Source: an optimization exercise on an open RTL-to-GDS flow (aim: small area and a short achievable clock period). Production flows keep margins and buffers that such runs may drop. At most, simulation tests tie the RTL to the original design; equivalence was not proved. Some runs may be left out. An edit can pass the tests and still lose a function that they never use. Function not checked in runs 2 to 5: the RTL went through the layout flow alone.

### run.sh
#!/bin/bash
# synth_recipe.tcl (not shown) runs the flow's synth.tcl, then flattens the netlist and writes it again
# the make line also repeats each setting of config.mk as NAME=value (left out here)
make -C /OpenROAD-flow-scripts/flow DESIGN_CONFIG=/design/flow/config.mk WORK_HOME=/design/flow/orfs CLKGATE_MAP_FILE= SYNTH_SCRIPT=/design/flow/synth_recipe.tcl finish
### config.mk
export PLATFORM = sky130hd
export DESIGN_NAME = cordic_vec
export DESIGN_NICKNAME = cordic_vec
export VERILOG_FILES = /design/flow/design.v
export SDC_FILE = /design/flow/constraint.sdc
export NUM_CORES = 4
export LEC_CHECK = 0
export CAP_MARGIN = 20
export CORE_MARGIN = 2
export CORE_UTILIZATION = 40
export SLEW_MARGIN = 20
### constraint.sdc
create_clock -name core_clock -period 32.0 [get_ports {clk}]
set_input_delay 6.4000 -clock core_clock [delete_from_list [all_inputs] [get_ports {clk}]]
set_output_delay 6.4000 -clock core_clock [all_outputs]
set_load 0.01 [all_outputs]
### design.v
module rca #(parameter W = 16) (
  input  [W-1:0] a, b,
  input          ci,
  output [W-1:0] s
);
  wire [W:0] c;
  assign c[0] = ci;
  genvar j;
  generate
    for (j = 0; j < W; j = j + 1) begin : b_
      assign s[j] = a[j] ^ b[j] ^ c[j];
      assign c[j+1] = (a[j] & b[j]) | (c[j] & (a[j] ^ b[j]));
    end
  endgenerate
endmodule
module cstage #(parameter I = 0) (
  input  [15:0] x, y,
  output [15:0] xn, yn
);
  wire d = y[15];
  wire [31:0] ye = {{16{y[15]}}, y};
  wire [31:0] xe = {{16{x[15]}}, x};
  wire [15:0] ys = ye[15+I:I];
  wire [15:0] xs = xe[15+I:I];
  rca #(16) ax (.a(x), .b(ys ^ {16{d}}),  .ci(d),  .s(xn));
  rca #(16) ay (.a(y), .b(xs ^ {16{~d}}), .ci(~d), .s(yn));
endmodule
module cstage_late #(parameter I = 11) (
  input  [15:0] x, y,
  output [15:0] xn, yn
);
  localparam L = 16 - I;   
  wire d = y[15];
  wire [L-2:0] ox = y[14:I] ^ {(L-1){d}};
  wire [I:0] xu = x[15:L-1];
  wire [I:0] fx;
  wire [L-1:0] oy = x[15:I] ^ {L{~d}};
  wire [L:0] yl = {1'b0, y[L-1:0]} + {1'b0, oy} + {{L{1'b0}}, ~d};
  wire e = oy[L-1];
  wire inc = yl[L] & ~e;
  wire dec = ~yl[L] & e;
  wire [I-1:0] yu = y[15:L];
  wire [I-1:0] fy;
  genvar j;
  generate
    for (j = 0; j < I; j = j + 1) begin : f
      if (j == 0) begin : z
        assign fy[j] = inc | dec;
      end else begin : o
        assign fy[j] = (inc & (&yu[j-1:0])) | (dec & ~(|yu[j-1:0]));
      end
    end
  endgenerate
  assign yn = {yu ^ fy, yl[L-1:0]};
  wire [L-1:0] xs = {1'b0, x[L-2:0]} + {1'b0, ox} + {{(L-1){1'b0}}, d};
  wire c = xs[L-1];
  generate
    for (j = 0; j <= I; j = j + 1) begin : g
      if (j == 0) begin : z
        assign fx[j] = c;
      end else begin : o
        assign fx[j] = c & (&xu[j-1:0]);
      end
    end
  endgenerate
  assign xn = {xu ^ fx, xs[L-2:0]};
endmodule
module cordic_vec(clk,a0,b0,r,ang);
  input signed [15:0] a0,b0;
  input clk;
  output signed [15:0] r,ang;
  reg [15:0] x0r, y0r;
  always @(posedge clk) begin
    x0r <= a0;
    y0r <= b0;
  end
  genvar k;
  generate
    for (k = 1; k <= 11; k = k + 1) begin : st
      wire [15:0] xi, yi, xo, yo;
      wire [k-1:0] di;
      reg [15:0] x, y;
      reg [k-1:0] d;
      if (k == 1) begin : f
        assign xi = x0r;
        assign yi = y0r;
      end else begin : n
        assign xi = st[k-1].x;
        assign yi = st[k-1].y;
        assign di[k-2:0] = st[k-1].d;
      end
      assign di[k-1] = yi[15];
      cstage #(k-1) cs (.x(xi), .y(yi), .xn(xo), .yn(yo));
      always @(posedge clk) begin
        x <= xo;
        y <= yo;
        d <= di;
      end
    end
  endgenerate
  wire [15:0] x12, y12, x13, y13;
  cstage_late #(11) c11 (.x(st[11].x), .y(st[11].y), .xn(x12), .yn(y12));
  cstage_late #(12) c12 (.x(x12), .y(y12), .xn(x13), .yn(y13));
  reg [15:0] x13r, y13r;
  reg [12:0] d13r;
  always @(posedge clk) begin
    x13r <= x13;
    y13r <= y13;
    d13r <= {y12[15], st[11].y[15], st[11].d};
  end
  wire [15:0] x14, y14, x15, y15;
  cstage_late #(13) c13 (.x(x13r), .y(y13r), .xn(x14), .yn(y14));
  cstage_late #(14) c14 (.x(x14), .y(y14), .xn(x15), .yn(y15));
  wire [15:0] x16 = x15 + {15'd0, y15[15]};
  reg [15:0] x16r;
  reg [15:0] dr;
  always @(posedge clk) begin
    x16r <= x16;
    dr <= {y15[15], y14[15], y13r[15], d13r};
  end
  wire neg = x16r[15];
  wire [14:0] u = x16r[14:0] ^ {15{neg}};
  wire [18:0] t9 = {4'd0, u} + {1'b0, u, 3'd0};
  wire [15:0] zs = 16'd34361
    + ({16{dr[0]}}  & 16'd41072) + ({16{dr[1]}}  & 16'd12396)
    + ({16{dr[2]}}  & 16'd37456) + ({16{dr[3]}}  & 16'd51276)
    + ({16{dr[4]}}  & 16'd58376) + ({16{dr[5]}}  & 16'd61956)
    + ({16{dr[6]}}  & 16'd63746) + ({16{dr[7]}}  & 16'd64640)
    + ({16{dr[8]}}  & 16'd65088) + ({16{dr[9]}}  & 16'd65312)
    + ({16{dr[10]}} & 16'd65424) + ({16{dr[11]}} & 16'd65480)
    + ({16{dr[12]}} & 16'd65510) + ({16{dr[13]}} & 16'd65522)
    + ({16{dr[14]}} & 16'd65530) + ({16{dr[15]}} & 16'd65534);
  reg [18:0] t9r;
  reg negr;
  reg [15:0] zr;
  always @(posedge clk) begin
    t9r <= t9;
    negr <= neg;
    zr <= zs;
  end
  wire [21:0] t45 = {3'd0, t9r} + {1'b0, t9r, 2'd0};
  wire [29:0] s = {11'd0, t9r} + {7'd0, t9r, 4'd0} + {5'd0, t9r, 6'd0}
                + {1'd0, t9r, 10'd0} + {17'd0, t45[21:9]}
                + (negr ? 30'h3fffe6e6 : 30'd8);
  reg [15:0] rr, angr;
  always @(posedge clk) begin
    rr <= s[29:14] ^ {16{negr}};
    angr <= zr;
  end
  assign r = rr;
  assign ang = angr;
endmodule
### The metal 1 layer, run 1

Cells faint in the background.
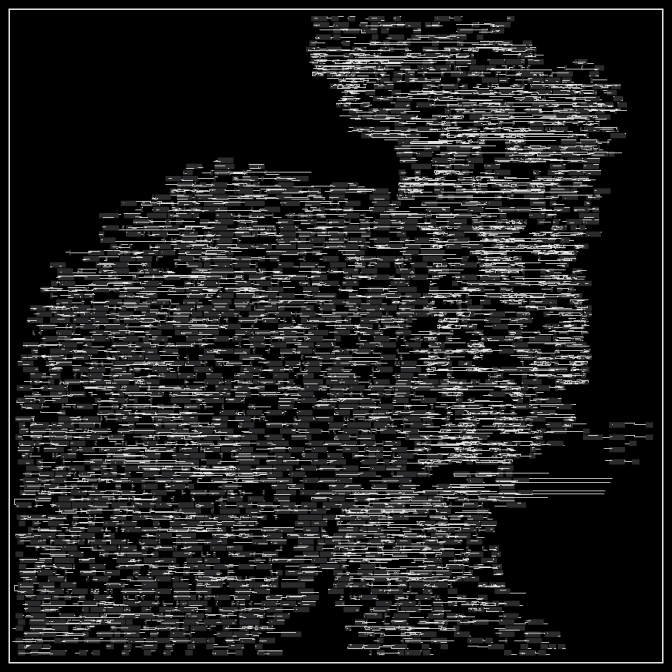
nets with wire on the layer: 3443
wire length on this layer: 23.1 mm

### Signal wires on met2, run 1

Bar = 100 µm.
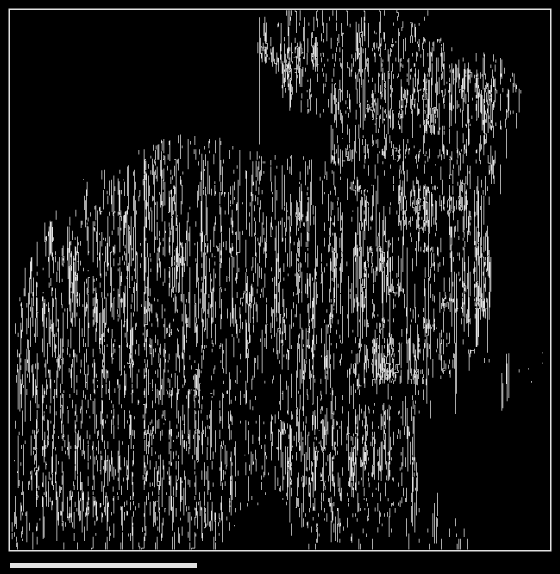
wire length on this layer: 25.9 mm
nets with wire on the layer: 2993
main direction: vertical
share of all routed wire: 50%
longest straight run: 71.7 µm

==> qor.csv, run 1 <==
metric,value,unit
result of the run,timing/DRC/antenna clean,
top area cells in the synthesized netlist,"dfxtp_1 37%, fa_1 24%, ha_1 8.3%, inv_1 8.2%, xor2_1 6.2%",
worst reg-to-reg setup slack,24.72,ns
Cell Count Post-Placement,3980,
type of element launching the critical path,flip-flop,
arrival time at the worst endpoint,1.46,ns
GRT Residual Overflow,0,
clock tree from TritonCTS,built,
Die Area,83000,µm²
transition time at the pin with the least slew margin,0.989,ns
"Largest stage delay, worst path",0.53,ns
list of cells traversed by the critical path,clkdlybuf4s50_1,
antenna diode count,0,
total number of yosys warnings,1,
number of antenna violations at the first check in global routing,0,
number of inserted filler cells in the final layout,7516,
number of buffers created by CTS,67,
Core Box Area,80200,µm²
relative area change from synthesis to final layout,12.5,%
Critical Path RT,25.60,ns
dominant combinational cell family by area after synthesis,adder cells,
Finished Layout Cells,4097,
Hold Fails Final Rpt,0,
PostCTS Resize Cnt,0,
kind of capture point of the worst setup path,primary output,
RSZ-0062 raised after global routing,no,
largest net degree at the start of global routing,35,
io pins,65,
vias per cell,4.32,
DPL Wire Length,41100,µm
end of the worst register-to-register path,st[10].y[15],
Slew HR,33.9,%
number of hold-repair buffers added at the cts stage,0,
routability congestion estimate from global placement,0.810,
"most common cell after layout, fill and taps aside",inv_1,
most area-hungry cell type in the Yosys netlist,dfxtp_1,
dominant synthesized flop cell,dfxtp_1,
global routing usage summed across all routing layers,13.4,%
H-tree levels,3,
starting utilization of the core area,40.3,%
die extent in y,288,µm
sequential-to-total area share from yosys stat,36.8,%
launch point of the worst reg-to-reg path,st[9].y[15],
post-synthesis simple-gate area fraction,4.89,%
post-layout minimum cycle time,7.86,ns
Clock Skews,0.0465,ns
final non-filler cell area,36300,µm²
Residual DRC,0,
drt pass-1 iters,5,
worst min-delay path startpoint,st[7].d[4],
total negative slack for setup checks,0,ns
Post-synth EDFFs,0,
Hold Path Sink,st[8].d[4],
Synth async-reset ratio,0,%
reported max-cap violation count,0,
start point of the critical path,angr[9],
count of endpoints failing setup in the final report,0,
first-pass GRT wire length,90900,µm
highest fanout seen on the critical path,1,
fraction of final layout cells sized beyond drive strength 1,5.04,%
detailed router's first-iteration violation count,562,
via count,17694,
utilization after layout,45.3,%
Mapped Avg Cell Area,11.1,µm²
final critical-path share of the clock period,24.5,%
Clk Tree Root Cell,clkbuf_16,
num rows,104,
stages on the worst setup path,1,
crit path kind,flip-flop to primary output,
routed wire length,51800,µm
total of buffers placed on input and output ports,63,
cell count of the worst hold path,0,
Clock transition at path regs,0.06,ns
multiplexer fraction of the synthesized cell area,0.620,%
most used cells in the layout excluding fill and tap cells,"708 x inv_1, 592 x dfxtp_1, 392 x fa_1",
### The metal 3 layer, run 1

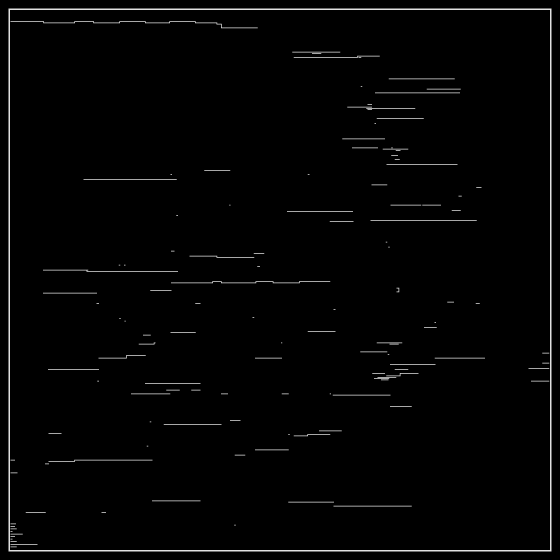
wire length on this layer: 1640 µm
main direction: horizontal
nets with wire on the layer: 63
longest straight run: 56.4 µm

run 1: cells in the mapped netlist, types with 18 or more instances:
master and n:
fa_1 392, nand3_1 19, xor2_1 229, clkbuf_1 34, nand4_1 18, xnor2_1 209
inv_1 708, dfxtp_1 593, mux2i_1 20, nand2_1 56, nor2_1 60, o21ai_0 27
nor3_1 31, a21oi_1 63, ha_1 214
run 1: flip-flops by register name, indices dropped and copies added (netlist names):
signal,cells
angr,15
d13r,13
dr,16
negr,1
rr,16
st.d,66
st.x,176
st.y,176
t9r,19
x0r,16
x13r,16
x16r,16
y0r,16
y13r,16
zr,15
run 1: area by class of cell:
type / instances / area (µm²) / share of cell area, %
well taps: 1060 / 1330 / 3.65
flip-flops and latches: 593 / 11900 / 32.7
multi-input cells: 1543 / 17500 / 48.2
repair buffers: 75 / 721 / 1.98
inverters: 709 / 2660 / 7.33
clock inverters: 34 / 434 / 1.20
clock buffers: 83 / 1790 / 4.92
run 1: routing by layer:
layer	routed length (µm)	vias to the layer above	track usage (%)
met1	23100	8502	16.6
li1	-	8929	-
met3	1640	84	2.14
met5	0	-	0
met2	25900	179	23.8
met4	1210	0	4.37
### Finished layout with every layer on, run 1

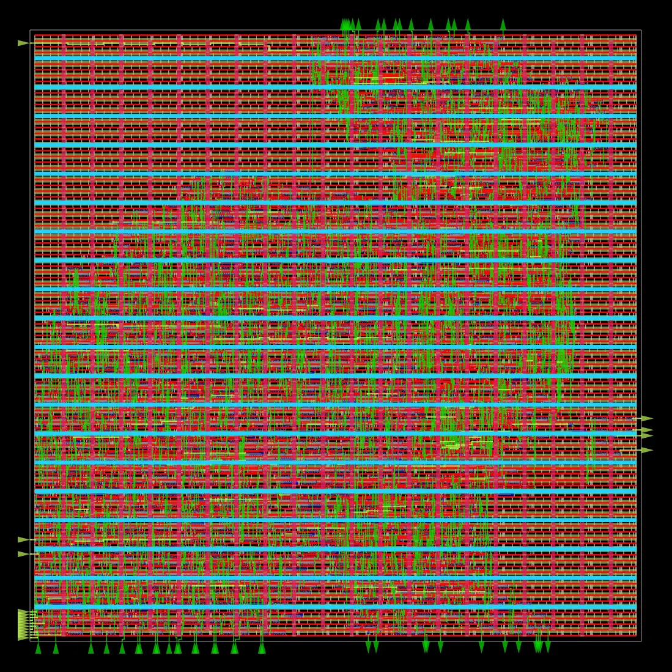

## Run 2: what changed since run 1
--- a/design.v
+++ b/design.v
@@ -18,10 +18,8 @@
   output [15:0] xn, yn
 );
   wire d = y[15];
-  wire [31:0] ye = {{16{y[15]}}, y};
-  wire [31:0] xe = {{16{x[15]}}, x};
-  wire [15:0] ys = ye[15+I:I];
-  wire [15:0] xs = xe[15+I:I];
+  wire [15:0] ys = $signed(y) >>> I;
+  wire [15:0] xs = $signed(x) >>> I;
   rca #(16) ax (.a(x), .b(ys ^ {16{d}}),  .ci(d),  .s(xn));
   rca #(16) ay (.a(y), .b(xs ^ {16{~d}}), .ci(~d), .s(yn));
 endmodule
@@ -139,9 +137,12 @@
     zr <= zs;
   end
   wire [21:0] t45 = {3'd0, t9r} + {1'b0, t9r, 2'd0};
-  wire [29:0] s = {11'd0, t9r} + {7'd0, t9r, 4'd0} + {5'd0, t9r, 6'd0}
-                + {1'd0, t9r, 10'd0} + {17'd0, t45[21:9]}
-                + (negr ? 30'h3fffe6e6 : 30'd8);
+  wire signed [29:0] s = $signed({11'd0, t9r})
+                       + $signed({7'd0, t9r, 4'd0})
+                       + $signed({5'd0, t9r, 6'd0})
+                       + $signed({1'd0, t9r, 10'd0})
+                       + $signed({17'd0, t45[21:9]})
+                       + (negr ? -30'sd6426 : 30'sd8);
   reg [15:0] rr, angr;
   always @(posedge clk) begin
     rr <= s[29:14] ^ {16{negr}};
### Finished layout with every layer on, run 2

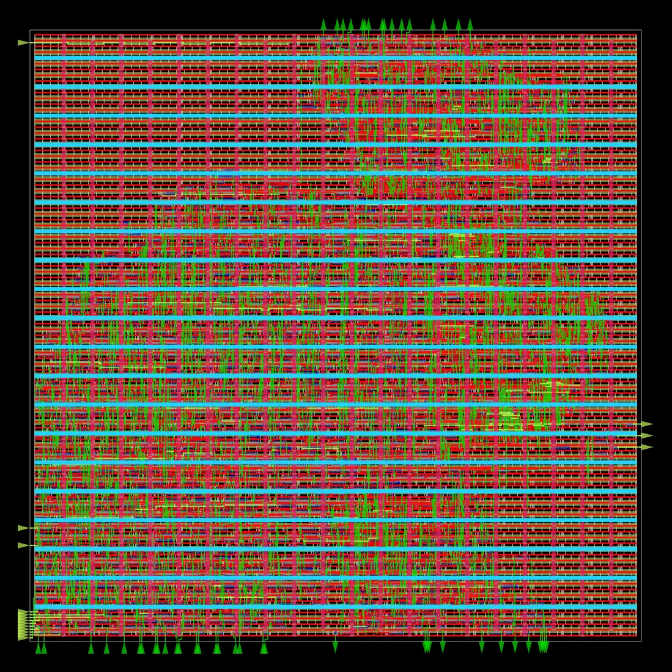
io pins: 65
routed wire length: 51200 µm
num rows: 104
Finished Layout Cells: 4102

### Met4 routing, run 2

Bar = 100 µm. Cells faint in the background.
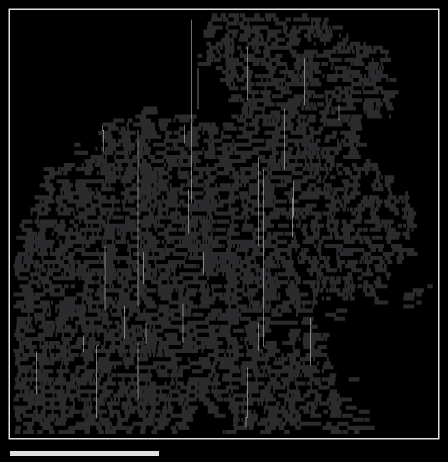
main direction: vertical
longest straight run: 123 µm

==> qor.csv, run 2 <==
metric,value,unit
Post-Syn Instances,2902,
met3 track demand over resource in global routing,2.19,%
worst min-delay path startpoint,st[9].d[0],
count of endpoints failing setup in the final report,0,
number of antenna violations at the first check in global routing,0,
DRT met1 WL,22900,µm
RSZ-0062 raised after global routing,no,
largest buffer count on any clock path,3,
Critical Path RT,25.60,ns
detailed router's first-iteration violation count,541,
DPL Wire Length,41400,µm
later-pin clock latency in the skew report,0.63,ns
clock tree from TritonCTS,built,
worst hold margin,0.299,ns
Synth async-reset ratio,0,%
adder-cell area share of the yosys netlist,32.7,%
Post-Syn Nets,3541,
Hold Fails Final Rpt,0,
cell count of the worst hold path,0,
"most common cell after layout, fill and taps aside",inv_1,
Residual DRC,0,
standard cell with the maximum stage delay on the critical path,clkdlybuf4s50_1,
via count,17618,
global routing usage summed across all routing layers,13.3,%
most used cells in the layout excluding fill and tap cells,"702 x inv_1, 592 x dfxtp_1, 392 x fa_1",
area of placed instances,34100,µm²
final non-filler cell area,36400,µm²
result of the run,timing/DRC/antenna clean,
Core Box Area,80200,µm²
DRT antenna net count,0,
list of cells traversed by the critical path,clkdlybuf4s50_1,
library cell with the highest instance count after synthesis,inv_1,
total of buffers placed on input and output ports,63,
transition time at the pin with the least slew margin,1.02,ns
Clock transition at path regs,0.06,ns
Final Slew Violations,0,
layer carrying the most global-route usage,met2,
number of buffers created by CTS,68,
final critical-path share of the clock period,24.5,%
H-tree levels,3,
Max Freq,127,MHz
starting utilization of the core area,40.2,%
count of unique library cells instantiated by Yosys,78,
number of inserted filler cells in the final layout,7569,
Cell Count Post-Placement,3979,
antenna diode count,0,
area share of xor/xnor cells in the synthesized design,12.3,%
vias per cell,4.29,
clock sink count,593,
reported max-cap violation count,0,
post-route worst setup slack,24.15,ns
utilization after layout,45.4,%
multiplexer fraction of the synthesized cell area,0.916,%
capture point of the critical path,ang[3],
die span in x,288,µm
cell family with most CP delay,buffers and inverters,
stages on the worst setup path,1,
GRT Residual Overflow,0,
end of the worst register-to-register path,rr[14],
area fraction of the dominant cell type after synthesis,36.8,%
first-pass GRT wire length,90400,µm
met3 WL,1600,µm
type of element launching the critical path,flip-flop,
worst reg-to-reg setup slack,24.41,ns
relative area change from synthesis to final layout,12.9,%
die extent in y,288,µm
top cell types by occurrence after synthesis,"702 x inv_1, 593 x dfxtp_1, 392 x fa_1",
Yosys reg bits,593,
fraction of final layout cells sized beyond drive strength 1,5.00,%
met2 wirelength from detailed routing,25600,µm
sequential-to-total area share from yosys stat,36.8,%
post-layout minimum cycle time,7.85,ns
uppermost routed layer,met4,
mean routed wirelength per cell,12.5,µm
highest fanout seen on the critical path,1,
arrival time at the worst endpoint,1.45,ns
via count of the first global-routing pass,19193,
Hold Path Sink,st[10].d[0],
routability congestion estimate from global placement,0.820,
Clk Tree Root Cell,clkbuf_16,
# Post-CTS Setup Buffers,0,
Slew HR,32.3,%
post-synthesis simple-gate area fraction,4.62,%
mapped cell area,32200,µm²
PostCTS Resize Cnt,0,
number of hold-repair buffers added at the cts stage,0,
kind of capture point of the worst setup path,primary output,
"Largest stage delay, worst path",0.52,ns
Die Area,82900,µm²
worst min path class,flip-flop to flip-flop,
minimum setup slack after placement,24.43,ns
total negative slack for setup checks,0,ns
dominant combinational cell family by area after synthesis,adder cells,
most area-hungry cell type in the Yosys netlist,dfxtp_1,
fraction of met2 tracks used by global routing,23.7,%
met1 track utilization from global routing,16.5,%
drt pass-1 iters,5,
Mapped Avg Cell Area,11.1,µm²
buffers and inverters on the worst path,1,
top area cells in the synthesized netlist,"dfxtp_1 37%, fa_1 24%, ha_1 8.3%, inv_1 8.2%, xnor2_1 6.2%",
dominant synthesized flop cell,dfxtp_1,
leading registers by flop count,"st.x x176, st.y x176, st.d x66",
Clock Skews,0.0477,ns
launch point of the worst reg-to-reg path,t9r[7],
crit path kind,flip-flop to primary output,
largest net degree at the start of global routing,35,
count of cells along the worst register-to-register path,24,
Post-synth EDFFs,0,
total number of yosys warnings,1,
nets,3628,
start point of the critical path,angr[3],
complex-gate fraction of the synthesized area,3.79,%
### The metal 3 layer, run 2

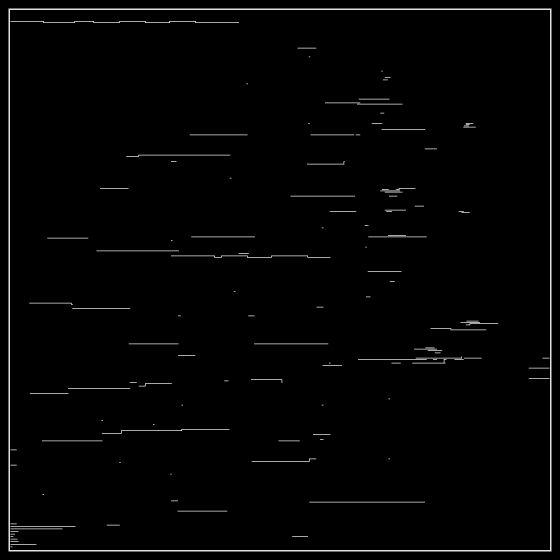
longest straight run: 61.4 µm
main direction: horizontal
nets with wire on the layer: 62

### The metal 1 layer, run 2

Cells faint in the background.
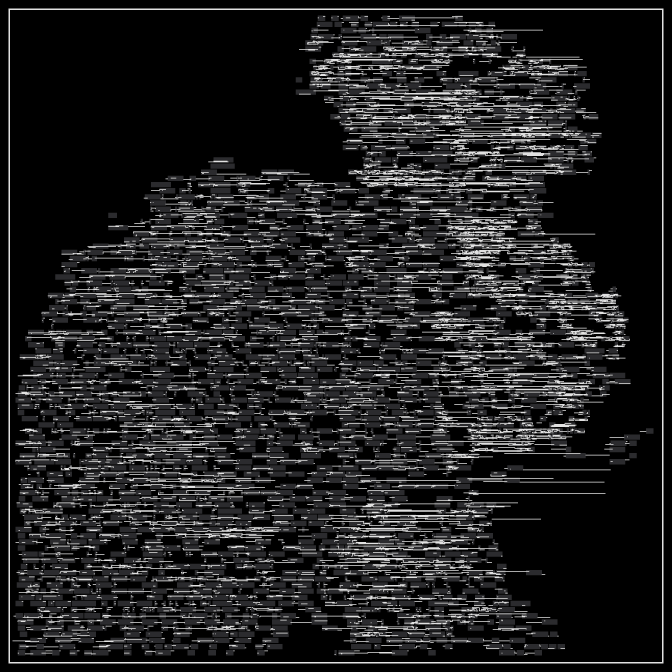
main direction: horizontal
longest straight run: 60.3 µm
share of all routed wire: 45%
wire length on this layer: 22.9 mm
nets with wire on the layer: 3437

-- run 2: cell types whose count changed after synthesis, sizes merged, moves of 7 or more --
cell,delta
a21oi,-9
and3,+9
buf,-7
clkbuf,+9
nand3,+11
nand4,-7
nor3,-9
xnor2,+20
xor2,-8
-- run 2: area by class of cell --
| type | instances | area [µm²] | share of cell area (%) |
|---|---|---|---|
| Sequential cell | 593 | 11900 | 32.6 |
| Tap cell | 1060 | 1330 | 3.64 |
| Inverter | 703 | 2640 | 7.25 |
| Clock inverter | 33 | 443 | 1.22 |
| Clock buffer | 90 | 1900 | 5.23 |
| Timing Repair Buffer | 74 | 713 | 1.96 |
| Multi-Input combinational cell | 1549 | 17500 | 48.1 |
### Signal wires on met2, run 2

Bar = 100 µm.
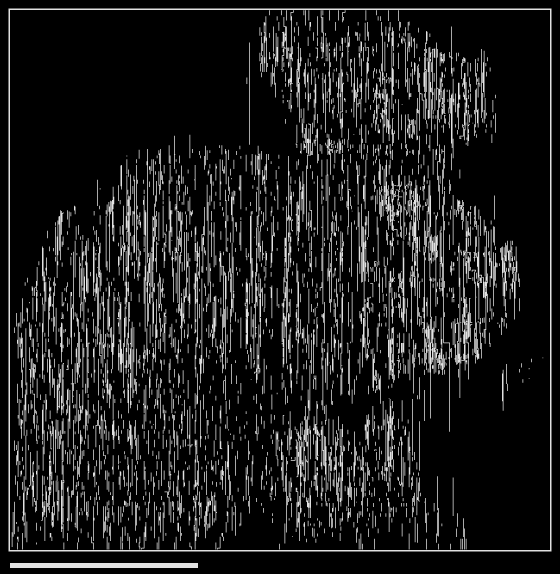

## Run 3: what changed since run 2
--- a/design.v
+++ b/design.v
@@ -22,46 +22,6 @@
   wire [15:0] xs = $signed(x) >>> I;
   rca #(16) ax (.a(x), .b(ys ^ {16{d}}),  .ci(d),  .s(xn));
   rca #(16) ay (.a(y), .b(xs ^ {16{~d}}), .ci(~d), .s(yn));
-endmodule
-module cstage_late #(parameter I = 11) (
-  input  [15:0] x, y,
-  output [15:0] xn, yn
-);
-  localparam L = 16 - I;   
-  wire d = y[15];
-  wire [L-2:0] ox = y[14:I] ^ {(L-1){d}};
-  wire [I:0] xu = x[15:L-1];
-  wire [I:0] fx;
-  wire [L-1:0] oy = x[15:I] ^ {L{~d}};
-  wire [L:0] yl = {1'b0, y[L-1:0]} + {1'b0, oy} + {{L{1'b0}}, ~d};
-  wire e = oy[L-1];
-  wire inc = yl[L] & ~e;
-  wire dec = ~yl[L] & e;
-  wire [I-1:0] yu = y[15:L];
-  wire [I-1:0] fy;
-  genvar j;
-  generate
-    for (j = 0; j < I; j = j + 1) begin : f
-      if (j == 0) begin : z
-        assign fy[j] = inc | dec;
-      end else begin : o
-        assign fy[j] = (inc & (&yu[j-1:0])) | (dec & ~(|yu[j-1:0]));
-      end
-    end
-  endgenerate
-  assign yn = {yu ^ fy, yl[L-1:0]};
-  wire [L-1:0] xs = {1'b0, x[L-2:0]} + {1'b0, ox} + {{(L-1){1'b0}}, d};
-  wire c = xs[L-1];
-  generate
-    for (j = 0; j <= I; j = j + 1) begin : g
-      if (j == 0) begin : z
-        assign fx[j] = c;
-      end else begin : o
-        assign fx[j] = c & (&xu[j-1:0]);
-      end
-    end
-  endgenerate
-  assign xn = {xu ^ fx, xs[L-2:0]};
 endmodule
 module cordic_vec(clk,a0,b0,r,ang);
   input signed [15:0] a0,b0;
@@ -97,8 +57,8 @@
     end
   endgenerate
   wire [15:0] x12, y12, x13, y13;
-  cstage_late #(11) c11 (.x(st[11].x), .y(st[11].y), .xn(x12), .yn(y12));
-  cstage_late #(12) c12 (.x(x12), .y(y12), .xn(x13), .yn(y13));
+  cstage #(11) c11 (.x(st[11].x), .y(st[11].y), .xn(x12), .yn(y12));
+  cstage #(12) c12 (.x(x12), .y(y12), .xn(x13), .yn(y13));
   reg [15:0] x13r, y13r;
   reg [12:0] d13r;
   always @(posedge clk) begin
@@ -107,8 +67,8 @@
     d13r <= {y12[15], st[11].y[15], st[11].d};
   end
   wire [15:0] x14, y14, x15, y15;
-  cstage_late #(13) c13 (.x(x13r), .y(y13r), .xn(x14), .yn(y14));
-  cstage_late #(14) c14 (.x(x14), .y(y14), .xn(x15), .yn(y15));
+  cstage #(13) c13 (.x(x13r), .y(y13r), .xn(x14), .yn(y14));
+  cstage #(14) c14 (.x(x14), .y(y14), .xn(x15), .yn(y15));
   wire [15:0] x16 = x15 + {15'd0, y15[15]};
   reg [15:0] x16r;
   reg [15:0] dr;
### Signal wires on met2, run 3

Bar = 100 µm.
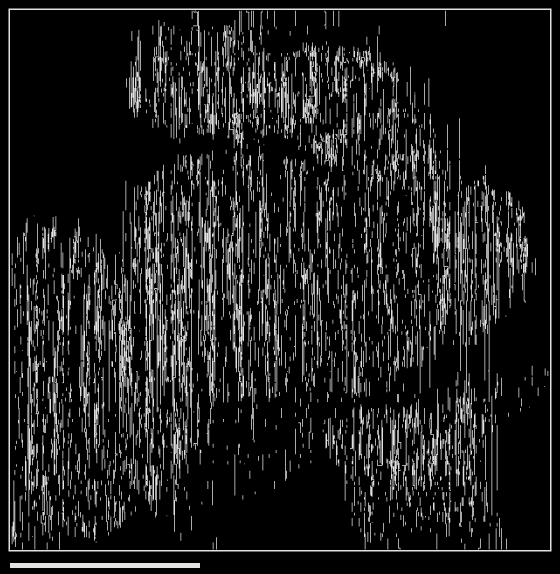
nets with wire on the layer: 2988
share of all routed wire: 52%
wire length on this layer: 26.0 mm
longest straight run: 117 µm

### Finished layout with every layer on, run 3

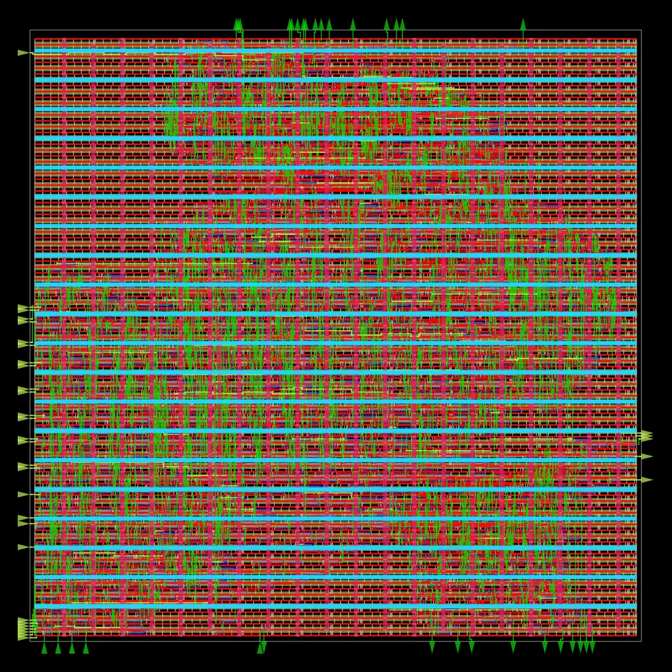
routed wire length: 49900 µm
die span in x: 284 µm

==> qor.csv, run 3 <==
metric,value,unit
transition time at the pin with the least slew margin,1.04,ns
Synth async-reset ratio,0,%
post-route worst setup slack,17.67,ns
stages on the worst setup path,33,
final non-filler cell area,35900,µm²
standard cell with the maximum stage delay on the critical path,dfxtp_1,
Critical Path RT,32.50,ns
Mapped Avg Cell Area,11.8,µm²
mapped cell area,31400,µm²
final critical-path share of the clock period,44.8,%
number of antenna violations at the first check in global routing,0,
GRT Residual Overflow,0,
worst hold margin,0.320,ns
post-layout minimum cycle time,14.33,ns
clock sink count,593,
mean routed wirelength per cell,12.9,µm
clock tree from TritonCTS,built,
DRT met1 WL,20500,µm
via count,16348,
kind of capture point of the worst setup path,flip-flop,
Clock transition at path regs,0.06,ns
type of element launching the critical path,flip-flop,
worst reg-to-reg setup slack,17.67,ns
Slew HR,30.4,%
PostCTS Resize Cnt,0,
total number of yosys warnings,1,
minimum setup slack after placement,17.57,ns
total negative slack for setup checks,0,ns
Clock Skews,0.0392,ns
arrival time at the worst endpoint,14.83,ns
met3 track demand over resource in global routing,2.49,%
highest fanout seen on the critical path,10,
via count of the first global-routing pass,18807,
most used cells in the layout excluding fill and tap cells,"709 x inv_1, 591 x dfxtp_1, 434 x fa_1",
io pins,65,
H-tree levels,3,
result of the run,timing/DRC/antenna clean,
routability congestion estimate from global placement,0.822,
Clk Tree Root Cell,clkbuf_16,
Hold Fails Final Rpt,0,
library cell with the highest instance count after synthesis,inv_1,
largest buffer count on any clock path,3,
number of hold-repair buffers added at the cts stage,0,
later-pin clock latency in the skew report,0.62,ns
Residual DRC,0,
detailed router's first-iteration violation count,403,
end of the worst register-to-register path,y13r[15],
area of placed instances,33400,µm²
Post-synth EDFFs,0,
buffers and inverters on the worst path,1,
relative area change from synthesis to final layout,14.1,%
Hold Path Sink,angr[12],
"most common cell after layout, fill and taps aside",inv_1,
cell count of the worst hold path,0,
cell family with most CP delay,adder cells,
top cell types by occurrence after synthesis,"709 x inv_1, 593 x dfxtp_1, 434 x fa_1",
antenna diode count,0,
launch point of the worst reg-to-reg path,st[11].y[15],
### The metal 3 layer, run 3

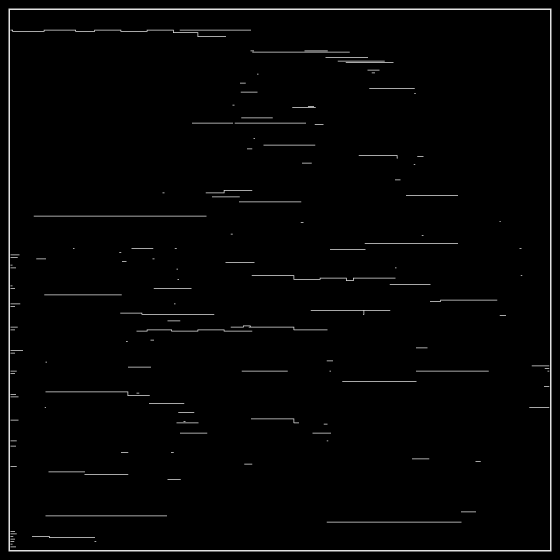
main direction: horizontal
longest straight run: 90.6 µm

### The metal 1 layer, run 3

Cells faint in the background.
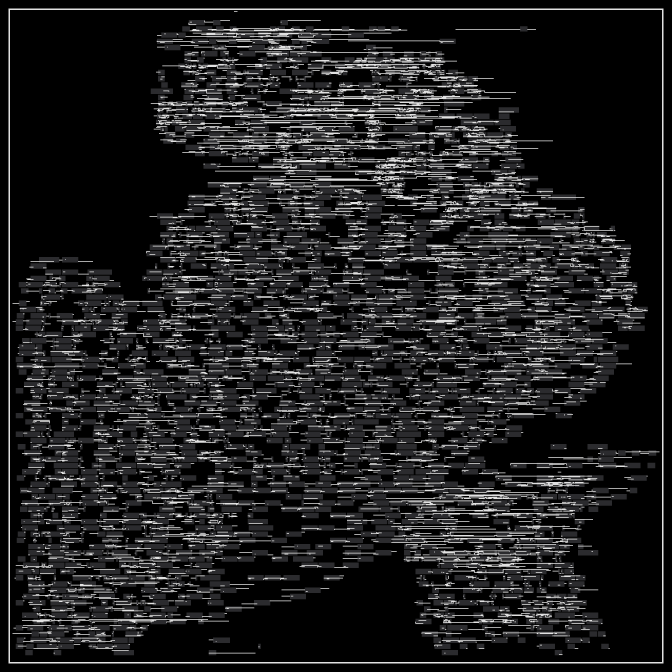
longest straight run: 51.7 µm
nets with wire on the layer: 3328

## run 3: changes by cell type after synthesis, sizes merged, moves of 18 or more
cell,previous run,this run
clkbuf,44,25
fa,392,434
ha,214,252
nand2,55,26
nand3,32,9
nor2,59,41
xnor2,230,195
xor2,221,194
## run 3: layout make-up
type / instances / area (µm²) / area share (%)
tap: 1040 / 1300 / 3.63
sequential: 593 / 11900 / 33.1
inverter: 709 / 2660 / 7.42
clock buffer: 87 / 1910 / 5.34
timing repair buffer: 79 / 751 / 2.09
multi-input combinational: 1323 / 16800 / 46.8
clock inverter: 39 / 593 / 1.65
## run 3: metrics by stage
step                      utilization (%)  instances
after floorplan                         -       2658
after global placement               43.0       3744
after detailed placement             43.0       3744
after CTS                            46.2       3870
after global routing                 46.2       3870
final                                46.2       3870
## run 3: cell families after synthesis
family          share of synthesized area [%]
xor+xnor                                 10.8
flops                                    37.8
other cells                            0.0119
compound gates                           2.58
fa+ha+maj                                37.7
buf+inv                                  8.87
simple gates                             1.76
mux                                     0.482
### Met4 routing, run 3

Bar = 100 µm. Cells faint in the background.
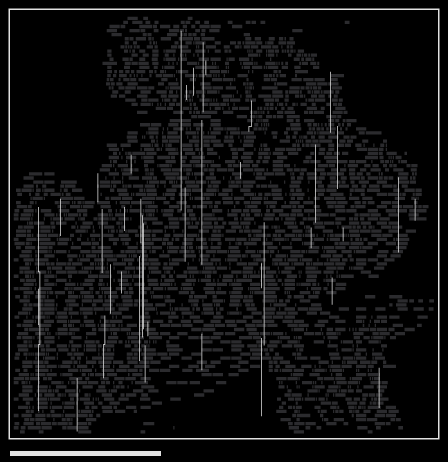

## Run 4: what changed since run 3
==> design.v (replaced) <==
module cordic_vec(clk,a0,b0,r,ang);
  input signed [15:0] a0,b0;
  input clk;
  output signed [15:0] r,ang;
  reg signed [15:0] x0r, y0r;
  always @(posedge clk) begin
    x0r <= a0;
    y0r <= b0;
  end
  genvar k;
  generate
    for (k = 1; k <= 12; k = k + 1) begin : st
      wire signed [15:0] xi, yi;
      wire [k-1:0] di;
      reg signed [15:0] x, y;
      reg [k-1:0] d;
      if (k == 1) begin : f
        assign xi = x0r;
        assign yi = y0r;
      end else begin : n
        assign xi = st[k-1].x;
        assign yi = st[k-1].y;
        assign di[k-2:0] = st[k-1].d;
      end
      assign di[k-1] = yi[15];
      always @(posedge clk) begin
        if (yi[15]) begin
          x <= xi - (yi >>> (k-1));
          y <= yi + (xi >>> (k-1));
        end else begin
          x <= xi + (yi >>> (k-1));
          y <= yi - (xi >>> (k-1));
        end
        d <= di;
      end
    end
  endgenerate
  wire signed [15:0] x12 = st[12].x, y12 = st[12].y;
  wire d12 = y12[15];
  wire signed [15:0] x13 = d12 ? x12 - (y12 >>> 12) : x12 + (y12 >>> 12);
  wire signed [15:0] y13 = d12 ? y12 + (x12 >>> 12) : y12 - (x12 >>> 12);
  wire d13 = y13[15];
  wire signed [15:0] x14 = d13 ? x13 - (y13 >>> 13) : x13 + (y13 >>> 13);
  wire signed [15:0] y14 = d13 ? y13 + (x13 >>> 13) : y13 - (x13 >>> 13);
  wire d14 = y14[15];
  wire signed [15:0] x15 = d14 ? x14 - (y14 >>> 14) : x14 + (y14 >>> 14);
  wire signed [15:0] y15 = d14 ? y14 + (x14 >>> 14) : y14 - (x14 >>> 14);
  reg signed [15:0] x15r;
  reg [15:0] dr;
  always @(posedge clk) begin
    x15r <= x15;
    dr <= {y15[15], d14, d13, d12, st[12].d};
  end
  wire [15:0] x16 = x15r + {15'd0, dr[15]};
  wire neg = x16[15];
  wire [14:0] u = x16[14:0] ^ {15{neg}};
  wire [18:0] t9 = {4'd0, u} + {1'b0, u, 3'd0};
  wire [15:0] zs = 16'd34361
    + ({16{dr[0]}}  & 16'd41072) + ({16{dr[1]}}  & 16'd12396)
    + ({16{dr[2]}}  & 16'd37456) + ({16{dr[3]}}  & 16'd51276)
    + ({16{dr[4]}}  & 16'd58376) + ({16{dr[5]}}  & 16'd61956)
    + ({16{dr[6]}}  & 16'd63746) + ({16{dr[7]}}  & 16'd64640)
    + ({16{dr[8]}}  & 16'd65088) + ({16{dr[9]}}  & 16'd65312)
    + ({16{dr[10]}} & 16'd65424) + ({16{dr[11]}} & 16'd65480)
    + ({16{dr[12]}} & 16'd65510) + ({16{dr[13]}} & 16'd65522)
    + ({16{dr[14]}} & 16'd65530) + ({16{dr[15]}} & 16'd65534);
  reg [18:0] t9r;
  reg negr;
  reg [15:0] zr;
  always @(posedge clk) begin
    t9r <= t9;
    negr <= neg;
    zr <= zs;
  end
  wire [24:0] t585 = {6'd0, t9r} + {t9r, 6'd0};
  wire [28:0] w = {4'd0, t585} + {t585, 4'd0};
  wire [21:0] t45 = {3'd0, t9r} + {1'b0, t9r, 2'd0};
  wire signed [29:0] s = $signed({1'b0, w}) + $signed({17'd0, t45[21:9]})
                       + (negr ? -30'sd6426 : 30'sd8);
  reg [15:0] rr, angr;
  always @(posedge clk) begin
    rr <= s[29:14] ^ {16{negr}};
    angr <= zr;
  end
  assign r = rr;
  assign ang = angr;
endmodule
### Met4 routing, run 4

Bar = 100 µm. Cells faint in the background.
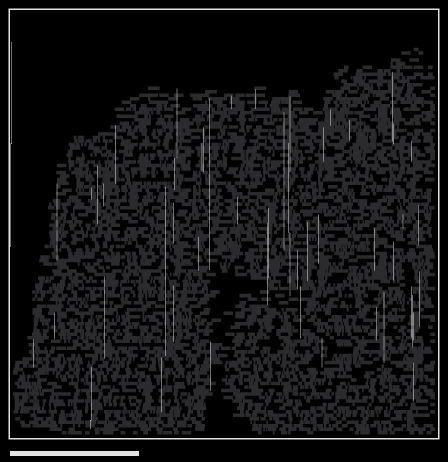
main direction: vertical
wire length on this layer: 2190 µm
share of all routed wire: 2.5%

### Finished layout with every layer on, run 4

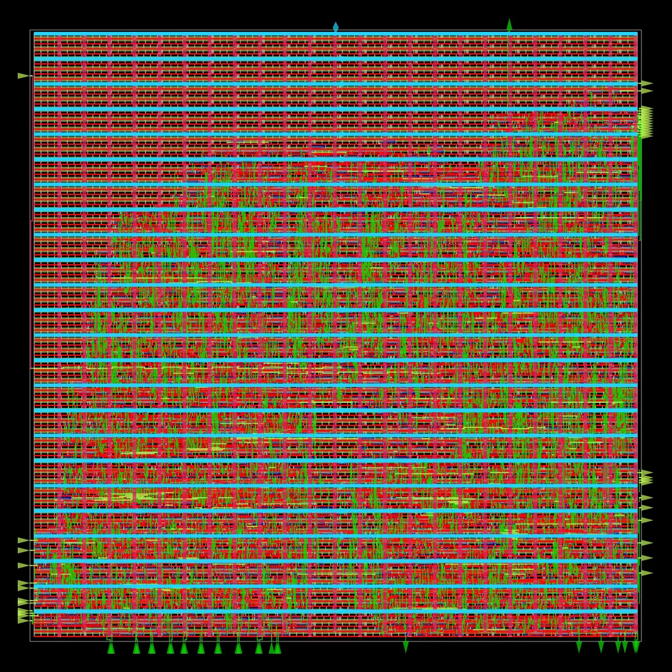
die extent in y: 331 µm
utilization after layout: 44.5%
die span in x: 331 µm

==> qor.csv, run 4 <==
metric,value,unit
result of the run,timing/DRC/antenna clean,
Clock transition at path regs,0.06,ns
clock sink count,591,
stages on the worst setup path,36,
Layout non-clock buf frac,1.53,%
fraction of final layout cells sized beyond drive strength 1,3.87,%
multiplexer fraction of the synthesized cell area,1.25,%
Slew HR,33.9,%
final non-filler cell area,47500,µm²
DPL Wire Length,71600,µm
final critical-path share of the clock period,29.4,%
clock-cell share of area,5.17,%
Clock Skews,0.0180,ns
adder-cell area share of the yosys netlist,24.6,%
Storage cell area,11800,µm²
met2 wirelength from detailed routing,39400,µm
dominant synthesized flop cell,dfxtp_1,
total number of yosys warnings,1,
starting utilization of the core area,40.2,%
via count,31569,
count of unique library cells instantiated by Yosys,89,
PostCTS Resize Cnt,0,
layer carrying the most global-route usage,met2,
reported max-cap violation count,0,
complex-gate fraction of the synthesized area,17.1,%
met1 track utilization from global routing,22.0,%
most used cells in the layout excluding fill and tap cells,"649 x ha_1, 590 x dfxtp_1, 521 x inv_1",
post-layout minimum cycle time,9.41,ns
top cell types by occurrence after synthesis,"649 x ha_1, 591 x dfxtp_1, 521 x inv_1",
largest net degree at the start of global routing,43,
Residual DRC,0,
nets,5708,
largest buffer count on any clock path,3,
Synth async-reset ratio,0,%
launch point of the worst reg-to-reg path,st[12].x[14],
transition time at the pin with the least slew margin,0.966,ns
met3 track demand over resource in global routing,2.17,%
Tapcell Cnt,1403,
buffers and inverters on the worst path,2,
total negative slack for setup checks,0,ns
Repair and plain buffers,76,
"Largest stage delay, worst path",0.73,ns
post-synthesis simple-gate area fraction,11.1,%
cell count of the worst hold path,0,
fraction of met2 tracks used by global routing,26.9,%
uppermost routed layer,met4,
layout sequential cell count,591,
routed wire length,88500,µm
crit path kind,flip-flop to flip-flop,
register with the highest flop count,st.y,
routability congestion estimate from global placement,0.832,
Hold Fails Final Rpt,0,
num rows,120,
detailed router's first-iteration violation count,1477,
dominant combinational cell family by area after synthesis,adder cells,
number of flip-flops in the largest register,192,
area of placed instances,45000,µm²
Final Slew Violations,0,
Hold Path Sink,st[12].d[0],
global routing usage summed across all routing layers,16.3,%
antenna diode count,0,
number of buffers created by CTS,71,
RSZ-0062 raised after global routing,no,
Yosys reg bits,591,
Post-Syn Instances,4825,
### The metal 1 layer, run 4

Cells faint in the background.
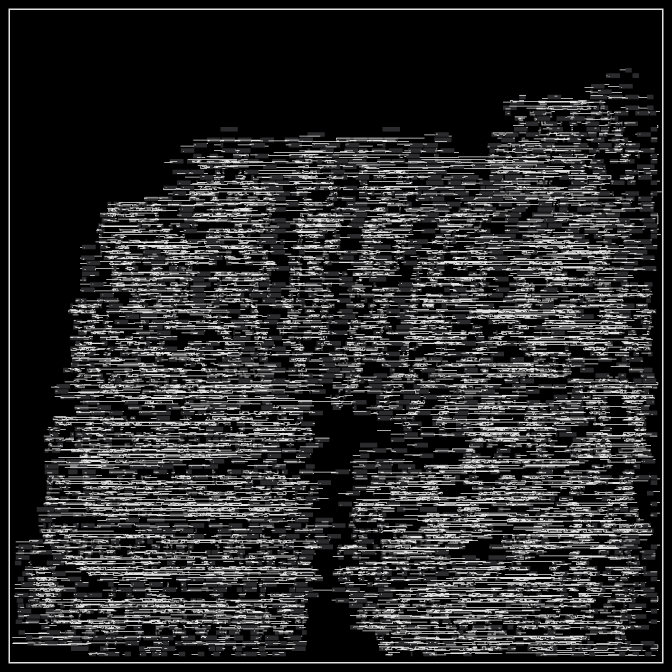
main direction: horizontal
nets with wire on the layer: 5461
wire length on this layer: 44.3 mm
longest straight run: 46.9 µm
share of all routed wire: 50%

### The metal 3 layer, run 4

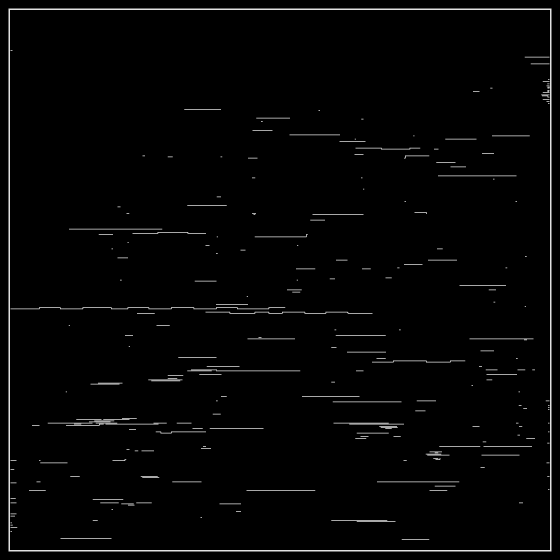
main direction: horizontal
wire length on this layer: 2580 µm
share of all routed wire: 2.9%
longest straight run: 56.8 µm
nets with wire on the layer: 152

[run 4: cell count changes after synthesis, sizes merged, moves of 69 or more]
cell / before / now
fa: 434 / 118
xnor2: 195 / 471
a21oi: 39 / 425
nor3: 9 / 130
a21o: 12 / 81
nand2: 26 / 187
inv: 709 / 521
ha: 252 / 649
o21ai: 19 / 253
o21bai: 11 / 163
nor2: 41 / 409
[run 4: metrics by stage]
step / instances / hold slack [ns]
2_1_floorplan: 4825 / 0.310
3_3_place_gp: 6238 / 0.310
3_5_place_dp: 6238 / 0.312
4_1_cts: 6364 / 0.320
5_1_grt: 6364 / 0.324
6_report: 6364 / 0.320
### Signal wires on met2, run 4

Bar = 100 µm.
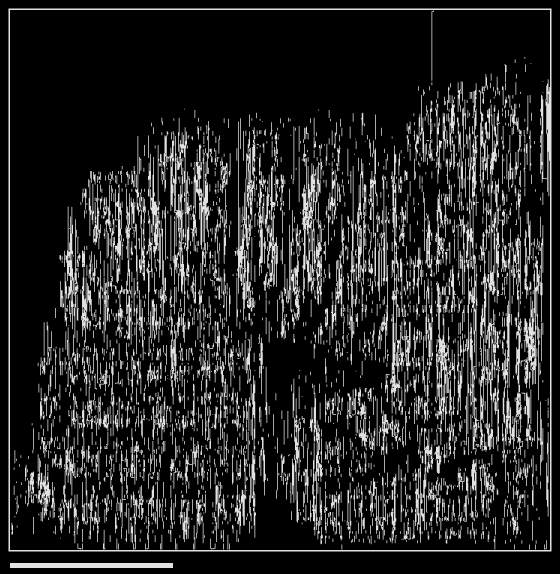

## Run 5: what changed since run 4
==> design.v (replaced) <==
		module cordic_vec(clk,a0,b0,r,ang);
input signed[15:0]a0,b0;
input clk;
  output signed [15:0]r,ang;
  wire signed [15:0] a1,a2,a3,a4,a5,a6,a7,a8,a9,a10,a11,a12,a13,a14,a15,a16;
  wire signed [15:0] b1,b2,b3,b4,b5,b6,b7,b8,b9,b10,b11,b12,b13,b14,b15,b16;
  wire signed [15:0] angle_x1,angle_x2,angle_x3,angle_x4,angle_x5,angle_x6,angle_x7,angle_x8,angle_x9,angle_x10,angle_x11,angle_x12,angle_x13,angle_x14,angle_x15,angle_x16;
wire signed [15:0] v = 16'd0607;
  vec k1(clk,a0,b0,b0,4'b0,16'b0,a1,b1,angle_x1);
  vec k2(clk,a1,b1,b1,4'd1,angle_x1,a2,b2,angle_x2);
  vec k3(clk,a2,b2,b2,4'd2,angle_x2,a3,b3,angle_x3);
  vec k4(clk,a3,b3,b3,4'd3,angle_x3,a4,b4,angle_x4);
  vec k5(clk,a4,b4,b4,4'd4,angle_x4,a5,b5,angle_x5);
  vec k6(clk,a5,b5,b5,4'd5,angle_x5,a6,b6,angle_x6);
  vec k7(clk,a6,b6,b6,4'd6,angle_x6,a7,b7,angle_x7);
  vec k8(clk,a7,b7,b7,4'd7,angle_x7,a8,b8,angle_x8);
  vec k9(clk,a8,b8,b8,4'd8,angle_x8,a9,b9,angle_x9);
  vec k10(clk,a9,b9,b9,4'd9,angle_x9,a10,b10,angle_x10);
  vec k11(clk,a10,b10,b10,4'd10,angle_x10,a11,b11,angle_x11);
  vec k12(clk,a11,b11,b11,4'd11,angle_x11,a12,b12,angle_x12);
  vec k13(clk,a12,b12,b12,4'd12,angle_x12,a13,b13,angle_x13);
  vec k14(clk,a13,b13,b13,4'd13,angle_x13,a14,b14,angle_x14);
  vec k15(clk,a14,b14,b14,4'd14,angle_x14,a15,b15,angle_x15);
  vec k16(clk,a15,b15,b15,4'd15,angle_x15,a16,b16,angle_x16);
assign  r=v*a16/1000;
assign ang=angle_x16;
endmodule
  module vec(clk,a,b,z,i,angle_y,af,bf,angle_x);
    input signed [15:0]a,b,angle_y,z;
  input clk;
  input [3:0]i;
  output reg signed [15:0]af,bf,angle_x;
    wire [15:0]angle[15:0];
  assign angle[0]=16'd45000;
  assign angle[1]=16'd26570;
  assign angle[2]=16'd14040;
  assign angle[3]=16'd7130;
  assign angle[4]=16'd3580;
  assign angle[5]=16'd1790;
  assign angle[6]=16'd0895;
  assign angle[7]=16'd0448;
  assign angle[8]=16'd0224;
  assign angle[9]=16'd0112;
  assign angle[10]=16'd0056;
  assign angle[11]=16'd0028;
  assign angle[12]=16'd0013;
  assign angle[13]=16'd0007;
  assign angle[14]=16'd0003;
  assign angle[15]=16'd0001;
  always@(posedge clk)
    begin
      if(z < 0)  
   begin
     af<= a - (b>>>i);
     bf<= b + (a>>>i);
     angle_x<=angle_y-angle[i];
     end
  else
    begin
      af<=a+(b>>>i);
      bf<=b-(a>>>i);
      angle_x<=angle_y+angle[i];
      end
    end 
endmodule
### Signal wires on met2, run 5

Bar = 100 µm.
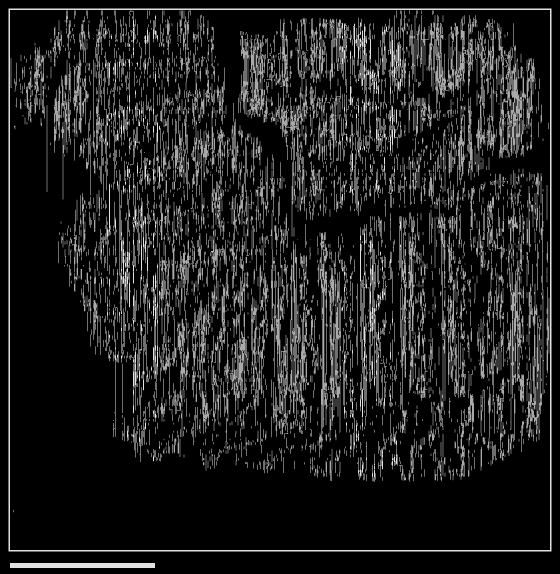
nets with wire on the layer: 5849
longest straight run: 83.0 µm
main direction: vertical
share of all routed wire: 47%

### Met4 routing, run 5

Bar = 100 µm. Cells faint in the background.
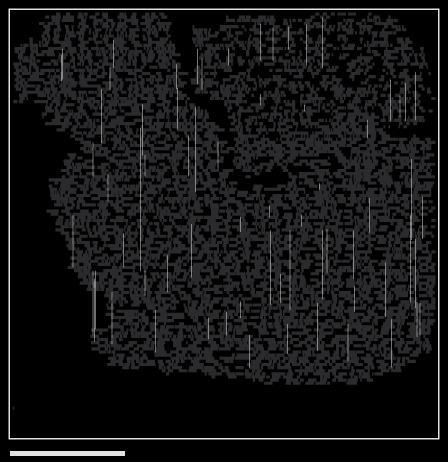
nets with wire on the layer: 42
share of all routed wire: 2.0%
main direction: vertical
wire length on this layer: 2330 µm
longest straight run: 124 µm

==> qor.csv, run 5 <==
metric,value,unit
RSZ-0062 raised after global routing,no,
Final Slew Violations,0,
top cell types by occurrence after synthesis,"784 x ha_1, 727 x inv_1, 699 x dfxtp_1",
buffers and inverters on the worst path,6,
final critical-path share of the clock period,90.4,%
sequential-to-total area share from yosys stat,25.8,%
dominant combinational cell family by area after synthesis,adder cells,
Hold Fails Final Rpt,0,
fraction of final layout cells sized beyond drive strength 1,4.94,%
Die Area,138000,µm²
arrival time at the worst endpoint,22.52,ns
met1 track utilization from global routing,21.5,%
vias per cell,5.06,
Cell Count Post-Placement,7881,
multiplexer fraction of the synthesized cell area,1.45,%
highest fanout seen on the critical path,14,
Clock transition at path regs,0.07,ns
area fraction of the dominant cell type after synthesis,25.8,%
most area-hungry cell type in the Yosys netlist,dfxtp_1,
fraction of met2 tracks used by global routing,28.4,%
nets,7116,
GRT Residual Overflow,0,
Slew HR,25.7,%
Yosys reg bits,699,
kind of capture point of the worst setup path,primary output,
utilization after layout,43.9,%
Post-Syn Instances,6109,
later-pin clock latency in the skew report,0.66,ns
die extent in y,372,µm
post-route worst setup slack,3.08,ns
cell family with most CP delay,compound AO/OA/AOI/OAI gates,
# Post-CTS Setup Buffers,0,
total of buffers placed on input and output ports,63,
dominant synthesized flop cell,dfxtp_1,
Residual DRC,0,
num rows,135,
DPL Wire Length,93500,µm
"Largest stage delay, worst path",0.87,ns
transition time at the pin with the least slew margin,1.09,ns
antenna diode count,0,
Synth async-reset ratio,0,%
area share of xor/xnor cells in the synthesized design,14.7,%
most used cells in the layout excluding fill and tap cells,"784 x ha_1, 727 x inv_1, 699 x dfxtp_1",
worst min path class,flip-flop to flip-flop,
post-layout minimum cycle time,28.92,ns
type of element launching the critical path,flip-flop,
count of unique library cells instantiated by Yosys,148,
library cell with the highest instance count after synthesis,ha_1,
Core Box Area,135000,µm²
total number of yosys warnings,1,
top area cells in the synthesized netlist,"dfxtp_1 26%, ha_1 18%, xnor2_1 9.5%, a21oi_1 6.3%, inv_1 5.0%",
total negative slack for setup checks,0,ns
result of the run,timing/DRC/antenna clean,
standard cell with the maximum stage delay on the critical path,a2111oi_0,
final non-filler cell area,59300,µm²
number of buffers created by CTS,78,
area of placed instances,56700,µm²
largest buffer count on any clock path,3,
largest net degree at the start of global routing,57,
Clk Tree Root Cell,clkbuf_16,
io pins,65,
mean routed wirelength per cell,14.2,µm
"most common cell after layout, fill and taps aside",ha_1,
minimum setup slack after placement,4.13,ns
global routing usage summed across all routing layers,16.4,%
drt pass-1 iters,6,
Post-Syn Nets,7045,
DRT antenna net count,0,
number of antenna violations at the first check in global routing,0,
starting utilization of the core area,40.2,%
via count of the first global-routing pass,39191,
met3 track demand over resource in global routing,2.18,%
via count,40591,
worst hold margin,0.315,ns
Post-synth EDFFs,0,
reported max-cap violation count,0,
Clock Skews,0.0381,ns
routed wire length,114000,µm
Finished Layout Cells,8018,
Max Freq,34.6,MHz
routability congestion estimate from global placement,0.866,
first-pass GRT wire length,190000,µm
mapped cell area,54200,µm²
complex-gate fraction of the synthesized area,20.5,%
clock tree from TritonCTS,built,
clock sink count,699,
detailed router's first-iteration violation count,1876,
crit path kind,flip-flop to primary output,
layer carrying the most global-route usage,met2,
post-synthesis simple-gate area fraction,8.89,%
die span in x,372,µm
count of endpoints failing setup in the final report,0,
PostCTS Resize Cnt,0,
adder-cell area share of the yosys netlist,22.5,%
H-tree levels,3,
number of hold-repair buffers added at the cts stage,0,
Mapped Avg Cell Area,8.87,µm²
relative area change from synthesis to final layout,9.43,%
Critical Path RT,25.60,ns
### The metal 1 layer, run 5

Cells faint in the background.
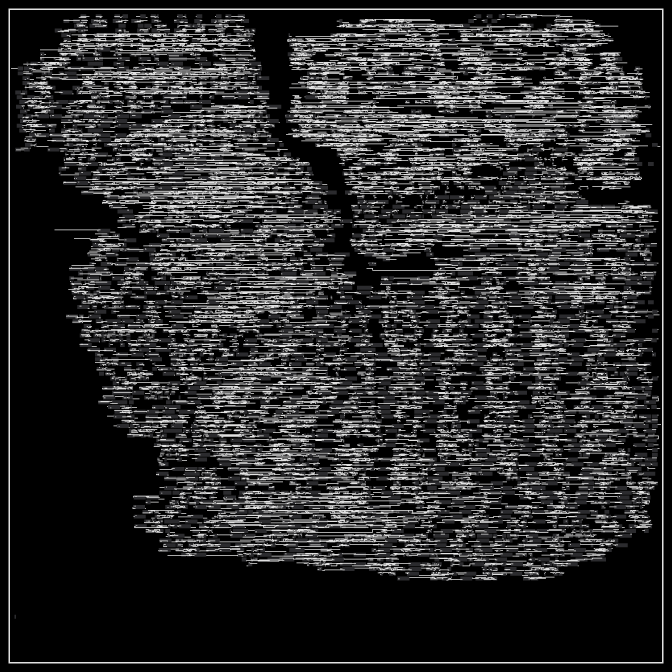
nets with wire on the layer: 6867
wire length on this layer: 54.7 mm
main direction: horizontal

### The metal 3 layer, run 5

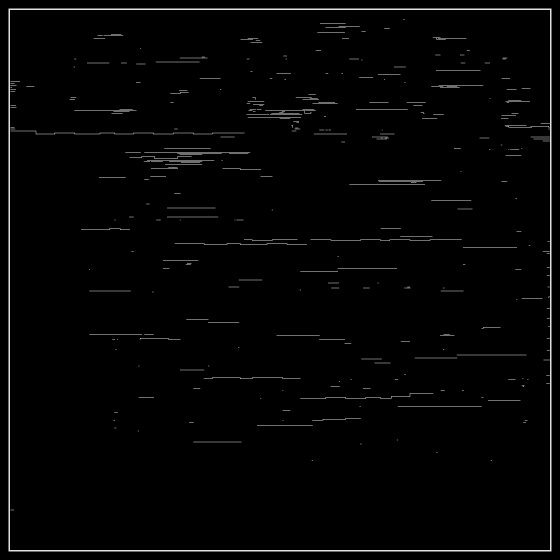
nets with wire on the layer: 201
share of all routed wire: 2.9%
main direction: horizontal
longest straight run: 72.7 µm

## run 5: cell count changes after synthesis, sizes merged, moves of 32 or more
| cell | change |
|---|---|
| inv | +209 |
| a21boi | -62 |
| xor2 | +145 |
| ha | +135 |
| a21o | +93 |
| o21bai | +121 |
| dfxtp | +108 |
| xnor2 | +121 |
| nor2b | -32 |
| nor2 | -51 |
| a21oi | +266 |
## run 5: worst paths after layout
| kind | startpoint | end | slack [ns] | cells after the start |
|---|---|---|---|---|
| min reg2reg | k9.angle_x[1] | k10.angle_x[1] | 0.32 | 0 |
| min | k9.angle_x[1] | k10.angle_x[1] | 0.32 | 0 |
| max | k16.af[5] | r[6] | 3.08 | 63 |
| max reg2reg | k13.bf[15] | k14.af[15] | 27.53 | 17 |
## run 5: cell type report
type	instances	area [µm²]
inverters	732	2750
multi-input cells	4578	36900
repair buffers	91	836
flip-flops and latches	699	14000
fillers	13079	75700
clock buffers	109	2260
well taps	1781	2230
clock inverters	28	337
## run 5: per-layer routing
metal / routed length (µm) / up-vias
met2: 53800 / 504
met3: 3340 / 150
met4: 2330 / 0
met5: 0 / -
met1: 54700 / 18697
li1: - / 21240
### Finished layout with every layer on, run 5

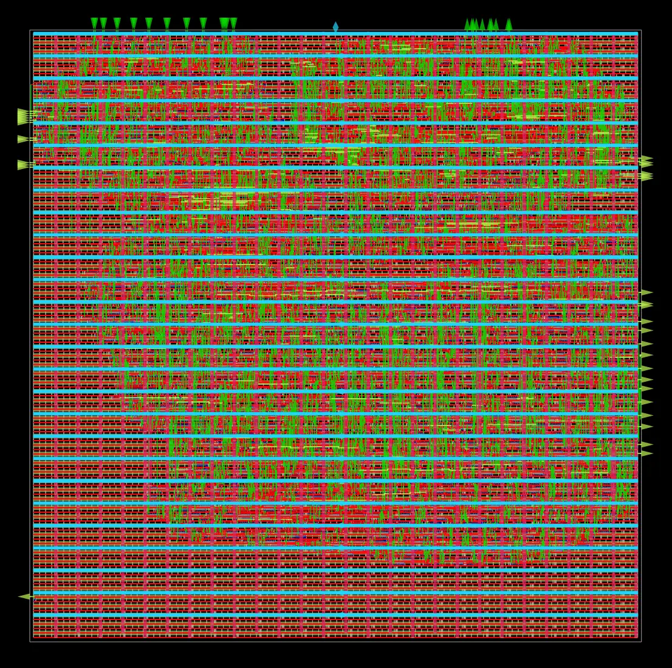

## Run 6: files that changed since run 5, shown whole
==> design.v <==
module rca #(parameter W = 16) (
  input  [W-1:0] a, b,
  input          ci,
  output [W-1:0] s
);
  wire [W:0] c;
  assign c[0] = ci;
  genvar j;
  generate
    for (j = 0; j < W; j = j + 1) begin : b_
      assign s[j] = a[j] ^ b[j] ^ c[j];
      assign c[j+1] = (a[j] & b[j]) | (c[j] & (a[j] ^ b[j]));
    end
  endgenerate
endmodule
module cstage #(parameter I = 0) (
  input  [15:0] x, w,
  input         d,
  output [15:0] xn, wn
);
  wire [14:0] nm = w[14:0] ^ {15{~w[15]}};    
  wire [31:0] xe = {{16{x[15]}}, x};
  wire [31:0] ne = {17'h1ffff, nm};
  wire [15:0] xs = xe[15+I:I];                 
  wire [15:0] ns = ne[15+I:I];                 
  rca #(16) ax (.a(x), .b(~ns), .ci(d), .s(xn));             
  rca #(16) aw (.a({1'b1, nm}), .b(xs), .ci(1'b0), .s(wn));  
endmodule
module cstage_late #(parameter I = 12) (
  input  [15:0] x, w,
  input         d,
  output [15:0] xn, wn
);
  localparam L = 16 - I;   
  wire [14:0] nm = w[14:0] ^ {15{~w[15]}};
  wire [14:0] m = ~nm;
  wire [L-1:0] xl = {1'b0, x[L-2:0]} + {1'b0, m[14:I]} + {{(L-1){1'b0}}, d};
  wire cx = xl[L-1];
  wire [I:0] xu = x[15:L-1];
  wire [I:0] fx;
  wire [L:0] wl = {1'b0, nm[L-1:0]} + {1'b0, x[15:I]};
  wire e = x[15];
  wire [15-L:0] wu = {1'b1, nm[14:L]};
  wire inc = wl[L] & ~e;
  wire dec = ~wl[L] & e;
  wire [15-L:0] fw;
  genvar j;
  generate
    for (j = 0; j <= I; j = j + 1) begin : g
      if (j == 0) begin : z
        assign fx[j] = cx;
      end else begin : o
        assign fx[j] = cx & (&xu[j-1:0]);
      end
    end
    for (j = 0; j <= 15 - L; j = j + 1) begin : f
      if (j == 0) begin : z
        assign fw[j] = inc | dec;
      end else begin : o
        assign fw[j] = (inc & (&wu[j-1:0])) | (dec & ~(|wu[j-1:0]));
      end
    end
  endgenerate
  assign xn = {xu ^ fx, xl[L-2:0]};
  assign wn = {wu ^ fw, wl[L-1:0]};
endmodule
module cordic_vec(clk,a0,b0,r,ang);
  input signed [15:0] a0,b0;
  input clk;
  output signed [15:0] r,ang;
  reg [15:0] x0r, w0r;
  always @(posedge clk) begin
    x0r <= a0;
    w0r <= b0;
  end
  genvar k;
  generate
    for (k = 1; k <= 12; k = k + 1) begin : st
      wire [15:0] xi, wi, xo, wo;
      wire di;                
      wire [k-1:0] dhi;
      reg [15:0] x, w;
      reg [k-1:0] dh;
      if (k == 1) begin : f
        assign xi = x0r;
        assign wi = w0r;
        assign di = w0r[15];
        assign dhi = di;
      end else begin : n
        assign xi = st[k-1].x;
        assign wi = st[k-1].w;
        assign di = st[k-1].dh[k-2] ^ ~st[k-1].w[15];
        assign dhi = {di, st[k-1].dh};
      end
      cstage #(k-1) cs (.x(xi), .w(wi), .d(di), .xn(xo), .wn(wo));
      always @(posedge clk) begin
        x <= xo;
        w <= wo;
        dh <= dhi;
      end
    end
  endgenerate
  wire d12 = st[12].dh[11] ^ ~st[12].w[15];
  wire [15:0] x13, w13, x14, w14;
  cstage_late #(12) ca (.x(st[12].x), .w(st[12].w), .d(d12), .xn(x13), .wn(w13));
  wire d13 = d12 ^ ~w13[15];
  cstage_late #(13) cb (.x(x13), .w(w13), .d(d13), .xn(x14), .wn(w14));
  reg [15:0] x14r, w14r;
  reg [13:0] dh14r;
  always @(posedge clk) begin
    x14r <= x14;
    w14r <= w14;
    dh14r <= {d13, d12, st[12].dh};
  end
  wire d14 = dh14r[13] ^ ~w14r[15];
  wire [15:0] x15, w15;
  cstage_late #(14) cc (.x(x14r), .w(w14r), .d(d14), .xn(x15), .wn(w15));
  wire d15 = d14 ^ ~w15[15];
  wire [15:0] x16 = x15 + {15'd0, d15};
  wire neg = x16[15];
  reg [14:0] ur;
  reg negr;
  reg [15:0] dr;
  always @(posedge clk) begin
    ur <= x16[14:0] ^ {15{neg}};
    negr <= neg;
    dr <= {d15, d14, dh14r};
  end
  wire sc_1 = negr ^ ur[11] ^ ur[2];
  wire sc_2 = (negr & ur[11]) | (negr & ur[2]) | (ur[11] & ur[2]);
  wire sc_3 = ur[5] ^ ~ur[7] ^ ~ur[9];
  wire sc_4 = (ur[5] & ~ur[7]) | (ur[5] & ~ur[9]) | (~ur[7] & ~ur[9]);
  wire sc_5 = 1'b1 ^ negr ^ ur[12];
  wire sc_6 = (1'b1 & negr) | (1'b1 & ur[12]) | (negr & ur[12]);
  wire sc_7 = ur[3] ^ ur[6] ^ ~ur[0];
  wire sc_8 = (ur[3] & ur[6]) | (ur[3] & ~ur[0]) | (ur[6] & ~ur[0]);
  wire sc_9 = ~ur[10] ^ ~ur[8] ^ sc_2;
  wire sc_10 = (~ur[10] & ~ur[8]) | (~ur[10] & sc_2) | (~ur[8] & sc_2);
  wire sc_11 = sc_4 ^ sc_5 ^ sc_7;
  wire sc_12 = (sc_4 & sc_5) | (sc_4 & sc_7) | (sc_5 & sc_7);
  wire sc_13 = 1'b1 ^ negr ^ ur[13];
  wire sc_14 = (1'b1 & negr) | (1'b1 & ur[13]) | (negr & ur[13]);
  wire sc_15 = ur[4] ^ ur[7] ^ ~ur[11];
  wire sc_16 = (ur[4] & ur[7]) | (ur[4] & ~ur[11]) | (ur[7] & ~ur[11]);
  wire sc_17 = ~ur[1] ^ ~ur[9] ^ sc_13;
  wire sc_18 = (~ur[1] & ~ur[9]) | (~ur[1] & sc_13) | (~ur[9] & sc_13);
  wire sc_19 = sc_15 ^ sc_6 ^ sc_8;
  wire sc_20 = (sc_15 & sc_6) | (sc_15 & sc_8) | (sc_6 & sc_8);
  wire sc_21 = sc_10 ^ sc_12 ^ sc_17;
  wire sc_22 = (sc_10 & sc_12) | (sc_10 & sc_17) | (sc_12 & sc_17);
  wire sc_23 = 1'b1 ^ ur[14] ^ ur[5];
  wire sc_24 = (1'b1 & ur[14]) | (1'b1 & ur[5]) | (ur[14] & ur[5]);
  wire sc_25 = ur[8] ^ ~ur[0] ^ ~ur[10];
  wire sc_26 = (ur[8] & ~ur[0]) | (ur[8] & ~ur[10]) | (~ur[0] & ~ur[10]);
  wire sc_27 = ~ur[12] ^ ~ur[2] ^ sc_14;
  wire sc_28 = (~ur[12] & ~ur[2]) | (~ur[12] & sc_14) | (~ur[2] & sc_14);
  wire sc_29 = sc_16 ^ sc_23 ^ sc_25;
  wire sc_30 = (sc_16 & sc_23) | (sc_16 & sc_25) | (sc_23 & sc_25);
  wire sc_31 = sc_18 ^ sc_20 ^ sc_27;
  wire sc_32 = (sc_18 & sc_20) | (sc_18 & sc_27) | (sc_20 & sc_27);
  wire sc_33 = sc_29 ^ sc_22 ^ sc_31;
  wire sc_34 = (sc_29 & sc_22) | (sc_29 & sc_31) | (sc_22 & sc_31);
  wire sc_35 = negr ^ ur[6] ^ ur[9];
  wire sc_36 = (negr & ur[6]) | (negr & ur[9]) | (ur[6] & ur[9]);
  wire sc_37 = ~ur[11] ^ ~ur[13] ^ ~ur[1];
  wire sc_38 = (~ur[11] & ~ur[13]) | (~ur[11] & ~ur[1]) | (~ur[13] & ~ur[1]);
  wire sc_39 = ~ur[3] ^ sc_24 ^ sc_26;
  wire sc_40 = (~ur[3] & sc_24) | (~ur[3] & sc_26) | (sc_24 & sc_26);
  wire sc_41 = sc_35 ^ sc_37 ^ sc_28;
  wire sc_42 = (sc_35 & sc_37) | (sc_35 & sc_28) | (sc_37 & sc_28);
  wire sc_43 = sc_30 ^ sc_39 ^ sc_32;
  wire sc_44 = (sc_30 & sc_39) | (sc_30 & sc_32) | (sc_39 & sc_32);
  wire sc_45 = sc_41 ^ sc_34 ^ sc_43;
  wire sc_46 = (sc_41 & sc_34) | (sc_41 & sc_43) | (sc_34 & sc_43);
  wire sc_47 = negr ^ ur[10] ^ ur[7];
  wire sc_48 = (negr & ur[10]) | (negr & ur[7]) | (ur[10] & ur[7]);
  wire sc_49 = ~ur[12] ^ ~ur[14] ^ ~ur[2];
  wire sc_50 = (~ur[12] & ~ur[14]) | (~ur[12] & ~ur[2]) | (~ur[14] & ~ur[2]);
  wire sc_51 = ~ur[4] ^ sc_36 ^ sc_38;
  wire sc_52 = (~ur[4] & sc_36) | (~ur[4] & sc_38) | (sc_36 & sc_38);
  wire sc_53 = sc_47 ^ sc_49 ^ sc_40;
  wire sc_54 = (sc_47 & sc_49) | (sc_47 & sc_40) | (sc_49 & sc_40);
  wire sc_55 = sc_51 ^ sc_42 ^ sc_53;
  wire sc_56 = (sc_51 & sc_42) | (sc_51 & sc_53) | (sc_42 & sc_53);
  wire sc_57 = sc_44 ^ sc_55 ^ sc_46;
  wire sc_58 = (sc_44 & sc_55) | (sc_44 & sc_46) | (sc_55 & sc_46);
  wire sc_59 = ur[11] ^ ur[8] ^ ~ur[0];
  wire sc_60 = (ur[11] & ur[8]) | (ur[11] & ~ur[0]) | (ur[8] & ~ur[0]);
  wire sc_61 = ~ur[13] ^ ~ur[3] ^ ~ur[5];
  wire sc_62 = (~ur[13] & ~ur[3]) | (~ur[13] & ~ur[5]) | (~ur[3] & ~ur[5]);
  wire sc_63 = sc_48 ^ sc_50 ^ sc_59;
  wire sc_64 = (sc_48 & sc_50) | (sc_48 & sc_59) | (sc_50 & sc_59);
  wire sc_65 = sc_61 ^ sc_52 ^ sc_63;
  wire sc_66 = (sc_61 & sc_52) | (sc_61 & sc_63) | (sc_52 & sc_63);
  wire sc_67 = sc_54 ^ sc_65 ^ sc_56;
  wire sc_68 = (sc_54 & sc_65) | (sc_54 & sc_56) | (sc_65 & sc_56);
  wire sc_69 = negr ^ ur[12] ^ ur[9];
  wire sc_70 = (negr & ur[12]) | (negr & ur[9]) | (ur[12] & ur[9]);
  wire sc_71 = ~ur[14] ^ ~ur[1] ^ ~ur[4];
  wire sc_72 = (~ur[14] & ~ur[1]) | (~ur[14] & ~ur[4]) | (~ur[1] & ~ur[4]);
  wire sc_73 = ~ur[6] ^ sc_60 ^ sc_62;
  wire sc_74 = (~ur[6] & sc_60) | (~ur[6] & sc_62) | (sc_60 & sc_62);
  wire sc_75 = sc_69 ^ sc_71 ^ sc_64;
  wire sc_76 = (sc_69 & sc_71) | (sc_69 & sc_64) | (sc_71 & sc_64);
  wire sc_77 = sc_73 ^ sc_66 ^ sc_75;
  wire sc_78 = (sc_73 & sc_66) | (sc_73 & sc_75) | (sc_66 & sc_75);
  wire sc_79 = 1'b1 ^ negr ^ ur[10];
  wire sc_80 = (1'b1 & negr) | (1'b1 & ur[10]) | (negr & ur[10]);
  wire sc_81 = ur[13] ^ ~ur[2] ^ ~ur[5];
  wire sc_82 = (ur[13] & ~ur[2]) | (ur[13] & ~ur[5]) | (~ur[2] & ~ur[5]);
  wire sc_83 = ~ur[7] ^ sc_70 ^ sc_72;
  wire sc_84 = (~ur[7] & sc_70) | (~ur[7] & sc_72) | (sc_70 & sc_72);
  wire sc_85 = sc_79 ^ sc_81 ^ sc_74;
  wire sc_86 = (sc_79 & sc_81) | (sc_79 & sc_74) | (sc_81 & sc_74);
  wire sc_87 = sc_83 ^ sc_76 ^ sc_85;
  wire sc_88 = (sc_83 & sc_76) | (sc_83 & sc_85) | (sc_76 & sc_85);
  wire sc_89 = 1'b1 ^ ur[0] ^ ur[11];
  wire sc_90 = (1'b1 & ur[0]) | (1'b1 & ur[11]) | (ur[0] & ur[11]);
  wire sc_91 = ur[14] ^ ~ur[3] ^ ~ur[6];
  wire sc_92 = (ur[14] & ~ur[3]) | (ur[14] & ~ur[6]) | (~ur[3] & ~ur[6]);
  wire sc_93 = ~ur[8] ^ sc_80 ^ sc_82;
  wire sc_94 = (~ur[8] & sc_80) | (~ur[8] & sc_82) | (sc_80 & sc_82);
  wire sc_95 = sc_89 ^ sc_91 ^ sc_84;
  wire sc_96 = (sc_89 & sc_91) | (sc_89 & sc_84) | (sc_91 & sc_84);
  wire sc_97 = sc_93 ^ sc_86 ^ sc_95;
  wire sc_98 = (sc_93 & sc_86) | (sc_93 & sc_95) | (sc_86 & sc_95);
  wire sc_99 = 1'b1 ^ ur[12] ^ ur[1];
  wire sc_100 = (1'b1 & ur[12]) | (1'b1 & ur[1]) | (ur[12] & ur[1]);
  wire sc_101 = ~ur[4] ^ ~ur[7] ^ ~ur[9];
  wire sc_102 = (~ur[4] & ~ur[7]) | (~ur[4] & ~ur[9]) | (~ur[7] & ~ur[9]);
  wire sc_103 = sc_101 ^ sc_90 ^ sc_92;
  wire sc_104 = (sc_101 & sc_90) | (sc_101 & sc_92) | (sc_90 & sc_92);
  wire sc_105 = sc_99 ^ sc_103 ^ sc_94;
  wire sc_106 = (sc_99 & sc_103) | (sc_99 & sc_94) | (sc_103 & sc_94);
  wire sc_107 = sc_105 ^ sc_96 ^ sc_98;
  wire sc_108 = (sc_105 & sc_96) | (sc_105 & sc_98) | (sc_96 & sc_98);
  wire sc_109 = 1'b1 ^ negr ^ ur[0];
  wire sc_110 = (1'b1 & negr) | (1'b1 & ur[0]) | (negr & ur[0]);
  wire sc_111 = ur[13] ^ ur[2] ^ ~ur[10];
  wire sc_112 = (ur[13] & ur[2]) | (ur[13] & ~ur[10]) | (ur[2] & ~ur[10]);
  wire sc_113 = ~ur[5] ^ ~ur[8] ^ sc_100;
  wire sc_114 = (~ur[5] & ~ur[8]) | (~ur[5] & sc_100) | (~ur[8] & sc_100);
  wire sc_115 = sc_102 ^ sc_109 ^ sc_111;
  wire sc_116 = (sc_102 & sc_109) | (sc_102 & sc_111) | (sc_109 & sc_111);
  wire sc_117 = sc_104 ^ sc_113 ^ sc_115;
  wire sc_118 = (sc_104 & sc_113) | (sc_104 & sc_115) | (sc_113 & sc_115);
  wire sc_119 = sc_106 ^ sc_117 ^ sc_108;
  wire sc_120 = (sc_106 & sc_117) | (sc_106 & sc_108) | (sc_117 & sc_108);
  wire sc_121 = 1'b1 ^ negr ^ ur[14];
  wire sc_122 = (1'b1 & negr) | (1'b1 & ur[14]) | (negr & ur[14]);
  wire sc_123 = ur[1] ^ ur[3] ^ ~ur[11];
  wire sc_124 = (ur[1] & ur[3]) | (ur[1] & ~ur[11]) | (ur[3] & ~ur[11]);
  wire sc_125 = ~ur[6] ^ ~ur[9] ^ sc_110;
  wire sc_126 = (~ur[6] & ~ur[9]) | (~ur[6] & sc_110) | (~ur[9] & sc_110);
  wire sc_127 = sc_112 ^ sc_121 ^ sc_123;
  wire sc_128 = (sc_112 & sc_121) | (sc_112 & sc_123) | (sc_121 & sc_123);
  wire sc_129 = sc_114 ^ sc_116 ^ sc_125;
  wire sc_130 = (sc_114 & sc_116) | (sc_114 & sc_125) | (sc_116 & sc_125);
  wire sc_131 = sc_127 ^ sc_118 ^ sc_129;
  wire sc_132 = (sc_127 & sc_118) | (sc_127 & sc_129) | (sc_118 & sc_129);
  wire sc_133 = 1'b1 ^ negr ^ ur[2];
  wire sc_134 = (1'b1 & negr) | (1'b1 & ur[2]) | (negr & ur[2]);
  wire sc_135 = ur[4] ^ ~ur[10] ^ ~ur[12];
  wire sc_136 = (ur[4] & ~ur[10]) | (ur[4] & ~ur[12]) | (~ur[10] & ~ur[12]);
  wire sc_137 = ~ur[7] ^ sc_122 ^ sc_124;
  wire sc_138 = (~ur[7] & sc_122) | (~ur[7] & sc_124) | (sc_122 & sc_124);
  wire sc_139 = sc_133 ^ sc_135 ^ sc_126;
  wire sc_140 = (sc_133 & sc_135) | (sc_133 & sc_126) | (sc_135 & sc_126);
  wire sc_141 = sc_128 ^ sc_137 ^ sc_130;
  wire sc_142 = (sc_128 & sc_137) | (sc_128 & sc_130) | (sc_137 & sc_130);
  wire sc_143 = sc_139 ^ sc_132 ^ sc_141;
  wire sc_144 = (sc_139 & sc_132) | (sc_139 & sc_141) | (sc_132 & sc_141);
  wire sc_145 = 1'b1 ^ negr ^ ur[3];
  wire sc_146 = (1'b1 & negr) | (1'b1 & ur[3]) | (negr & ur[3]);
  wire sc_147 = ur[5] ^ ~ur[11] ^ ~ur[13];
  wire sc_148 = (ur[5] & ~ur[11]) | (ur[5] & ~ur[13]) | (~ur[11] & ~ur[13]);
  wire sc_149 = ~ur[8] ^ sc_134 ^ sc_136;
  wire sc_150 = (~ur[8] & sc_134) | (~ur[8] & sc_136) | (sc_134 & sc_136);
  wire sc_151 = sc_145 ^ sc_147 ^ sc_138;
  wire sc_152 = (sc_145 & sc_147) | (sc_145 & sc_138) | (sc_147 & sc_138);
  wire sc_153 = sc_149 ^ sc_140 ^ sc_151;
  wire sc_154 = (sc_149 & sc_140) | (sc_149 & sc_151) | (sc_140 & sc_151);
  wire sc_155 = sc_142 ^ sc_153 ^ sc_144;
  wire sc_156 = (sc_142 & sc_153) | (sc_142 & sc_144) | (sc_153 & sc_144);
  wire sc_157 = 1'b1 ^ negr ^ ur[4];
  wire sc_158 = (1'b1 & negr) | (1'b1 & ur[4]) | (negr & ur[4]);
  wire sc_159 = ur[6] ^ ~ur[12] ^ ~ur[14];
  wire sc_160 = (ur[6] & ~ur[12]) | (ur[6] & ~ur[14]) | (~ur[12] & ~ur[14]);
  wire sc_161 = ~ur[9] ^ sc_146 ^ sc_148;
  wire sc_162 = (~ur[9] & sc_146) | (~ur[9] & sc_148) | (sc_146 & sc_148);
  wire sc_163 = sc_157 ^ sc_159 ^ sc_150;
  wire sc_164 = (sc_157 & sc_159) | (sc_157 & sc_150) | (sc_159 & sc_150);
  wire sc_165 = sc_161 ^ sc_152 ^ sc_163;
  wire sc_166 = (sc_161 & sc_152) | (sc_161 & sc_163) | (sc_152 & sc_163);
  wire sc_167 = sc_154 ^ sc_165 ^ sc_156;
  wire sc_168 = (sc_154 & sc_165) | (sc_154 & sc_156) | (sc_165 & sc_156);
  wire sc_169 = negr ^ ur[5] ^ ur[7];
  wire sc_170 = (negr & ur[5]) | (negr & ur[7]) | (ur[5] & ur[7]);
  wire sc_171 = ~ur[10] ^ ~ur[13] ^ sc_158;
  wire sc_172 = (~ur[10] & ~ur[13]) | (~ur[10] & sc_158) | (~ur[13] & sc_158);
  wire sc_173 = sc_160 ^ sc_169 ^ sc_162;
  wire sc_174 = (sc_160 & sc_169) | (sc_160 & sc_162) | (sc_169 & sc_162);
  wire sc_175 = sc_171 ^ sc_164 ^ sc_173;
  wire sc_176 = (sc_171 & sc_164) | (sc_171 & sc_173) | (sc_164 & sc_173);
  wire sc_177 = sc_166 ^ sc_175 ^ sc_168;
  wire sc_178 = (sc_166 & sc_175) | (sc_166 & sc_168) | (sc_175 & sc_168);
  wire sc_179 = 1'b1 ^ negr ^ ur[6];
  wire sc_180 = (1'b1 & negr) | (1'b1 & ur[6]) | (negr & ur[6]);
  wire sc_181 = ur[8] ^ ~ur[11] ^ ~ur[14];
  wire sc_182 = (ur[8] & ~ur[11]) | (ur[8] & ~ur[14]) | (~ur[11] & ~ur[14]);
  wire sc_183 = sc_170 ^ sc_179 ^ sc_181;
  wire sc_184 = (sc_170 & sc_179) | (sc_170 & sc_181) | (sc_179 & sc_181);
  wire sc_185 = sc_172 ^ sc_183 ^ sc_174;
  wire sc_186 = (sc_172 & sc_183) | (sc_172 & sc_174) | (sc_183 & sc_174);
  wire sc_187 = sc_176 ^ sc_185 ^ sc_178;
  wire sc_188 = (sc_176 & sc_185) | (sc_176 & sc_178) | (sc_185 & sc_178);
  wire sc_189 = negr ^ ur[7] ^ ur[9];
  wire sc_190 = (negr & ur[7]) | (negr & ur[9]) | (ur[7] & ur[9]);
  wire sc_191 = ~ur[12] ^ sc_180 ^ sc_182;
  wire sc_192 = (~ur[12] & sc_180) | (~ur[12] & sc_182) | (sc_180 & sc_182);
  wire sc_193 = sc_189 ^ sc_184 ^ sc_191;
  wire sc_194 = (sc_189 & sc_184) | (sc_189 & sc_191) | (sc_184 & sc_191);
  wire sc_195 = sc_193 ^ sc_186 ^ sc_188;
  wire sc_196 = (sc_193 & sc_186) | (sc_193 & sc_188) | (sc_186 & sc_188);
  wire sc_197 = 1'b1 ^ negr ^ ur[10];
  wire sc_198 = (1'b1 & negr) | (1'b1 & ur[10]) | (negr & ur[10]);
  wire sc_199 = ur[8] ^ ~ur[13] ^ sc_190;
  wire sc_200 = (ur[8] & ~ur[13]) | (ur[8] & sc_190) | (~ur[13] & sc_190);
  wire sc_201 = sc_197 ^ sc_192 ^ sc_199;
  wire sc_202 = (sc_197 & sc_192) | (sc_197 & sc_199) | (sc_192 & sc_199);
  wire sc_203 = sc_194 ^ sc_201 ^ sc_196;
  wire sc_204 = (sc_194 & sc_201) | (sc_194 & sc_196) | (sc_201 & sc_196);
  wire sc_205 = 1'b1 ^ negr ^ ur[11];
  wire sc_206 = (1'b1 & negr) | (1'b1 & ur[11]) | (negr & ur[11]);
  wire sc_207 = ur[9] ^ ~ur[14] ^ sc_198;
  wire sc_208 = (ur[9] & ~ur[14]) | (ur[9] & sc_198) | (~ur[14] & sc_198);
  wire sc_209 = sc_205 ^ sc_200 ^ sc_207;
  wire sc_210 = (sc_205 & sc_200) | (sc_205 & sc_207) | (sc_200 & sc_207);
  wire sc_211 = sc_202 ^ sc_209 ^ sc_204;
  wire sc_212 = (sc_202 & sc_209) | (sc_202 & sc_204) | (sc_209 & sc_204);
  wire sc_213 = negr ^ ur[10] ^ ur[12];
  wire sc_214 = (negr & ur[10]) | (negr & ur[12]) | (ur[10] & ur[12]);
  wire sc_215 = sc_206 ^ sc_213 ^ sc_208;
  wire sc_216 = (sc_206 & sc_213) | (sc_206 & sc_208) | (sc_213 & sc_208);
  wire sc_217 = sc_210 ^ sc_215 ^ sc_212;
  wire sc_218 = (sc_210 & sc_215) | (sc_210 & sc_212) | (sc_215 & sc_212);
  wire sc_219 = 1'b1 ^ negr ^ ur[11];
  wire sc_220 = (1'b1 & negr) | (1'b1 & ur[11]) | (negr & ur[11]);
  wire sc_221 = ur[13] ^ sc_214 ^ sc_219;
  wire sc_222 = (ur[13] & sc_214) | (ur[13] & sc_219) | (sc_214 & sc_219);
  wire sc_223 = sc_221 ^ sc_216 ^ sc_218;
  wire sc_224 = (sc_221 & sc_216) | (sc_221 & sc_218) | (sc_216 & sc_218);
  wire sc_225 = 1'b1 ^ negr ^ ur[12];
  wire sc_226 = (1'b1 & negr) | (1'b1 & ur[12]) | (negr & ur[12]);
  wire sc_227 = ur[14] ^ sc_220 ^ sc_225;
  wire sc_228 = (ur[14] & sc_220) | (ur[14] & sc_225) | (sc_220 & sc_225);
  wire sc_229 = sc_222 ^ sc_227 ^ sc_224;
  wire sc_230 = (sc_222 & sc_227) | (sc_222 & sc_224) | (sc_227 & sc_224);
  wire sc_231 = 1'b1 ^ negr ^ ur[13];
  wire sc_232 = (1'b1 & negr) | (1'b1 & ur[13]) | (negr & ur[13]);
  wire sc_233 = sc_226 ^ sc_231 ^ sc_228;
  wire sc_234 = (sc_226 & sc_231) | (sc_226 & sc_228) | (sc_231 & sc_228);
  wire sc_235 = 1'b1 ^ negr ^ ur[14];
  wire sc_236 = (1'b1 & negr) | (1'b1 & ur[14]) | (negr & ur[14]);
  wire sc_237 = sc_232 ^ sc_235 ^ sc_234;
  wire sc_238 = (sc_232 & sc_235) | (sc_232 & sc_234) | (sc_235 & sc_234);
  wire sc_239 = 1'b1 ^ negr ^ sc_236;
  wire sc_240 = (1'b1 & negr) | (1'b1 & sc_236) | (negr & sc_236);
  wire sc_241 = 1'b1 ^ negr ^ sc_240;
  wire sc_242 = (1'b1 & negr) | (1'b1 & sc_240) | (negr & sc_240);
  wire [38:0] sc_243 = {sc_241, sc_238, sc_237, sc_230, sc_229, sc_223, sc_217, sc_211, sc_203, sc_195, sc_187, sc_177, sc_167, sc_155, sc_143, sc_120, sc_119, sc_107, sc_88, sc_78, sc_68, sc_58, sc_57, sc_45, sc_33, sc_19, sc_9, sc_1, 1'b0, 1'b1, 1'b1, 1'b1, 1'b1, 1'b1, 1'b1, 1'b1, 1'b1, 1'b1, 1'b1};
  wire [38:0] sc_244 = {1'b0, sc_239, 1'b0, sc_233, 1'b0, 1'b0, 1'b0, 1'b0, 1'b0, 1'b0, 1'b0, 1'b0, 1'b0, 1'b0, 1'b0, sc_131, 1'b0, 1'b0, sc_97, sc_87, sc_77, sc_67, 1'b0, 1'b0, 1'b0, sc_21, sc_11, sc_3, 1'b0, 1'b0, 1'b0, 1'b0, 1'b0, 1'b0, 1'b0, 1'b0, 1'b0, 1'b0, 1'b0};
  wire [38:0] sc_245 = sc_243 + sc_244;
  wire zs_1 = dr[13] ^ dr[14] ^ dr[6];
  wire zs_2 = (dr[13] & dr[14]) | (dr[13] & dr[6]) | (dr[14] & dr[6]);
  wire zs_3 = ~dr[12] ^ ~dr[15] ^ zs_1;
  wire zs_4 = (~dr[12] & ~dr[15]) | (~dr[12] & zs_1) | (~dr[15] & zs_1);
  wire zs_5 = 1'b1 ^ dr[5] ^ ~dr[1];
  wire zs_6 = (1'b1 & dr[5]) | (1'b1 & ~dr[1]) | (dr[5] & ~dr[1]);
  wire zs_7 = ~dr[3] ^ zs_2 ^ zs_5;
  wire zs_8 = (~dr[3] & zs_2) | (~dr[3] & zs_5) | (zs_2 & zs_5);
  wire zs_9 = dr[11] ^ dr[12] ^ dr[4];
  wire zs_10 = (dr[11] & dr[12]) | (dr[11] & dr[4]) | (dr[12] & dr[4]);
  wire zs_11 = ~dr[14] ^ zs_6 ^ zs_9;
  wire zs_12 = (~dr[14] & zs_6) | (~dr[14] & zs_9) | (zs_6 & zs_9);
  wire zs_13 = 1'b1 ^ dr[10] ^ dr[2];
  wire zs_14 = (1'b1 & dr[10]) | (1'b1 & dr[2]) | (dr[10] & dr[2]);
  wire zs_15 = dr[3] ^ ~dr[0] ^ ~dr[13];
  wire zs_16 = (dr[3] & ~dr[0]) | (dr[3] & ~dr[13]) | (~dr[0] & ~dr[13]);
  wire zs_17 = ~dr[1] ^ zs_10 ^ zs_13;
  wire zs_18 = (~dr[1] & zs_10) | (~dr[1] & zs_13) | (zs_10 & zs_13);
  wire zs_19 = zs_15 ^ zs_12 ^ zs_17;
  wire zs_20 = (zs_15 & zs_12) | (zs_15 & zs_17) | (zs_12 & zs_17);
  wire zs_21 = dr[9] ^ ~dr[12] ^ zs_14;
  wire zs_22 = (dr[9] & ~dr[12]) | (dr[9] & zs_14) | (~dr[12] & zs_14);
  wire zs_23 = zs_16 ^ zs_18 ^ zs_21;
  wire zs_24 = (zs_16 & zs_18) | (zs_16 & zs_21) | (zs_18 & zs_21);
  wire zs_25 = dr[2] ^ dr[3] ^ dr[8];
  wire zs_26 = (dr[2] & dr[3]) | (dr[2] & dr[8]) | (dr[3] & dr[8]);
  wire zs_27 = ~dr[11] ^ zs_25 ^ zs_22;
  wire zs_28 = (~dr[11] & zs_25) | (~dr[11] & zs_22) | (zs_25 & zs_22);
  wire zs_29 = dr[0] ^ dr[1] ^ dr[7];
  wire zs_30 = (dr[0] & dr[1]) | (dr[0] & dr[7]) | (dr[1] & dr[7]);
  wire zs_31 = ~dr[10] ^ zs_26 ^ zs_29;
  wire zs_32 = (~dr[10] & zs_26) | (~dr[10] & zs_29) | (zs_26 & zs_29);
  wire zs_33 = dr[6] ^ ~dr[9] ^ zs_30;
  wire zs_34 = (dr[6] & ~dr[9]) | (dr[6] & zs_30) | (~dr[9] & zs_30);
  wire zs_35 = 1'b1 ^ dr[2] ^ dr[5];
  wire zs_36 = (1'b1 & dr[2]) | (1'b1 & dr[5]) | (dr[2] & dr[5]);
  wire zs_37 = ~dr[8] ^ zs_35 ^ zs_34;
  wire zs_38 = (~dr[8] & zs_35) | (~dr[8] & zs_34) | (zs_35 & zs_34);
  wire zs_39 = 1'b1 ^ dr[4] ^ ~dr[7];
  wire zs_40 = (1'b1 & dr[4]) | (1'b1 & ~dr[7]) | (dr[4] & ~dr[7]);
  wire zs_41 = zs_36 ^ zs_39 ^ zs_38;
  wire zs_42 = (zs_36 & zs_39) | (zs_36 & zs_38) | (zs_39 & zs_38);
  wire zs_43 = dr[3] ^ ~dr[6] ^ zs_40;
  wire zs_44 = (dr[3] & ~dr[6]) | (dr[3] & zs_40) | (~dr[6] & zs_40);
  wire zs_45 = 1'b1 ^ dr[2] ^ ~dr[1];
  wire zs_46 = (1'b1 & dr[2]) | (1'b1 & ~dr[1]) | (dr[2] & ~dr[1]);
  wire zs_47 = ~dr[5] ^ zs_45 ^ zs_44;
  wire zs_48 = (~dr[5] & zs_45) | (~dr[5] & zs_44) | (zs_45 & zs_44);
  wire zs_49 = 1'b1 ^ dr[0] ^ ~dr[4];
  wire zs_50 = (1'b1 & dr[0]) | (1'b1 & ~dr[4]) | (dr[0] & ~dr[4]);
  wire zs_51 = zs_46 ^ zs_49 ^ zs_48;
  wire zs_52 = (zs_46 & zs_49) | (zs_46 & zs_48) | (zs_49 & zs_48);
  wire zs_53 = 1'b1 ^ dr[1] ^ ~dr[3];
  wire zs_54 = (1'b1 & dr[1]) | (1'b1 & ~dr[3]) | (dr[1] & ~dr[3]);
  wire zs_55 = zs_50 ^ zs_53 ^ zs_52;
  wire zs_56 = (zs_50 & zs_53) | (zs_50 & zs_52) | (zs_53 & zs_52);
  wire zs_57 = dr[0] ^ ~dr[2] ^ zs_54;
  wire zs_58 = (dr[0] & ~dr[2]) | (dr[0] & zs_54) | (~dr[2] & zs_54);
  wire [15:0] zs_59 = {zs_56, zs_55, zs_51, zs_47, zs_42, zs_41, zs_37, zs_32, zs_28, zs_24, zs_20, zs_19, zs_8, zs_4, zs_3, 1'b1};
  wire [15:0] zs_60 = {zs_57, 1'b0, 1'b0, 1'b0, zs_43, 1'b0, 1'b0, zs_33, zs_31, zs_27, zs_23, 1'b0, zs_11, zs_7, 1'b0, 1'b0};
  wire [15:0] zs_61 = zs_59 + zs_60;
  reg [15:0] rr, angr;
  always @(posedge clk) begin
    rr <= sc_245[38:23] ^ {16{negr}};
    angr <= zs_61;
  end
  assign r = rr;
  assign ang = angr;
endmodule
### Finished layout with every layer on, run 6

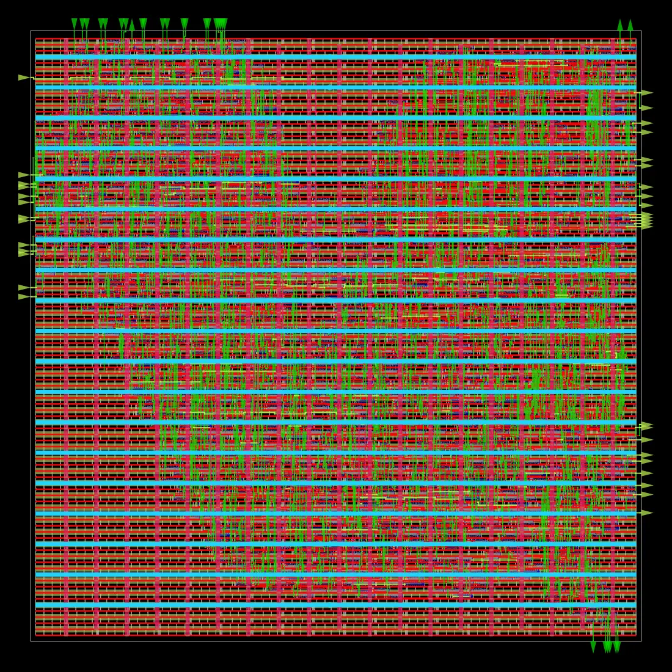
die extent in y: 273 µm
Die Area: 74500 µm²

### The metal 3 layer, run 6

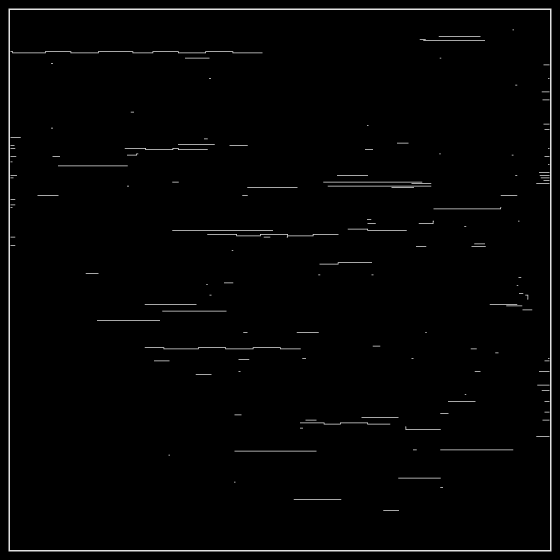
nets with wire on the layer: 70
wire length on this layer: 1370 µm
main direction: horizontal

==> qor.csv, run 6 <==
metric,value,unit
result of the run,timing/DRC/antenna clean,
multiplexer fraction of the synthesized cell area,0.216,%
drt pass-1 iters,5,
adder-cell area share of the yosys netlist,34.3,%
arrival time at the worst endpoint,9.44,ns
dominant combinational cell family by area after synthesis,adder cells,
most area-hungry cell type in the Yosys netlist,dfxtp_1,
vias per cell,4.27,
Clock transition at path regs,0.05,ns
nets,2977,
post-layout minimum cycle time,8.97,ns
transition time at the pin with the least slew margin,0.998,ns
H-tree levels,3,
mapped cell area,28900,µm²
Mapped Avg Cell Area,12.6,µm²
kind of capture point of the worst setup path,flip-flop,
area share of xor/xnor cells in the synthesized design,10.9,%
worst hold margin,0.322,ns
count of unique library cells instantiated by Yosys,74,
met3 WL,1370,µm
complex-gate fraction of the synthesized area,2.34,%
top area cells in the synthesized netlist,"dfxtp_1 42%, fa_1 28%, xor2_1 6.7%, inv_1 6.0%, ha_1 5.8%",
RSZ-0062 raised after global routing,no,
type of element launching the critical path,flip-flop,
Slew HR,33.4,%
via count,14485,
most used cells in the layout excluding fill and tap cells,"603 x dfxtp_1, 463 x inv_1, 411 x fa_1",
largest buffer count on any clock path,3,
mean routed wirelength per cell,14.0,µm
via count of the first global-routing pass,16363,
capture point of the critical path,rr[15],
final non-filler cell area,32800,µm²
total of buffers placed on input and output ports,63,
Post-Syn Nets,2882,
reported max-cap violation count,0,
Core Box Area,71500,µm²
Cell Count Post-Placement,3280,
io pins,65,
later-pin clock latency in the skew report,0.59,ns
uppermost routed layer,met4,
end of the worst register-to-register path,rr[15],
post-synthesis simple-gate area fraction,3.71,%
number of buffers created by CTS,66,
number of inserted filler cells in the final layout,6423,
clock sink count,603,
area of the multi-input gates,14900,µm²
minimum setup slack after placement,22.96,ns
Clock Skews,0.0171,ns
layer carrying the most global-route usage,met2,
first-pass GRT wire length,81000,µm
Post-synth EDFFs,0,
count of endpoints failing setup in the final report,0,
Hold Fails Final Rpt,0,
met2 wirelength from detailed routing,25500,µm
# Post-CTS Setup Buffers,0,
Critical Path RT,32.46,ns
worst reg-to-reg setup slack,23.03,ns
relative area change from synthesis to final layout,13.4,%
fraction of final layout cells sized beyond drive strength 1,5.36,%
Finished Layout Cells,3396,
detailed router's first-iteration violation count,385,
DRT met1 WL,19500,µm
"most common cell after layout, fill and taps aside",dfxtp_1,
Final Slew Violations,0,
Post-Syn Instances,2303,
antenna diode count,0,
die span in x,273,µm
Residual DRC,0,
area of placed instances,30600,µm²
dominant synthesized flop cell,dfxtp_1,
number of hold-repair buffers added at the cts stage,0,
Yosys reg bits,603,
utilization after layout,45.9,%
cell count of the worst hold path,0,
total number of yosys warnings,1,
worst min-delay path startpoint,st[7].dh[2],
crit path kind,flip-flop to flip-flop,
PostCTS Resize Cnt,0,
total negative slack for setup checks,0,ns
met3 track demand over resource in global routing,2.54,%
clock tree from TritonCTS,built,
routed wire length,47600,µm
library cell with the highest instance count after synthesis,dfxtp_1,
### Signal wires on met2, run 6

Bar = 100 µm.
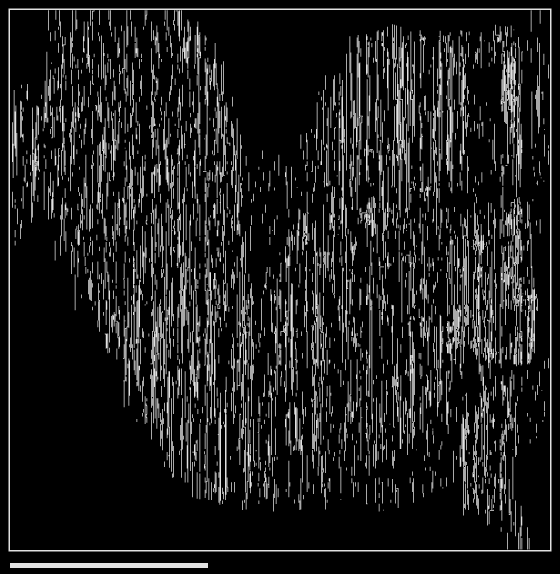
longest straight run: 73.4 µm
main direction: vertical
nets with wire on the layer: 2507
wire length on this layer: 25.5 mm

### Met4 routing, run 6

Bar = 100 µm. Cells faint in the background.
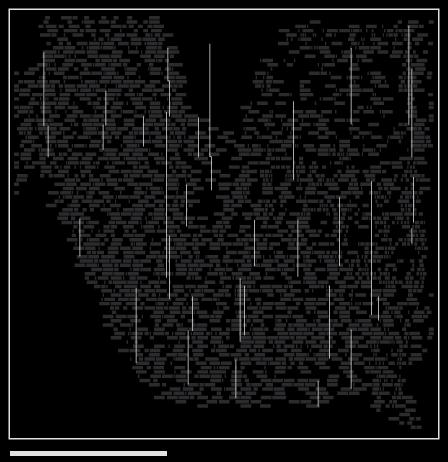
nets with wire on the layer: 16
share of all routed wire: 2.6%
wire length on this layer: 1250 µm

-- run 6: cell types whose count changed in the layout (fill, tap and decap cells not counted), sizes merged, moves of 90 or more --
cell	change
nand2	-167
dfxtp	-96
a21oi	-669
o21ai	-247
o21bai	-284
inv	-265
a21o	-165
nor3	-112
xnor2	-453
nor2	-332
xor2	-90
ha	-649
fa	+292
-- run 6: worst max-delay path, cell delays in order, from the launching register on --
cell,delay [ns]
dfxtp_1,0.30
buf_4,0.34
inv_1,0.40
ha_1,0.42
fa_1,0.50
inv_1,0.05
fa_1,0.44
fa_1,0.43
fa_1,0.43
fa_1,0.46
fa_1,0.46
fa_1,0.46
fa_1,0.47
fa_1,0.47
fa_1,0.46
fa_1,0.47
fa_1,0.46
fa_1,0.42
inv_1,0.08
fa_1,0.44
nand4b_1,0.19
o31a_1,0.27
nor2_1,0.17
a21oi_1,0.11
xnor2_1,0.13
-- run 6: final cells by class --
| cell class | count | share of cell area [%] |
|---|---|---|
| multi-input combinational | 1191 | 45.5 |
| sequential | 603 | 36.8 |
| clock buffer | 101 | 6.01 |
| inverter | 463 | 5.30 |
| tap | 950 | 3.62 |
| timing repair buffer | 73 | 2.15 |
| clock inverter | 15 | 0.626 |
### The metal 1 layer, run 6

Cells faint in the background.
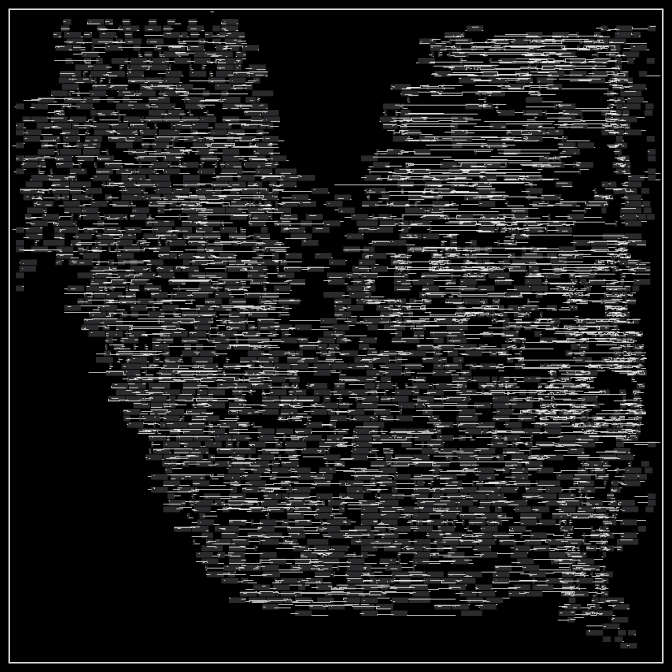

## Run 7: large edit since run 6, in outline
design.v: 442 -> 464 lines; modules unchanged: 3
  cordic_vec: edited, 376 -> 398 lines
### The metal 1 layer, run 7

Cells faint in the background.
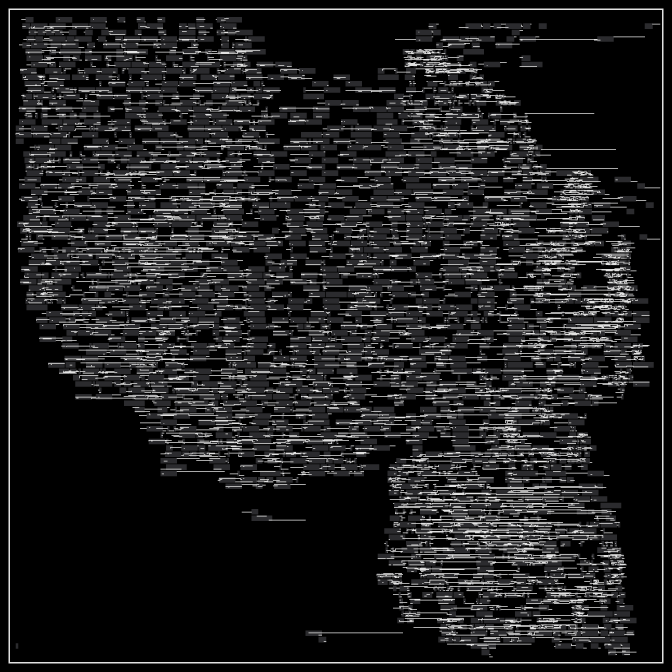
nets with wire on the layer: 3055
longest straight run: 40.5 µm

### Met4 routing, run 7

Bar = 100 µm. Cells faint in the background.
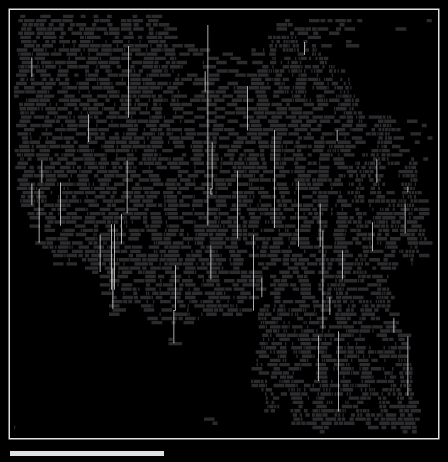
longest straight run: 130 µm
nets with wire on the layer: 22
main direction: vertical
wire length on this layer: 1160 µm
share of all routed wire: 2.5%

==> qor.csv, run 7 <==
metric,value,unit
dominant kind of cell by area,multi-input gates,
library cell with the highest instance count after synthesis,dfxtp_1,
via count,15562,
DRT met1 WL,19700,µm
RSZ-0062 raised after global routing,no,
"most common cell after layout, fill and taps aside",dfxtp_1,
Tapcell Cnt,969,
Repair and plain buffers,71,
die extent in y,278,µm
fraction of final layout cells sized beyond drive strength 1,5.53,%
num rows,100,
number of inserted filler cells in the final layout,6707,
# Post-CTS Setup Buffers,0,
Finished Layout Cells,3611,
Die Area,77000,µm²
standard cell with the maximum stage delay on the critical path,clkdlybuf4s50_1,
Max Freq,127,MHz
DRT antenna net count,0,
met2 wirelength from detailed routing,24200,µm
PostCTS Resize Cnt,0,
drt pass-1 iters,5,
nets,3211,
non-clock inverter instance count of the final layout,562,
result of the run,timing/DRC/antenna clean,
clock-cell share of area,6.82,%
routed wire length,46500,µm
start point of the critical path,angr[5],
number of antenna violations at the first check in global routing,0,
clock sink count,603,
reported max-cap violation count,0,
later-pin clock latency in the skew report,0.62,ns
met3 track demand over resource in global routing,2.48,%
top cell types by occurrence after synthesis,"603 x dfxtp_1, 562 x inv_1, 388 x fa_1",
GRT Residual Overflow,0,
arrival time at the worst endpoint,1.46,ns
Clock Skews,0.0344,ns
Slew HR,37.7,%
area of the multi-input gates,15500,µm²
largest net degree at the start of global routing,42,
count of unique library cells instantiated by Yosys,79,
clock buffer count,99,
worst reg-to-reg setup slack,24.44,ns
via count of the first global-routing pass,17333,
uppermost routed layer,met4,
antenna diode count,0,
Mapped Avg Cell Area,12.0,µm²
register fraction of the total cell area,35.6,%
clock tree from TritonCTS,built,
multi-input gate count,1283,
cell family with most CP delay,buffers and inverters,
stages on the worst setup path,1,
list of cells traversed by the critical path,clkdlybuf4s50_1,
number of hold-repair buffers added at the cts stage,0,
most used cells in the layout excluding fill and tap cells,"602 x dfxtp_1, 562 x inv_1, 388 x fa_1",
layout sequential cell count,603,
Clk Tree Root Cell,clkbuf_16,
dominant synthesized flop cell,dfxtp_1,
"Largest stage delay, worst path",0.53,ns
fraction of area in multi-input gates,45.8,%
launch point of the worst reg-to-reg path,w0r[15],
largest buffer count on any clock path,3,
mean routed wirelength per cell,12.9,µm
global routing usage summed across all routing layers,12.9,%
vias per cell,4.31,
routability congestion estimate from global placement,0.830,
worst min-delay path startpoint,dh14r[12],
Post-Syn Instances,2490,
Storage cell area,12100,µm²
detailed router's first-iteration violation count,500,
DPL Wire Length,37700,µm
area of placed instances,31600,µm²
leading registers by flop count,"st.w x192, st.x x192, st.dh x78",
Clock transition at path regs,0.06,ns
type of element launching the critical path,flip-flop,
post-layout minimum cycle time,7.86,ns
Post-synth EDFFs,0,
count of endpoints failing setup in the final report,0,
end of the worst register-to-register path,st[1].w[15],
utilization after layout,45.7,%
Hold Fails Final Rpt,0,
area fraction of the dominant cell type after synthesis,40.3,%
Layout non-clock buf frac,2.03,%
crit path kind,flip-flop to primary output,
total number of yosys warnings,1,
total negative slack for setup checks,0,ns
kind of capture point of the worst setup path,primary output,
Synth async-reset ratio,0,%
most area-hungry cell type in the Yosys netlist,dfxtp_1,
Yosys reg bits,603,
top area cells in the synthesized netlist,"dfxtp_1 40%, fa_1 26%, ha_1 8.4%, inv_1 7.0%, xor2_1 6.5%",
worst min path class,flip-flop to flip-flop,
Critical Path RT,25.60,ns
Residual DRC,0,
Post-Syn Nets,3112,
die span in x,278,µm
met3 WL,1440,µm
met1 track utilization from global routing,15.3,%
fraction of met2 tracks used by global routing,23.2,%
total of buffers placed on input and output ports,63,
relative area change from synthesis to final layout,13.4,%
starting utilization of the core area,40.3,%
io pins,65,
highest fanout seen on the critical path,1,
Cell Count Post-Placement,3488,
final non-filler cell area,33900,µm²
buffers and inverters on the worst path,1,
first-pass GRT wire length,81600,µm
final critical-path share of the clock period,24.6,%
Core Box Area,74200,µm²
transition time at the pin with the least slew margin,0.933,ns
H-tree levels,3,
layer carrying the most global-route usage,met2,
capture point of the critical path,ang[5],
count of cells along the worst register-to-register path,18,
mapped cell area,29900,µm²
### The metal 3 layer, run 7

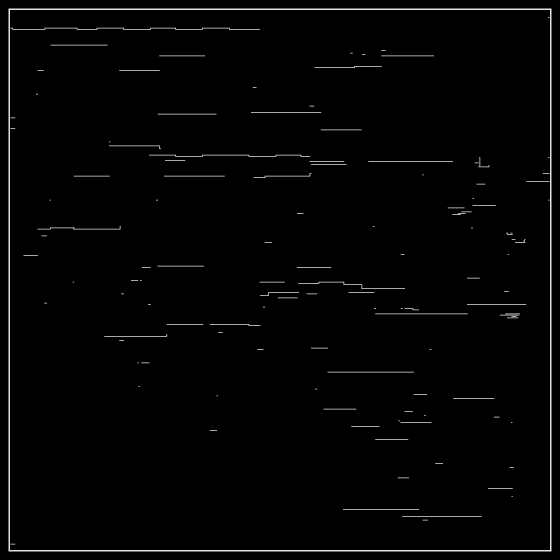
longest straight run: 47.2 µm
share of all routed wire: 3.1%
wire length on this layer: 1440 µm
main direction: horizontal
nets with wire on the layer: 57

### Signal wires on met2, run 7

Bar = 100 µm.
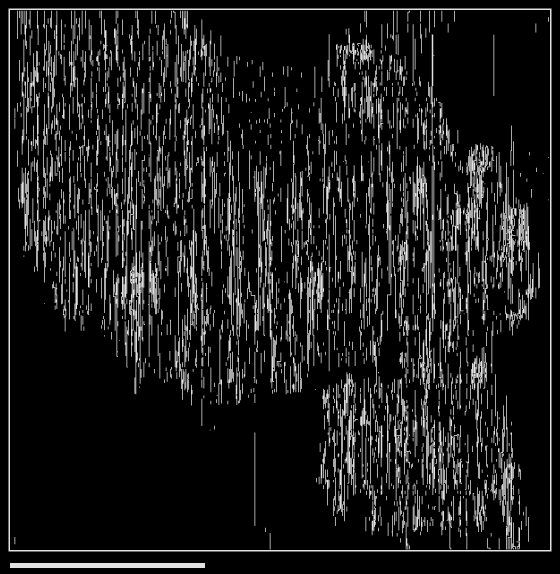
wire length on this layer: 24.2 mm
share of all routed wire: 52%
nets with wire on the layer: 2699

run 7: cell types whose count changed after synthesis, sizes merged, moves of 5 or more:
| cell | change |
|---|---|
| inv | +99 |
| nor2 | +7 |
| nand2 | +5 |
| ha | +66 |
| nand3 | -5 |
| a21o | +8 |
| o21ai | +11 |
| nand4 | +11 |
| nand3b | -5 |
| fa | -23 |
| xnor2 | -9 |
| a21oi | +16 |
run 7: logic make-up after synthesis:
group | share of synthesized area (%)
AOI/OAI and AO/OA | 3.15
xor gates and xnor gates | 10.4
adders and majority gates | 34.4
buffers and inverters | 7.72
DFF | 40.3
muxes | 0.318
other | 0.0125
and+or+nand+nor | 3.65
run 7: worst min path at each step:
stage              endpoint  slack, ns  cells past startpoint
6_report             dr[12]       0.30                      0
2_1_floorplan      dh14r[0]       0.31                      0
4_1_cts              dr[12]       0.30                      0
3_3_place_gp   st[12].dh[1]       0.31                      0
5_1_grt        st[12].dh[8]       0.31                      0
3_5_place_dp       dh14r[1]       0.31                      0
run 7: per-stage QoR:
stage	worst slack, ns	hold WS (ns)
floorplan	24.43	0.310
global placement	24.50	0.310
detailed placement	24.37	0.312
CTS	24.09	0.300
global route	24.04	0.314
finish	24.14	0.301
### Finished layout with every layer on, run 7

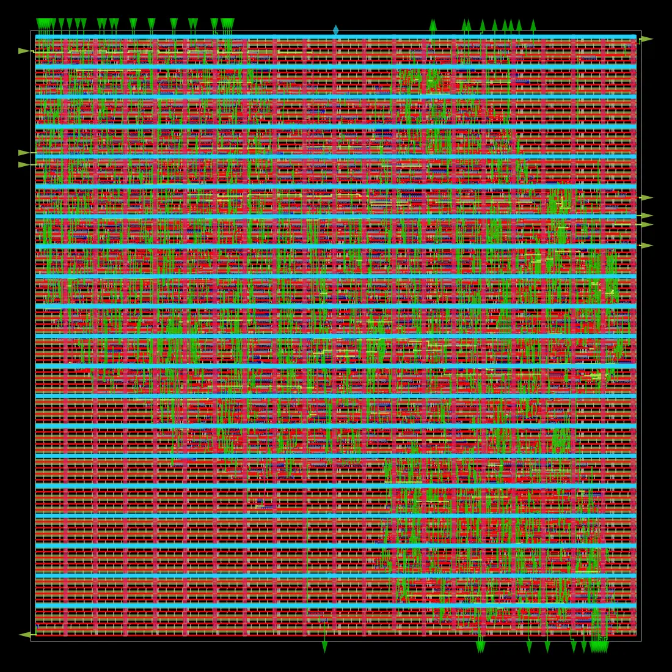

==> run 8: too many edits to list; what changed since run 7 <==
design.v: 464 -> 425 lines; modules unchanged: 3
  cordic_vec: edited, 398 -> 359 lines
==> flow/run.sh (new file) <==
#!/bin/bash
# The standard layout, except that the port buffers are plain buffers
# (sky130_fd_sc_hd__buf_1) instead of the delay cells buffer_ports picks
# by default.
set -euo pipefail
bash standard.sh "BUFFER_PORTS_ARGS=-buffer_cell sky130_fd_sc_hd__buf_1" finish > standard_flow.log 2>&1
==> standard.sh (new file) <==
#!/bin/bash
# synth_recipe.tcl (not shown) runs the flow's synth.tcl, then flattens the netlist and writes it again
# the make line also repeats each setting of config.mk as NAME=value (left out here)
make -C /OpenROAD-flow-scripts/flow DESIGN_CONFIG=/design/flow/config.mk WORK_HOME=/design/flow/orfs CLKGATE_MAP_FILE= SYNTH_SCRIPT=/design/flow/synth_recipe.tcl "${@:-finish}"
removed: run.sh
### Finished layout with every layer on, run 8

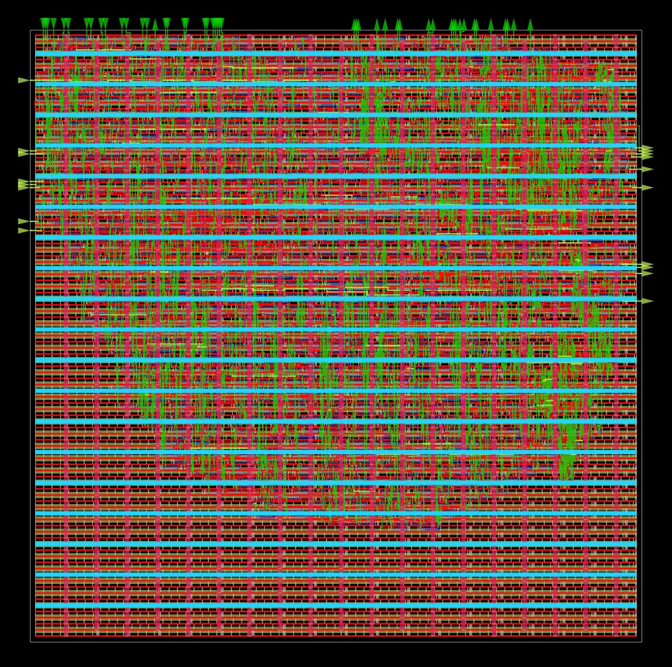
final non-filler cell area: 32100 µm²
Die Area: 73700 µm²
Finished Layout Cells: 3378

### The metal 3 layer, run 8

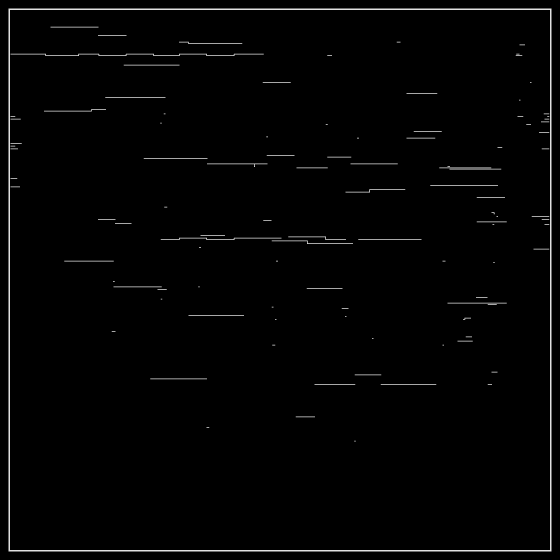
main direction: horizontal
nets with wire on the layer: 49
longest straight run: 33.8 µm
wire length on this layer: 1180 µm

==> qor.csv, run 8 <==
metric,value,unit
Synth async-reset ratio,0,%
DRT met1 WL,18300,µm
later-pin clock latency in the skew report,0.65,ns
# Post-CTS Setup Buffers,0,
nets,2960,
standard cell with the maximum stage delay on the critical path,dfxtp_1,
Hold Path Sink,dr[7],
num rows,98,
count of unique library cells instantiated by Yosys,76,
starting utilization of the core area,40.2,%
Core Box Area,71100,µm²
Clk Tree Root Cell,clkbuf_16,
post-route worst setup slack,24.46,ns
PostCTS Resize Cnt,0,
Residual DRC,0,
launch point of the worst reg-to-reg path,st[9].w[15],
antenna diode count,0,
multiplexer fraction of the synthesized cell area,0.380,%
end of the worst register-to-register path,st[10].w[15],
relative area change from synthesis to final layout,12.0,%
via count,14274,
Slew HR,41.3,%
met1 track utilization from global routing,15.1,%
result of the run,timing/DRC/antenna clean,
adder-cell area share of the yosys netlist,34.6,%
minimum setup slack after placement,24.39,ns
Final Slew Violations,0,
transition time at the pin with the least slew margin,0.879,ns
leading registers by flop count,"st.w x192, st.x x192, st.dh x78",
cell count of the worst hold path,0,
post-synthesis simple-gate area fraction,3.42,%
Max Freq,133,MHz
utilization after layout,45.1,%
via count of the first global-routing pass,15923,
global routing usage summed across all routing layers,12.7,%
number of buffers created by CTS,59,
DRT antenna net count,0,
H-tree levels,2,
area of placed instances,29900,µm²
first-pass GRT wire length,76500,µm
area share of xor/xnor cells in the synthesized design,9.88,%
met3 track demand over resource in global routing,1.96,%
Post-Syn Nets,2867,
mapped cell area,28600,µm²
count of cells along the worst register-to-register path,18,
post-layout minimum cycle time,7.54,ns
DPL Wire Length,36300,µm
Post-synth EDFFs,0,
total negative slack for setup checks,0,ns
worst reg-to-reg setup slack,24.46,ns
drt pass-1 iters,4,
top area cells in the synthesized netlist,"dfxtp_1 42%, fa_1 28%, xor2_1 7.3%, inv_1 6.5%, ha_1 6.2%",
vias per cell,4.23,
count of endpoints failing setup in the final report,0,
"Largest stage delay, worst path",0.84,ns
list of cells traversed by the critical path,xnor2_1 -> ha_1 -> inv_1 -> fa_1 -> fa_1 -> fa_1 -> fa_1 -> fa_1 -> fa_1 -> fa_1 -> fa_1 -> fa_1 -> fa_1 -> fa_1 -> fa_1 -> fa_1 -> fa_1 -> xor2_1,
number of antenna violations at the first check in global routing,2,
worst hold margin,0.292,ns
largest net degree at the start of global routing,34,
number of hold-repair buffers added at the cts stage,0,
met3 WL,1180,µm
cell mode on critical path,fa_1,
fraction of met2 tracks used by global routing,23.3,%
Yosys reg bits,603,
clock tree from TritonCTS,built,
final critical-path share of the clock period,23.6,%
highest fanout seen on the critical path,16,
detailed router's first-iteration violation count,416,
Critical Path RT,32.48,ns
die extent in y,271,µm
dominant combinational cell family by area after synthesis,adder cells,
"most common cell after layout, fill and taps aside",dfxtp_1,
mean routed wirelength per cell,13.1,µm
most area-hungry cell type in the Yosys netlist,dfxtp_1,
crit path kind,flip-flop to flip-flop,
clock sink count,603,
sequential-to-total area share from yosys stat,42.2,%
uppermost routed layer,met4,
complex-gate fraction of the synthesized area,2.42,%
reported max-cap violation count,0,
arrival time at the worst endpoint,8.02,ns
routed wire length,44100,µm
Cell Count Post-Placement,3269,
Hold Fails Final Rpt,0,
cell family with most CP delay,adder cells,
Clock transition at path regs,0.06,ns
Clock Skews,0.0490,ns
GRT Residual Overflow,0,
most used cells in the layout excluding fill and tap cells,"603 x dfxtp_1, 493 x inv_1, 405 x fa_1",
top cell types by occurrence after synthesis,"603 x dfxtp_1, 493 x inv_1, 405 x fa_1",
die span in x,271,µm
total number of yosys warnings,1,
type of element launching the critical path,flip-flop,
dominant synthesized flop cell,dfxtp_1,
area fraction of the dominant cell type after synthesis,42.2,%
layer carrying the most global-route usage,met2,
Post-Syn Instances,2287,
Mapped Avg Cell Area,12.5,µm²
library cell with the highest instance count after synthesis,dfxtp_1,
RSZ-0062 raised after global routing,no,
### The metal 1 layer, run 8

Cells faint in the background.
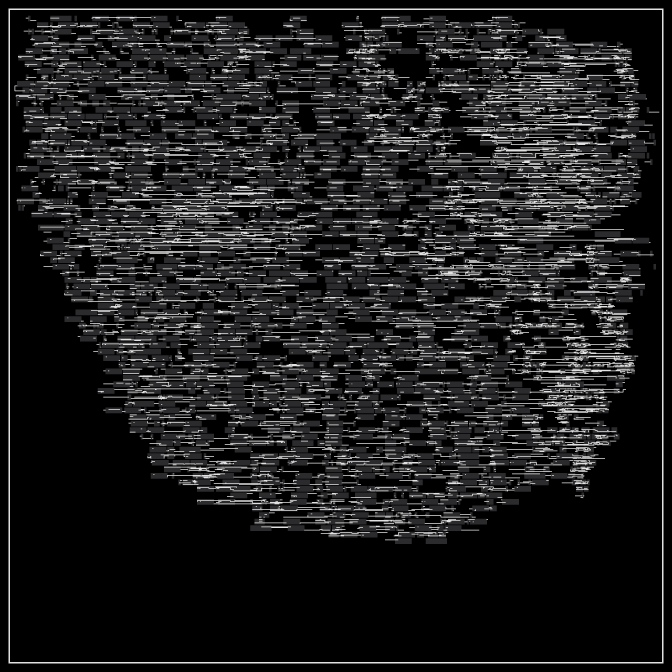
wire length on this layer: 18300 µm
nets with wire on the layer: 2834
share of all routed wire: 41%
longest straight run: 54.7 µm
main direction: horizontal

### Met4 routing, run 8

Bar = 100 µm. Cells faint in the background.
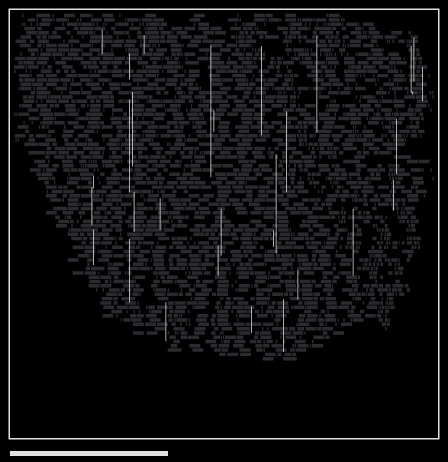
main direction: vertical
share of all routed wire: 2.1%
wire length on this layer: 944 µm
longest straight run: 83.6 µm
nets with wire on the layer: 14

-- run 8: layout make-up --
class	count	area, µm²
clock inverters	25	439
clock buffers	84	1720
inverters	493	1850
well taps	950	1190
repair buffers	69	282
fillers	6492	39100
multi-input cells	1154	14500
flip-flops and latches	603	12100
-- run 8: cells by family after synthesis --
kind of cell / Yosys count
AOI/OAI and AO/OA: 91
xor gates and xnor gates: 322
adders and majority gates: 548
buffers and inverters: 530
DFF: 603
muxes: 9
other: 1
and+or+nand+nor: 183
-- run 8: how the worst max path moves through the flow --
stage,startpoint,to,slack [ns],cells past startpoint
after floorplan,w0r[15],st[1].w[15],24.43,20
after global placement,st[9].w[15],st[10].w[15],24.47,18
after detailed placement,st[9].w[15],st[10].w[15],24.39,18
after CTS,st[9].w[15],st[10].w[15],24.35,18
after global routing,w0r[15],st[1].w[15],24.01,18
final,st[9].w[15],st[10].w[15],24.46,18

static timing again, ports no longer ideal:
How much do the figures lean on ideal ports? The routed layouts below were timed once more, with nothing changed but the port constraints. Step 1: set_driving_cell puts a clkbuf_16 on clk and a buf_2 on each other input, an assumption about the parent block. Step 2, shift: input delay + t, output delay - t, t = (earliest + latest rising clock arrival at the registers) / 2. This alone moves slack from input paths to output paths. Slacks: ideal ports / drivers / drivers and shift; pairs: ideal ports / drivers.
| run | shift t [ns] | setup slack, ns | worst slew at a driven data input, ns |
|---|---|---|---|
| run 1 | 0.666 | 24.144 / 24.084 / 24.715 | 0.03 |
| run 2 | 0.663 | 24.153 / 24.097 / 24.412 | 0.05 |
| run 3 | 0.666 | 17.667 / 17.667 / 17.667 | 0.04 |
| run 4 | 0.685 | 22.590 / 22.590 / 22.590 | 0.04 |
| run 5 | 0.712 | 3.084 / 3.015 / 3.726 | 0.04 |
| run 6 | 0.635 | 23.028 / 23.028 / 23.028 | 0.04 |
| run 7 | 0.659 | 24.142 / 24.078 / 24.437 | 0.03 |
| run 8 | 0.676 | 24.455 / 24.433 / 24.455 | 0.04 |
After both steps every run listed still meets setup and hold.
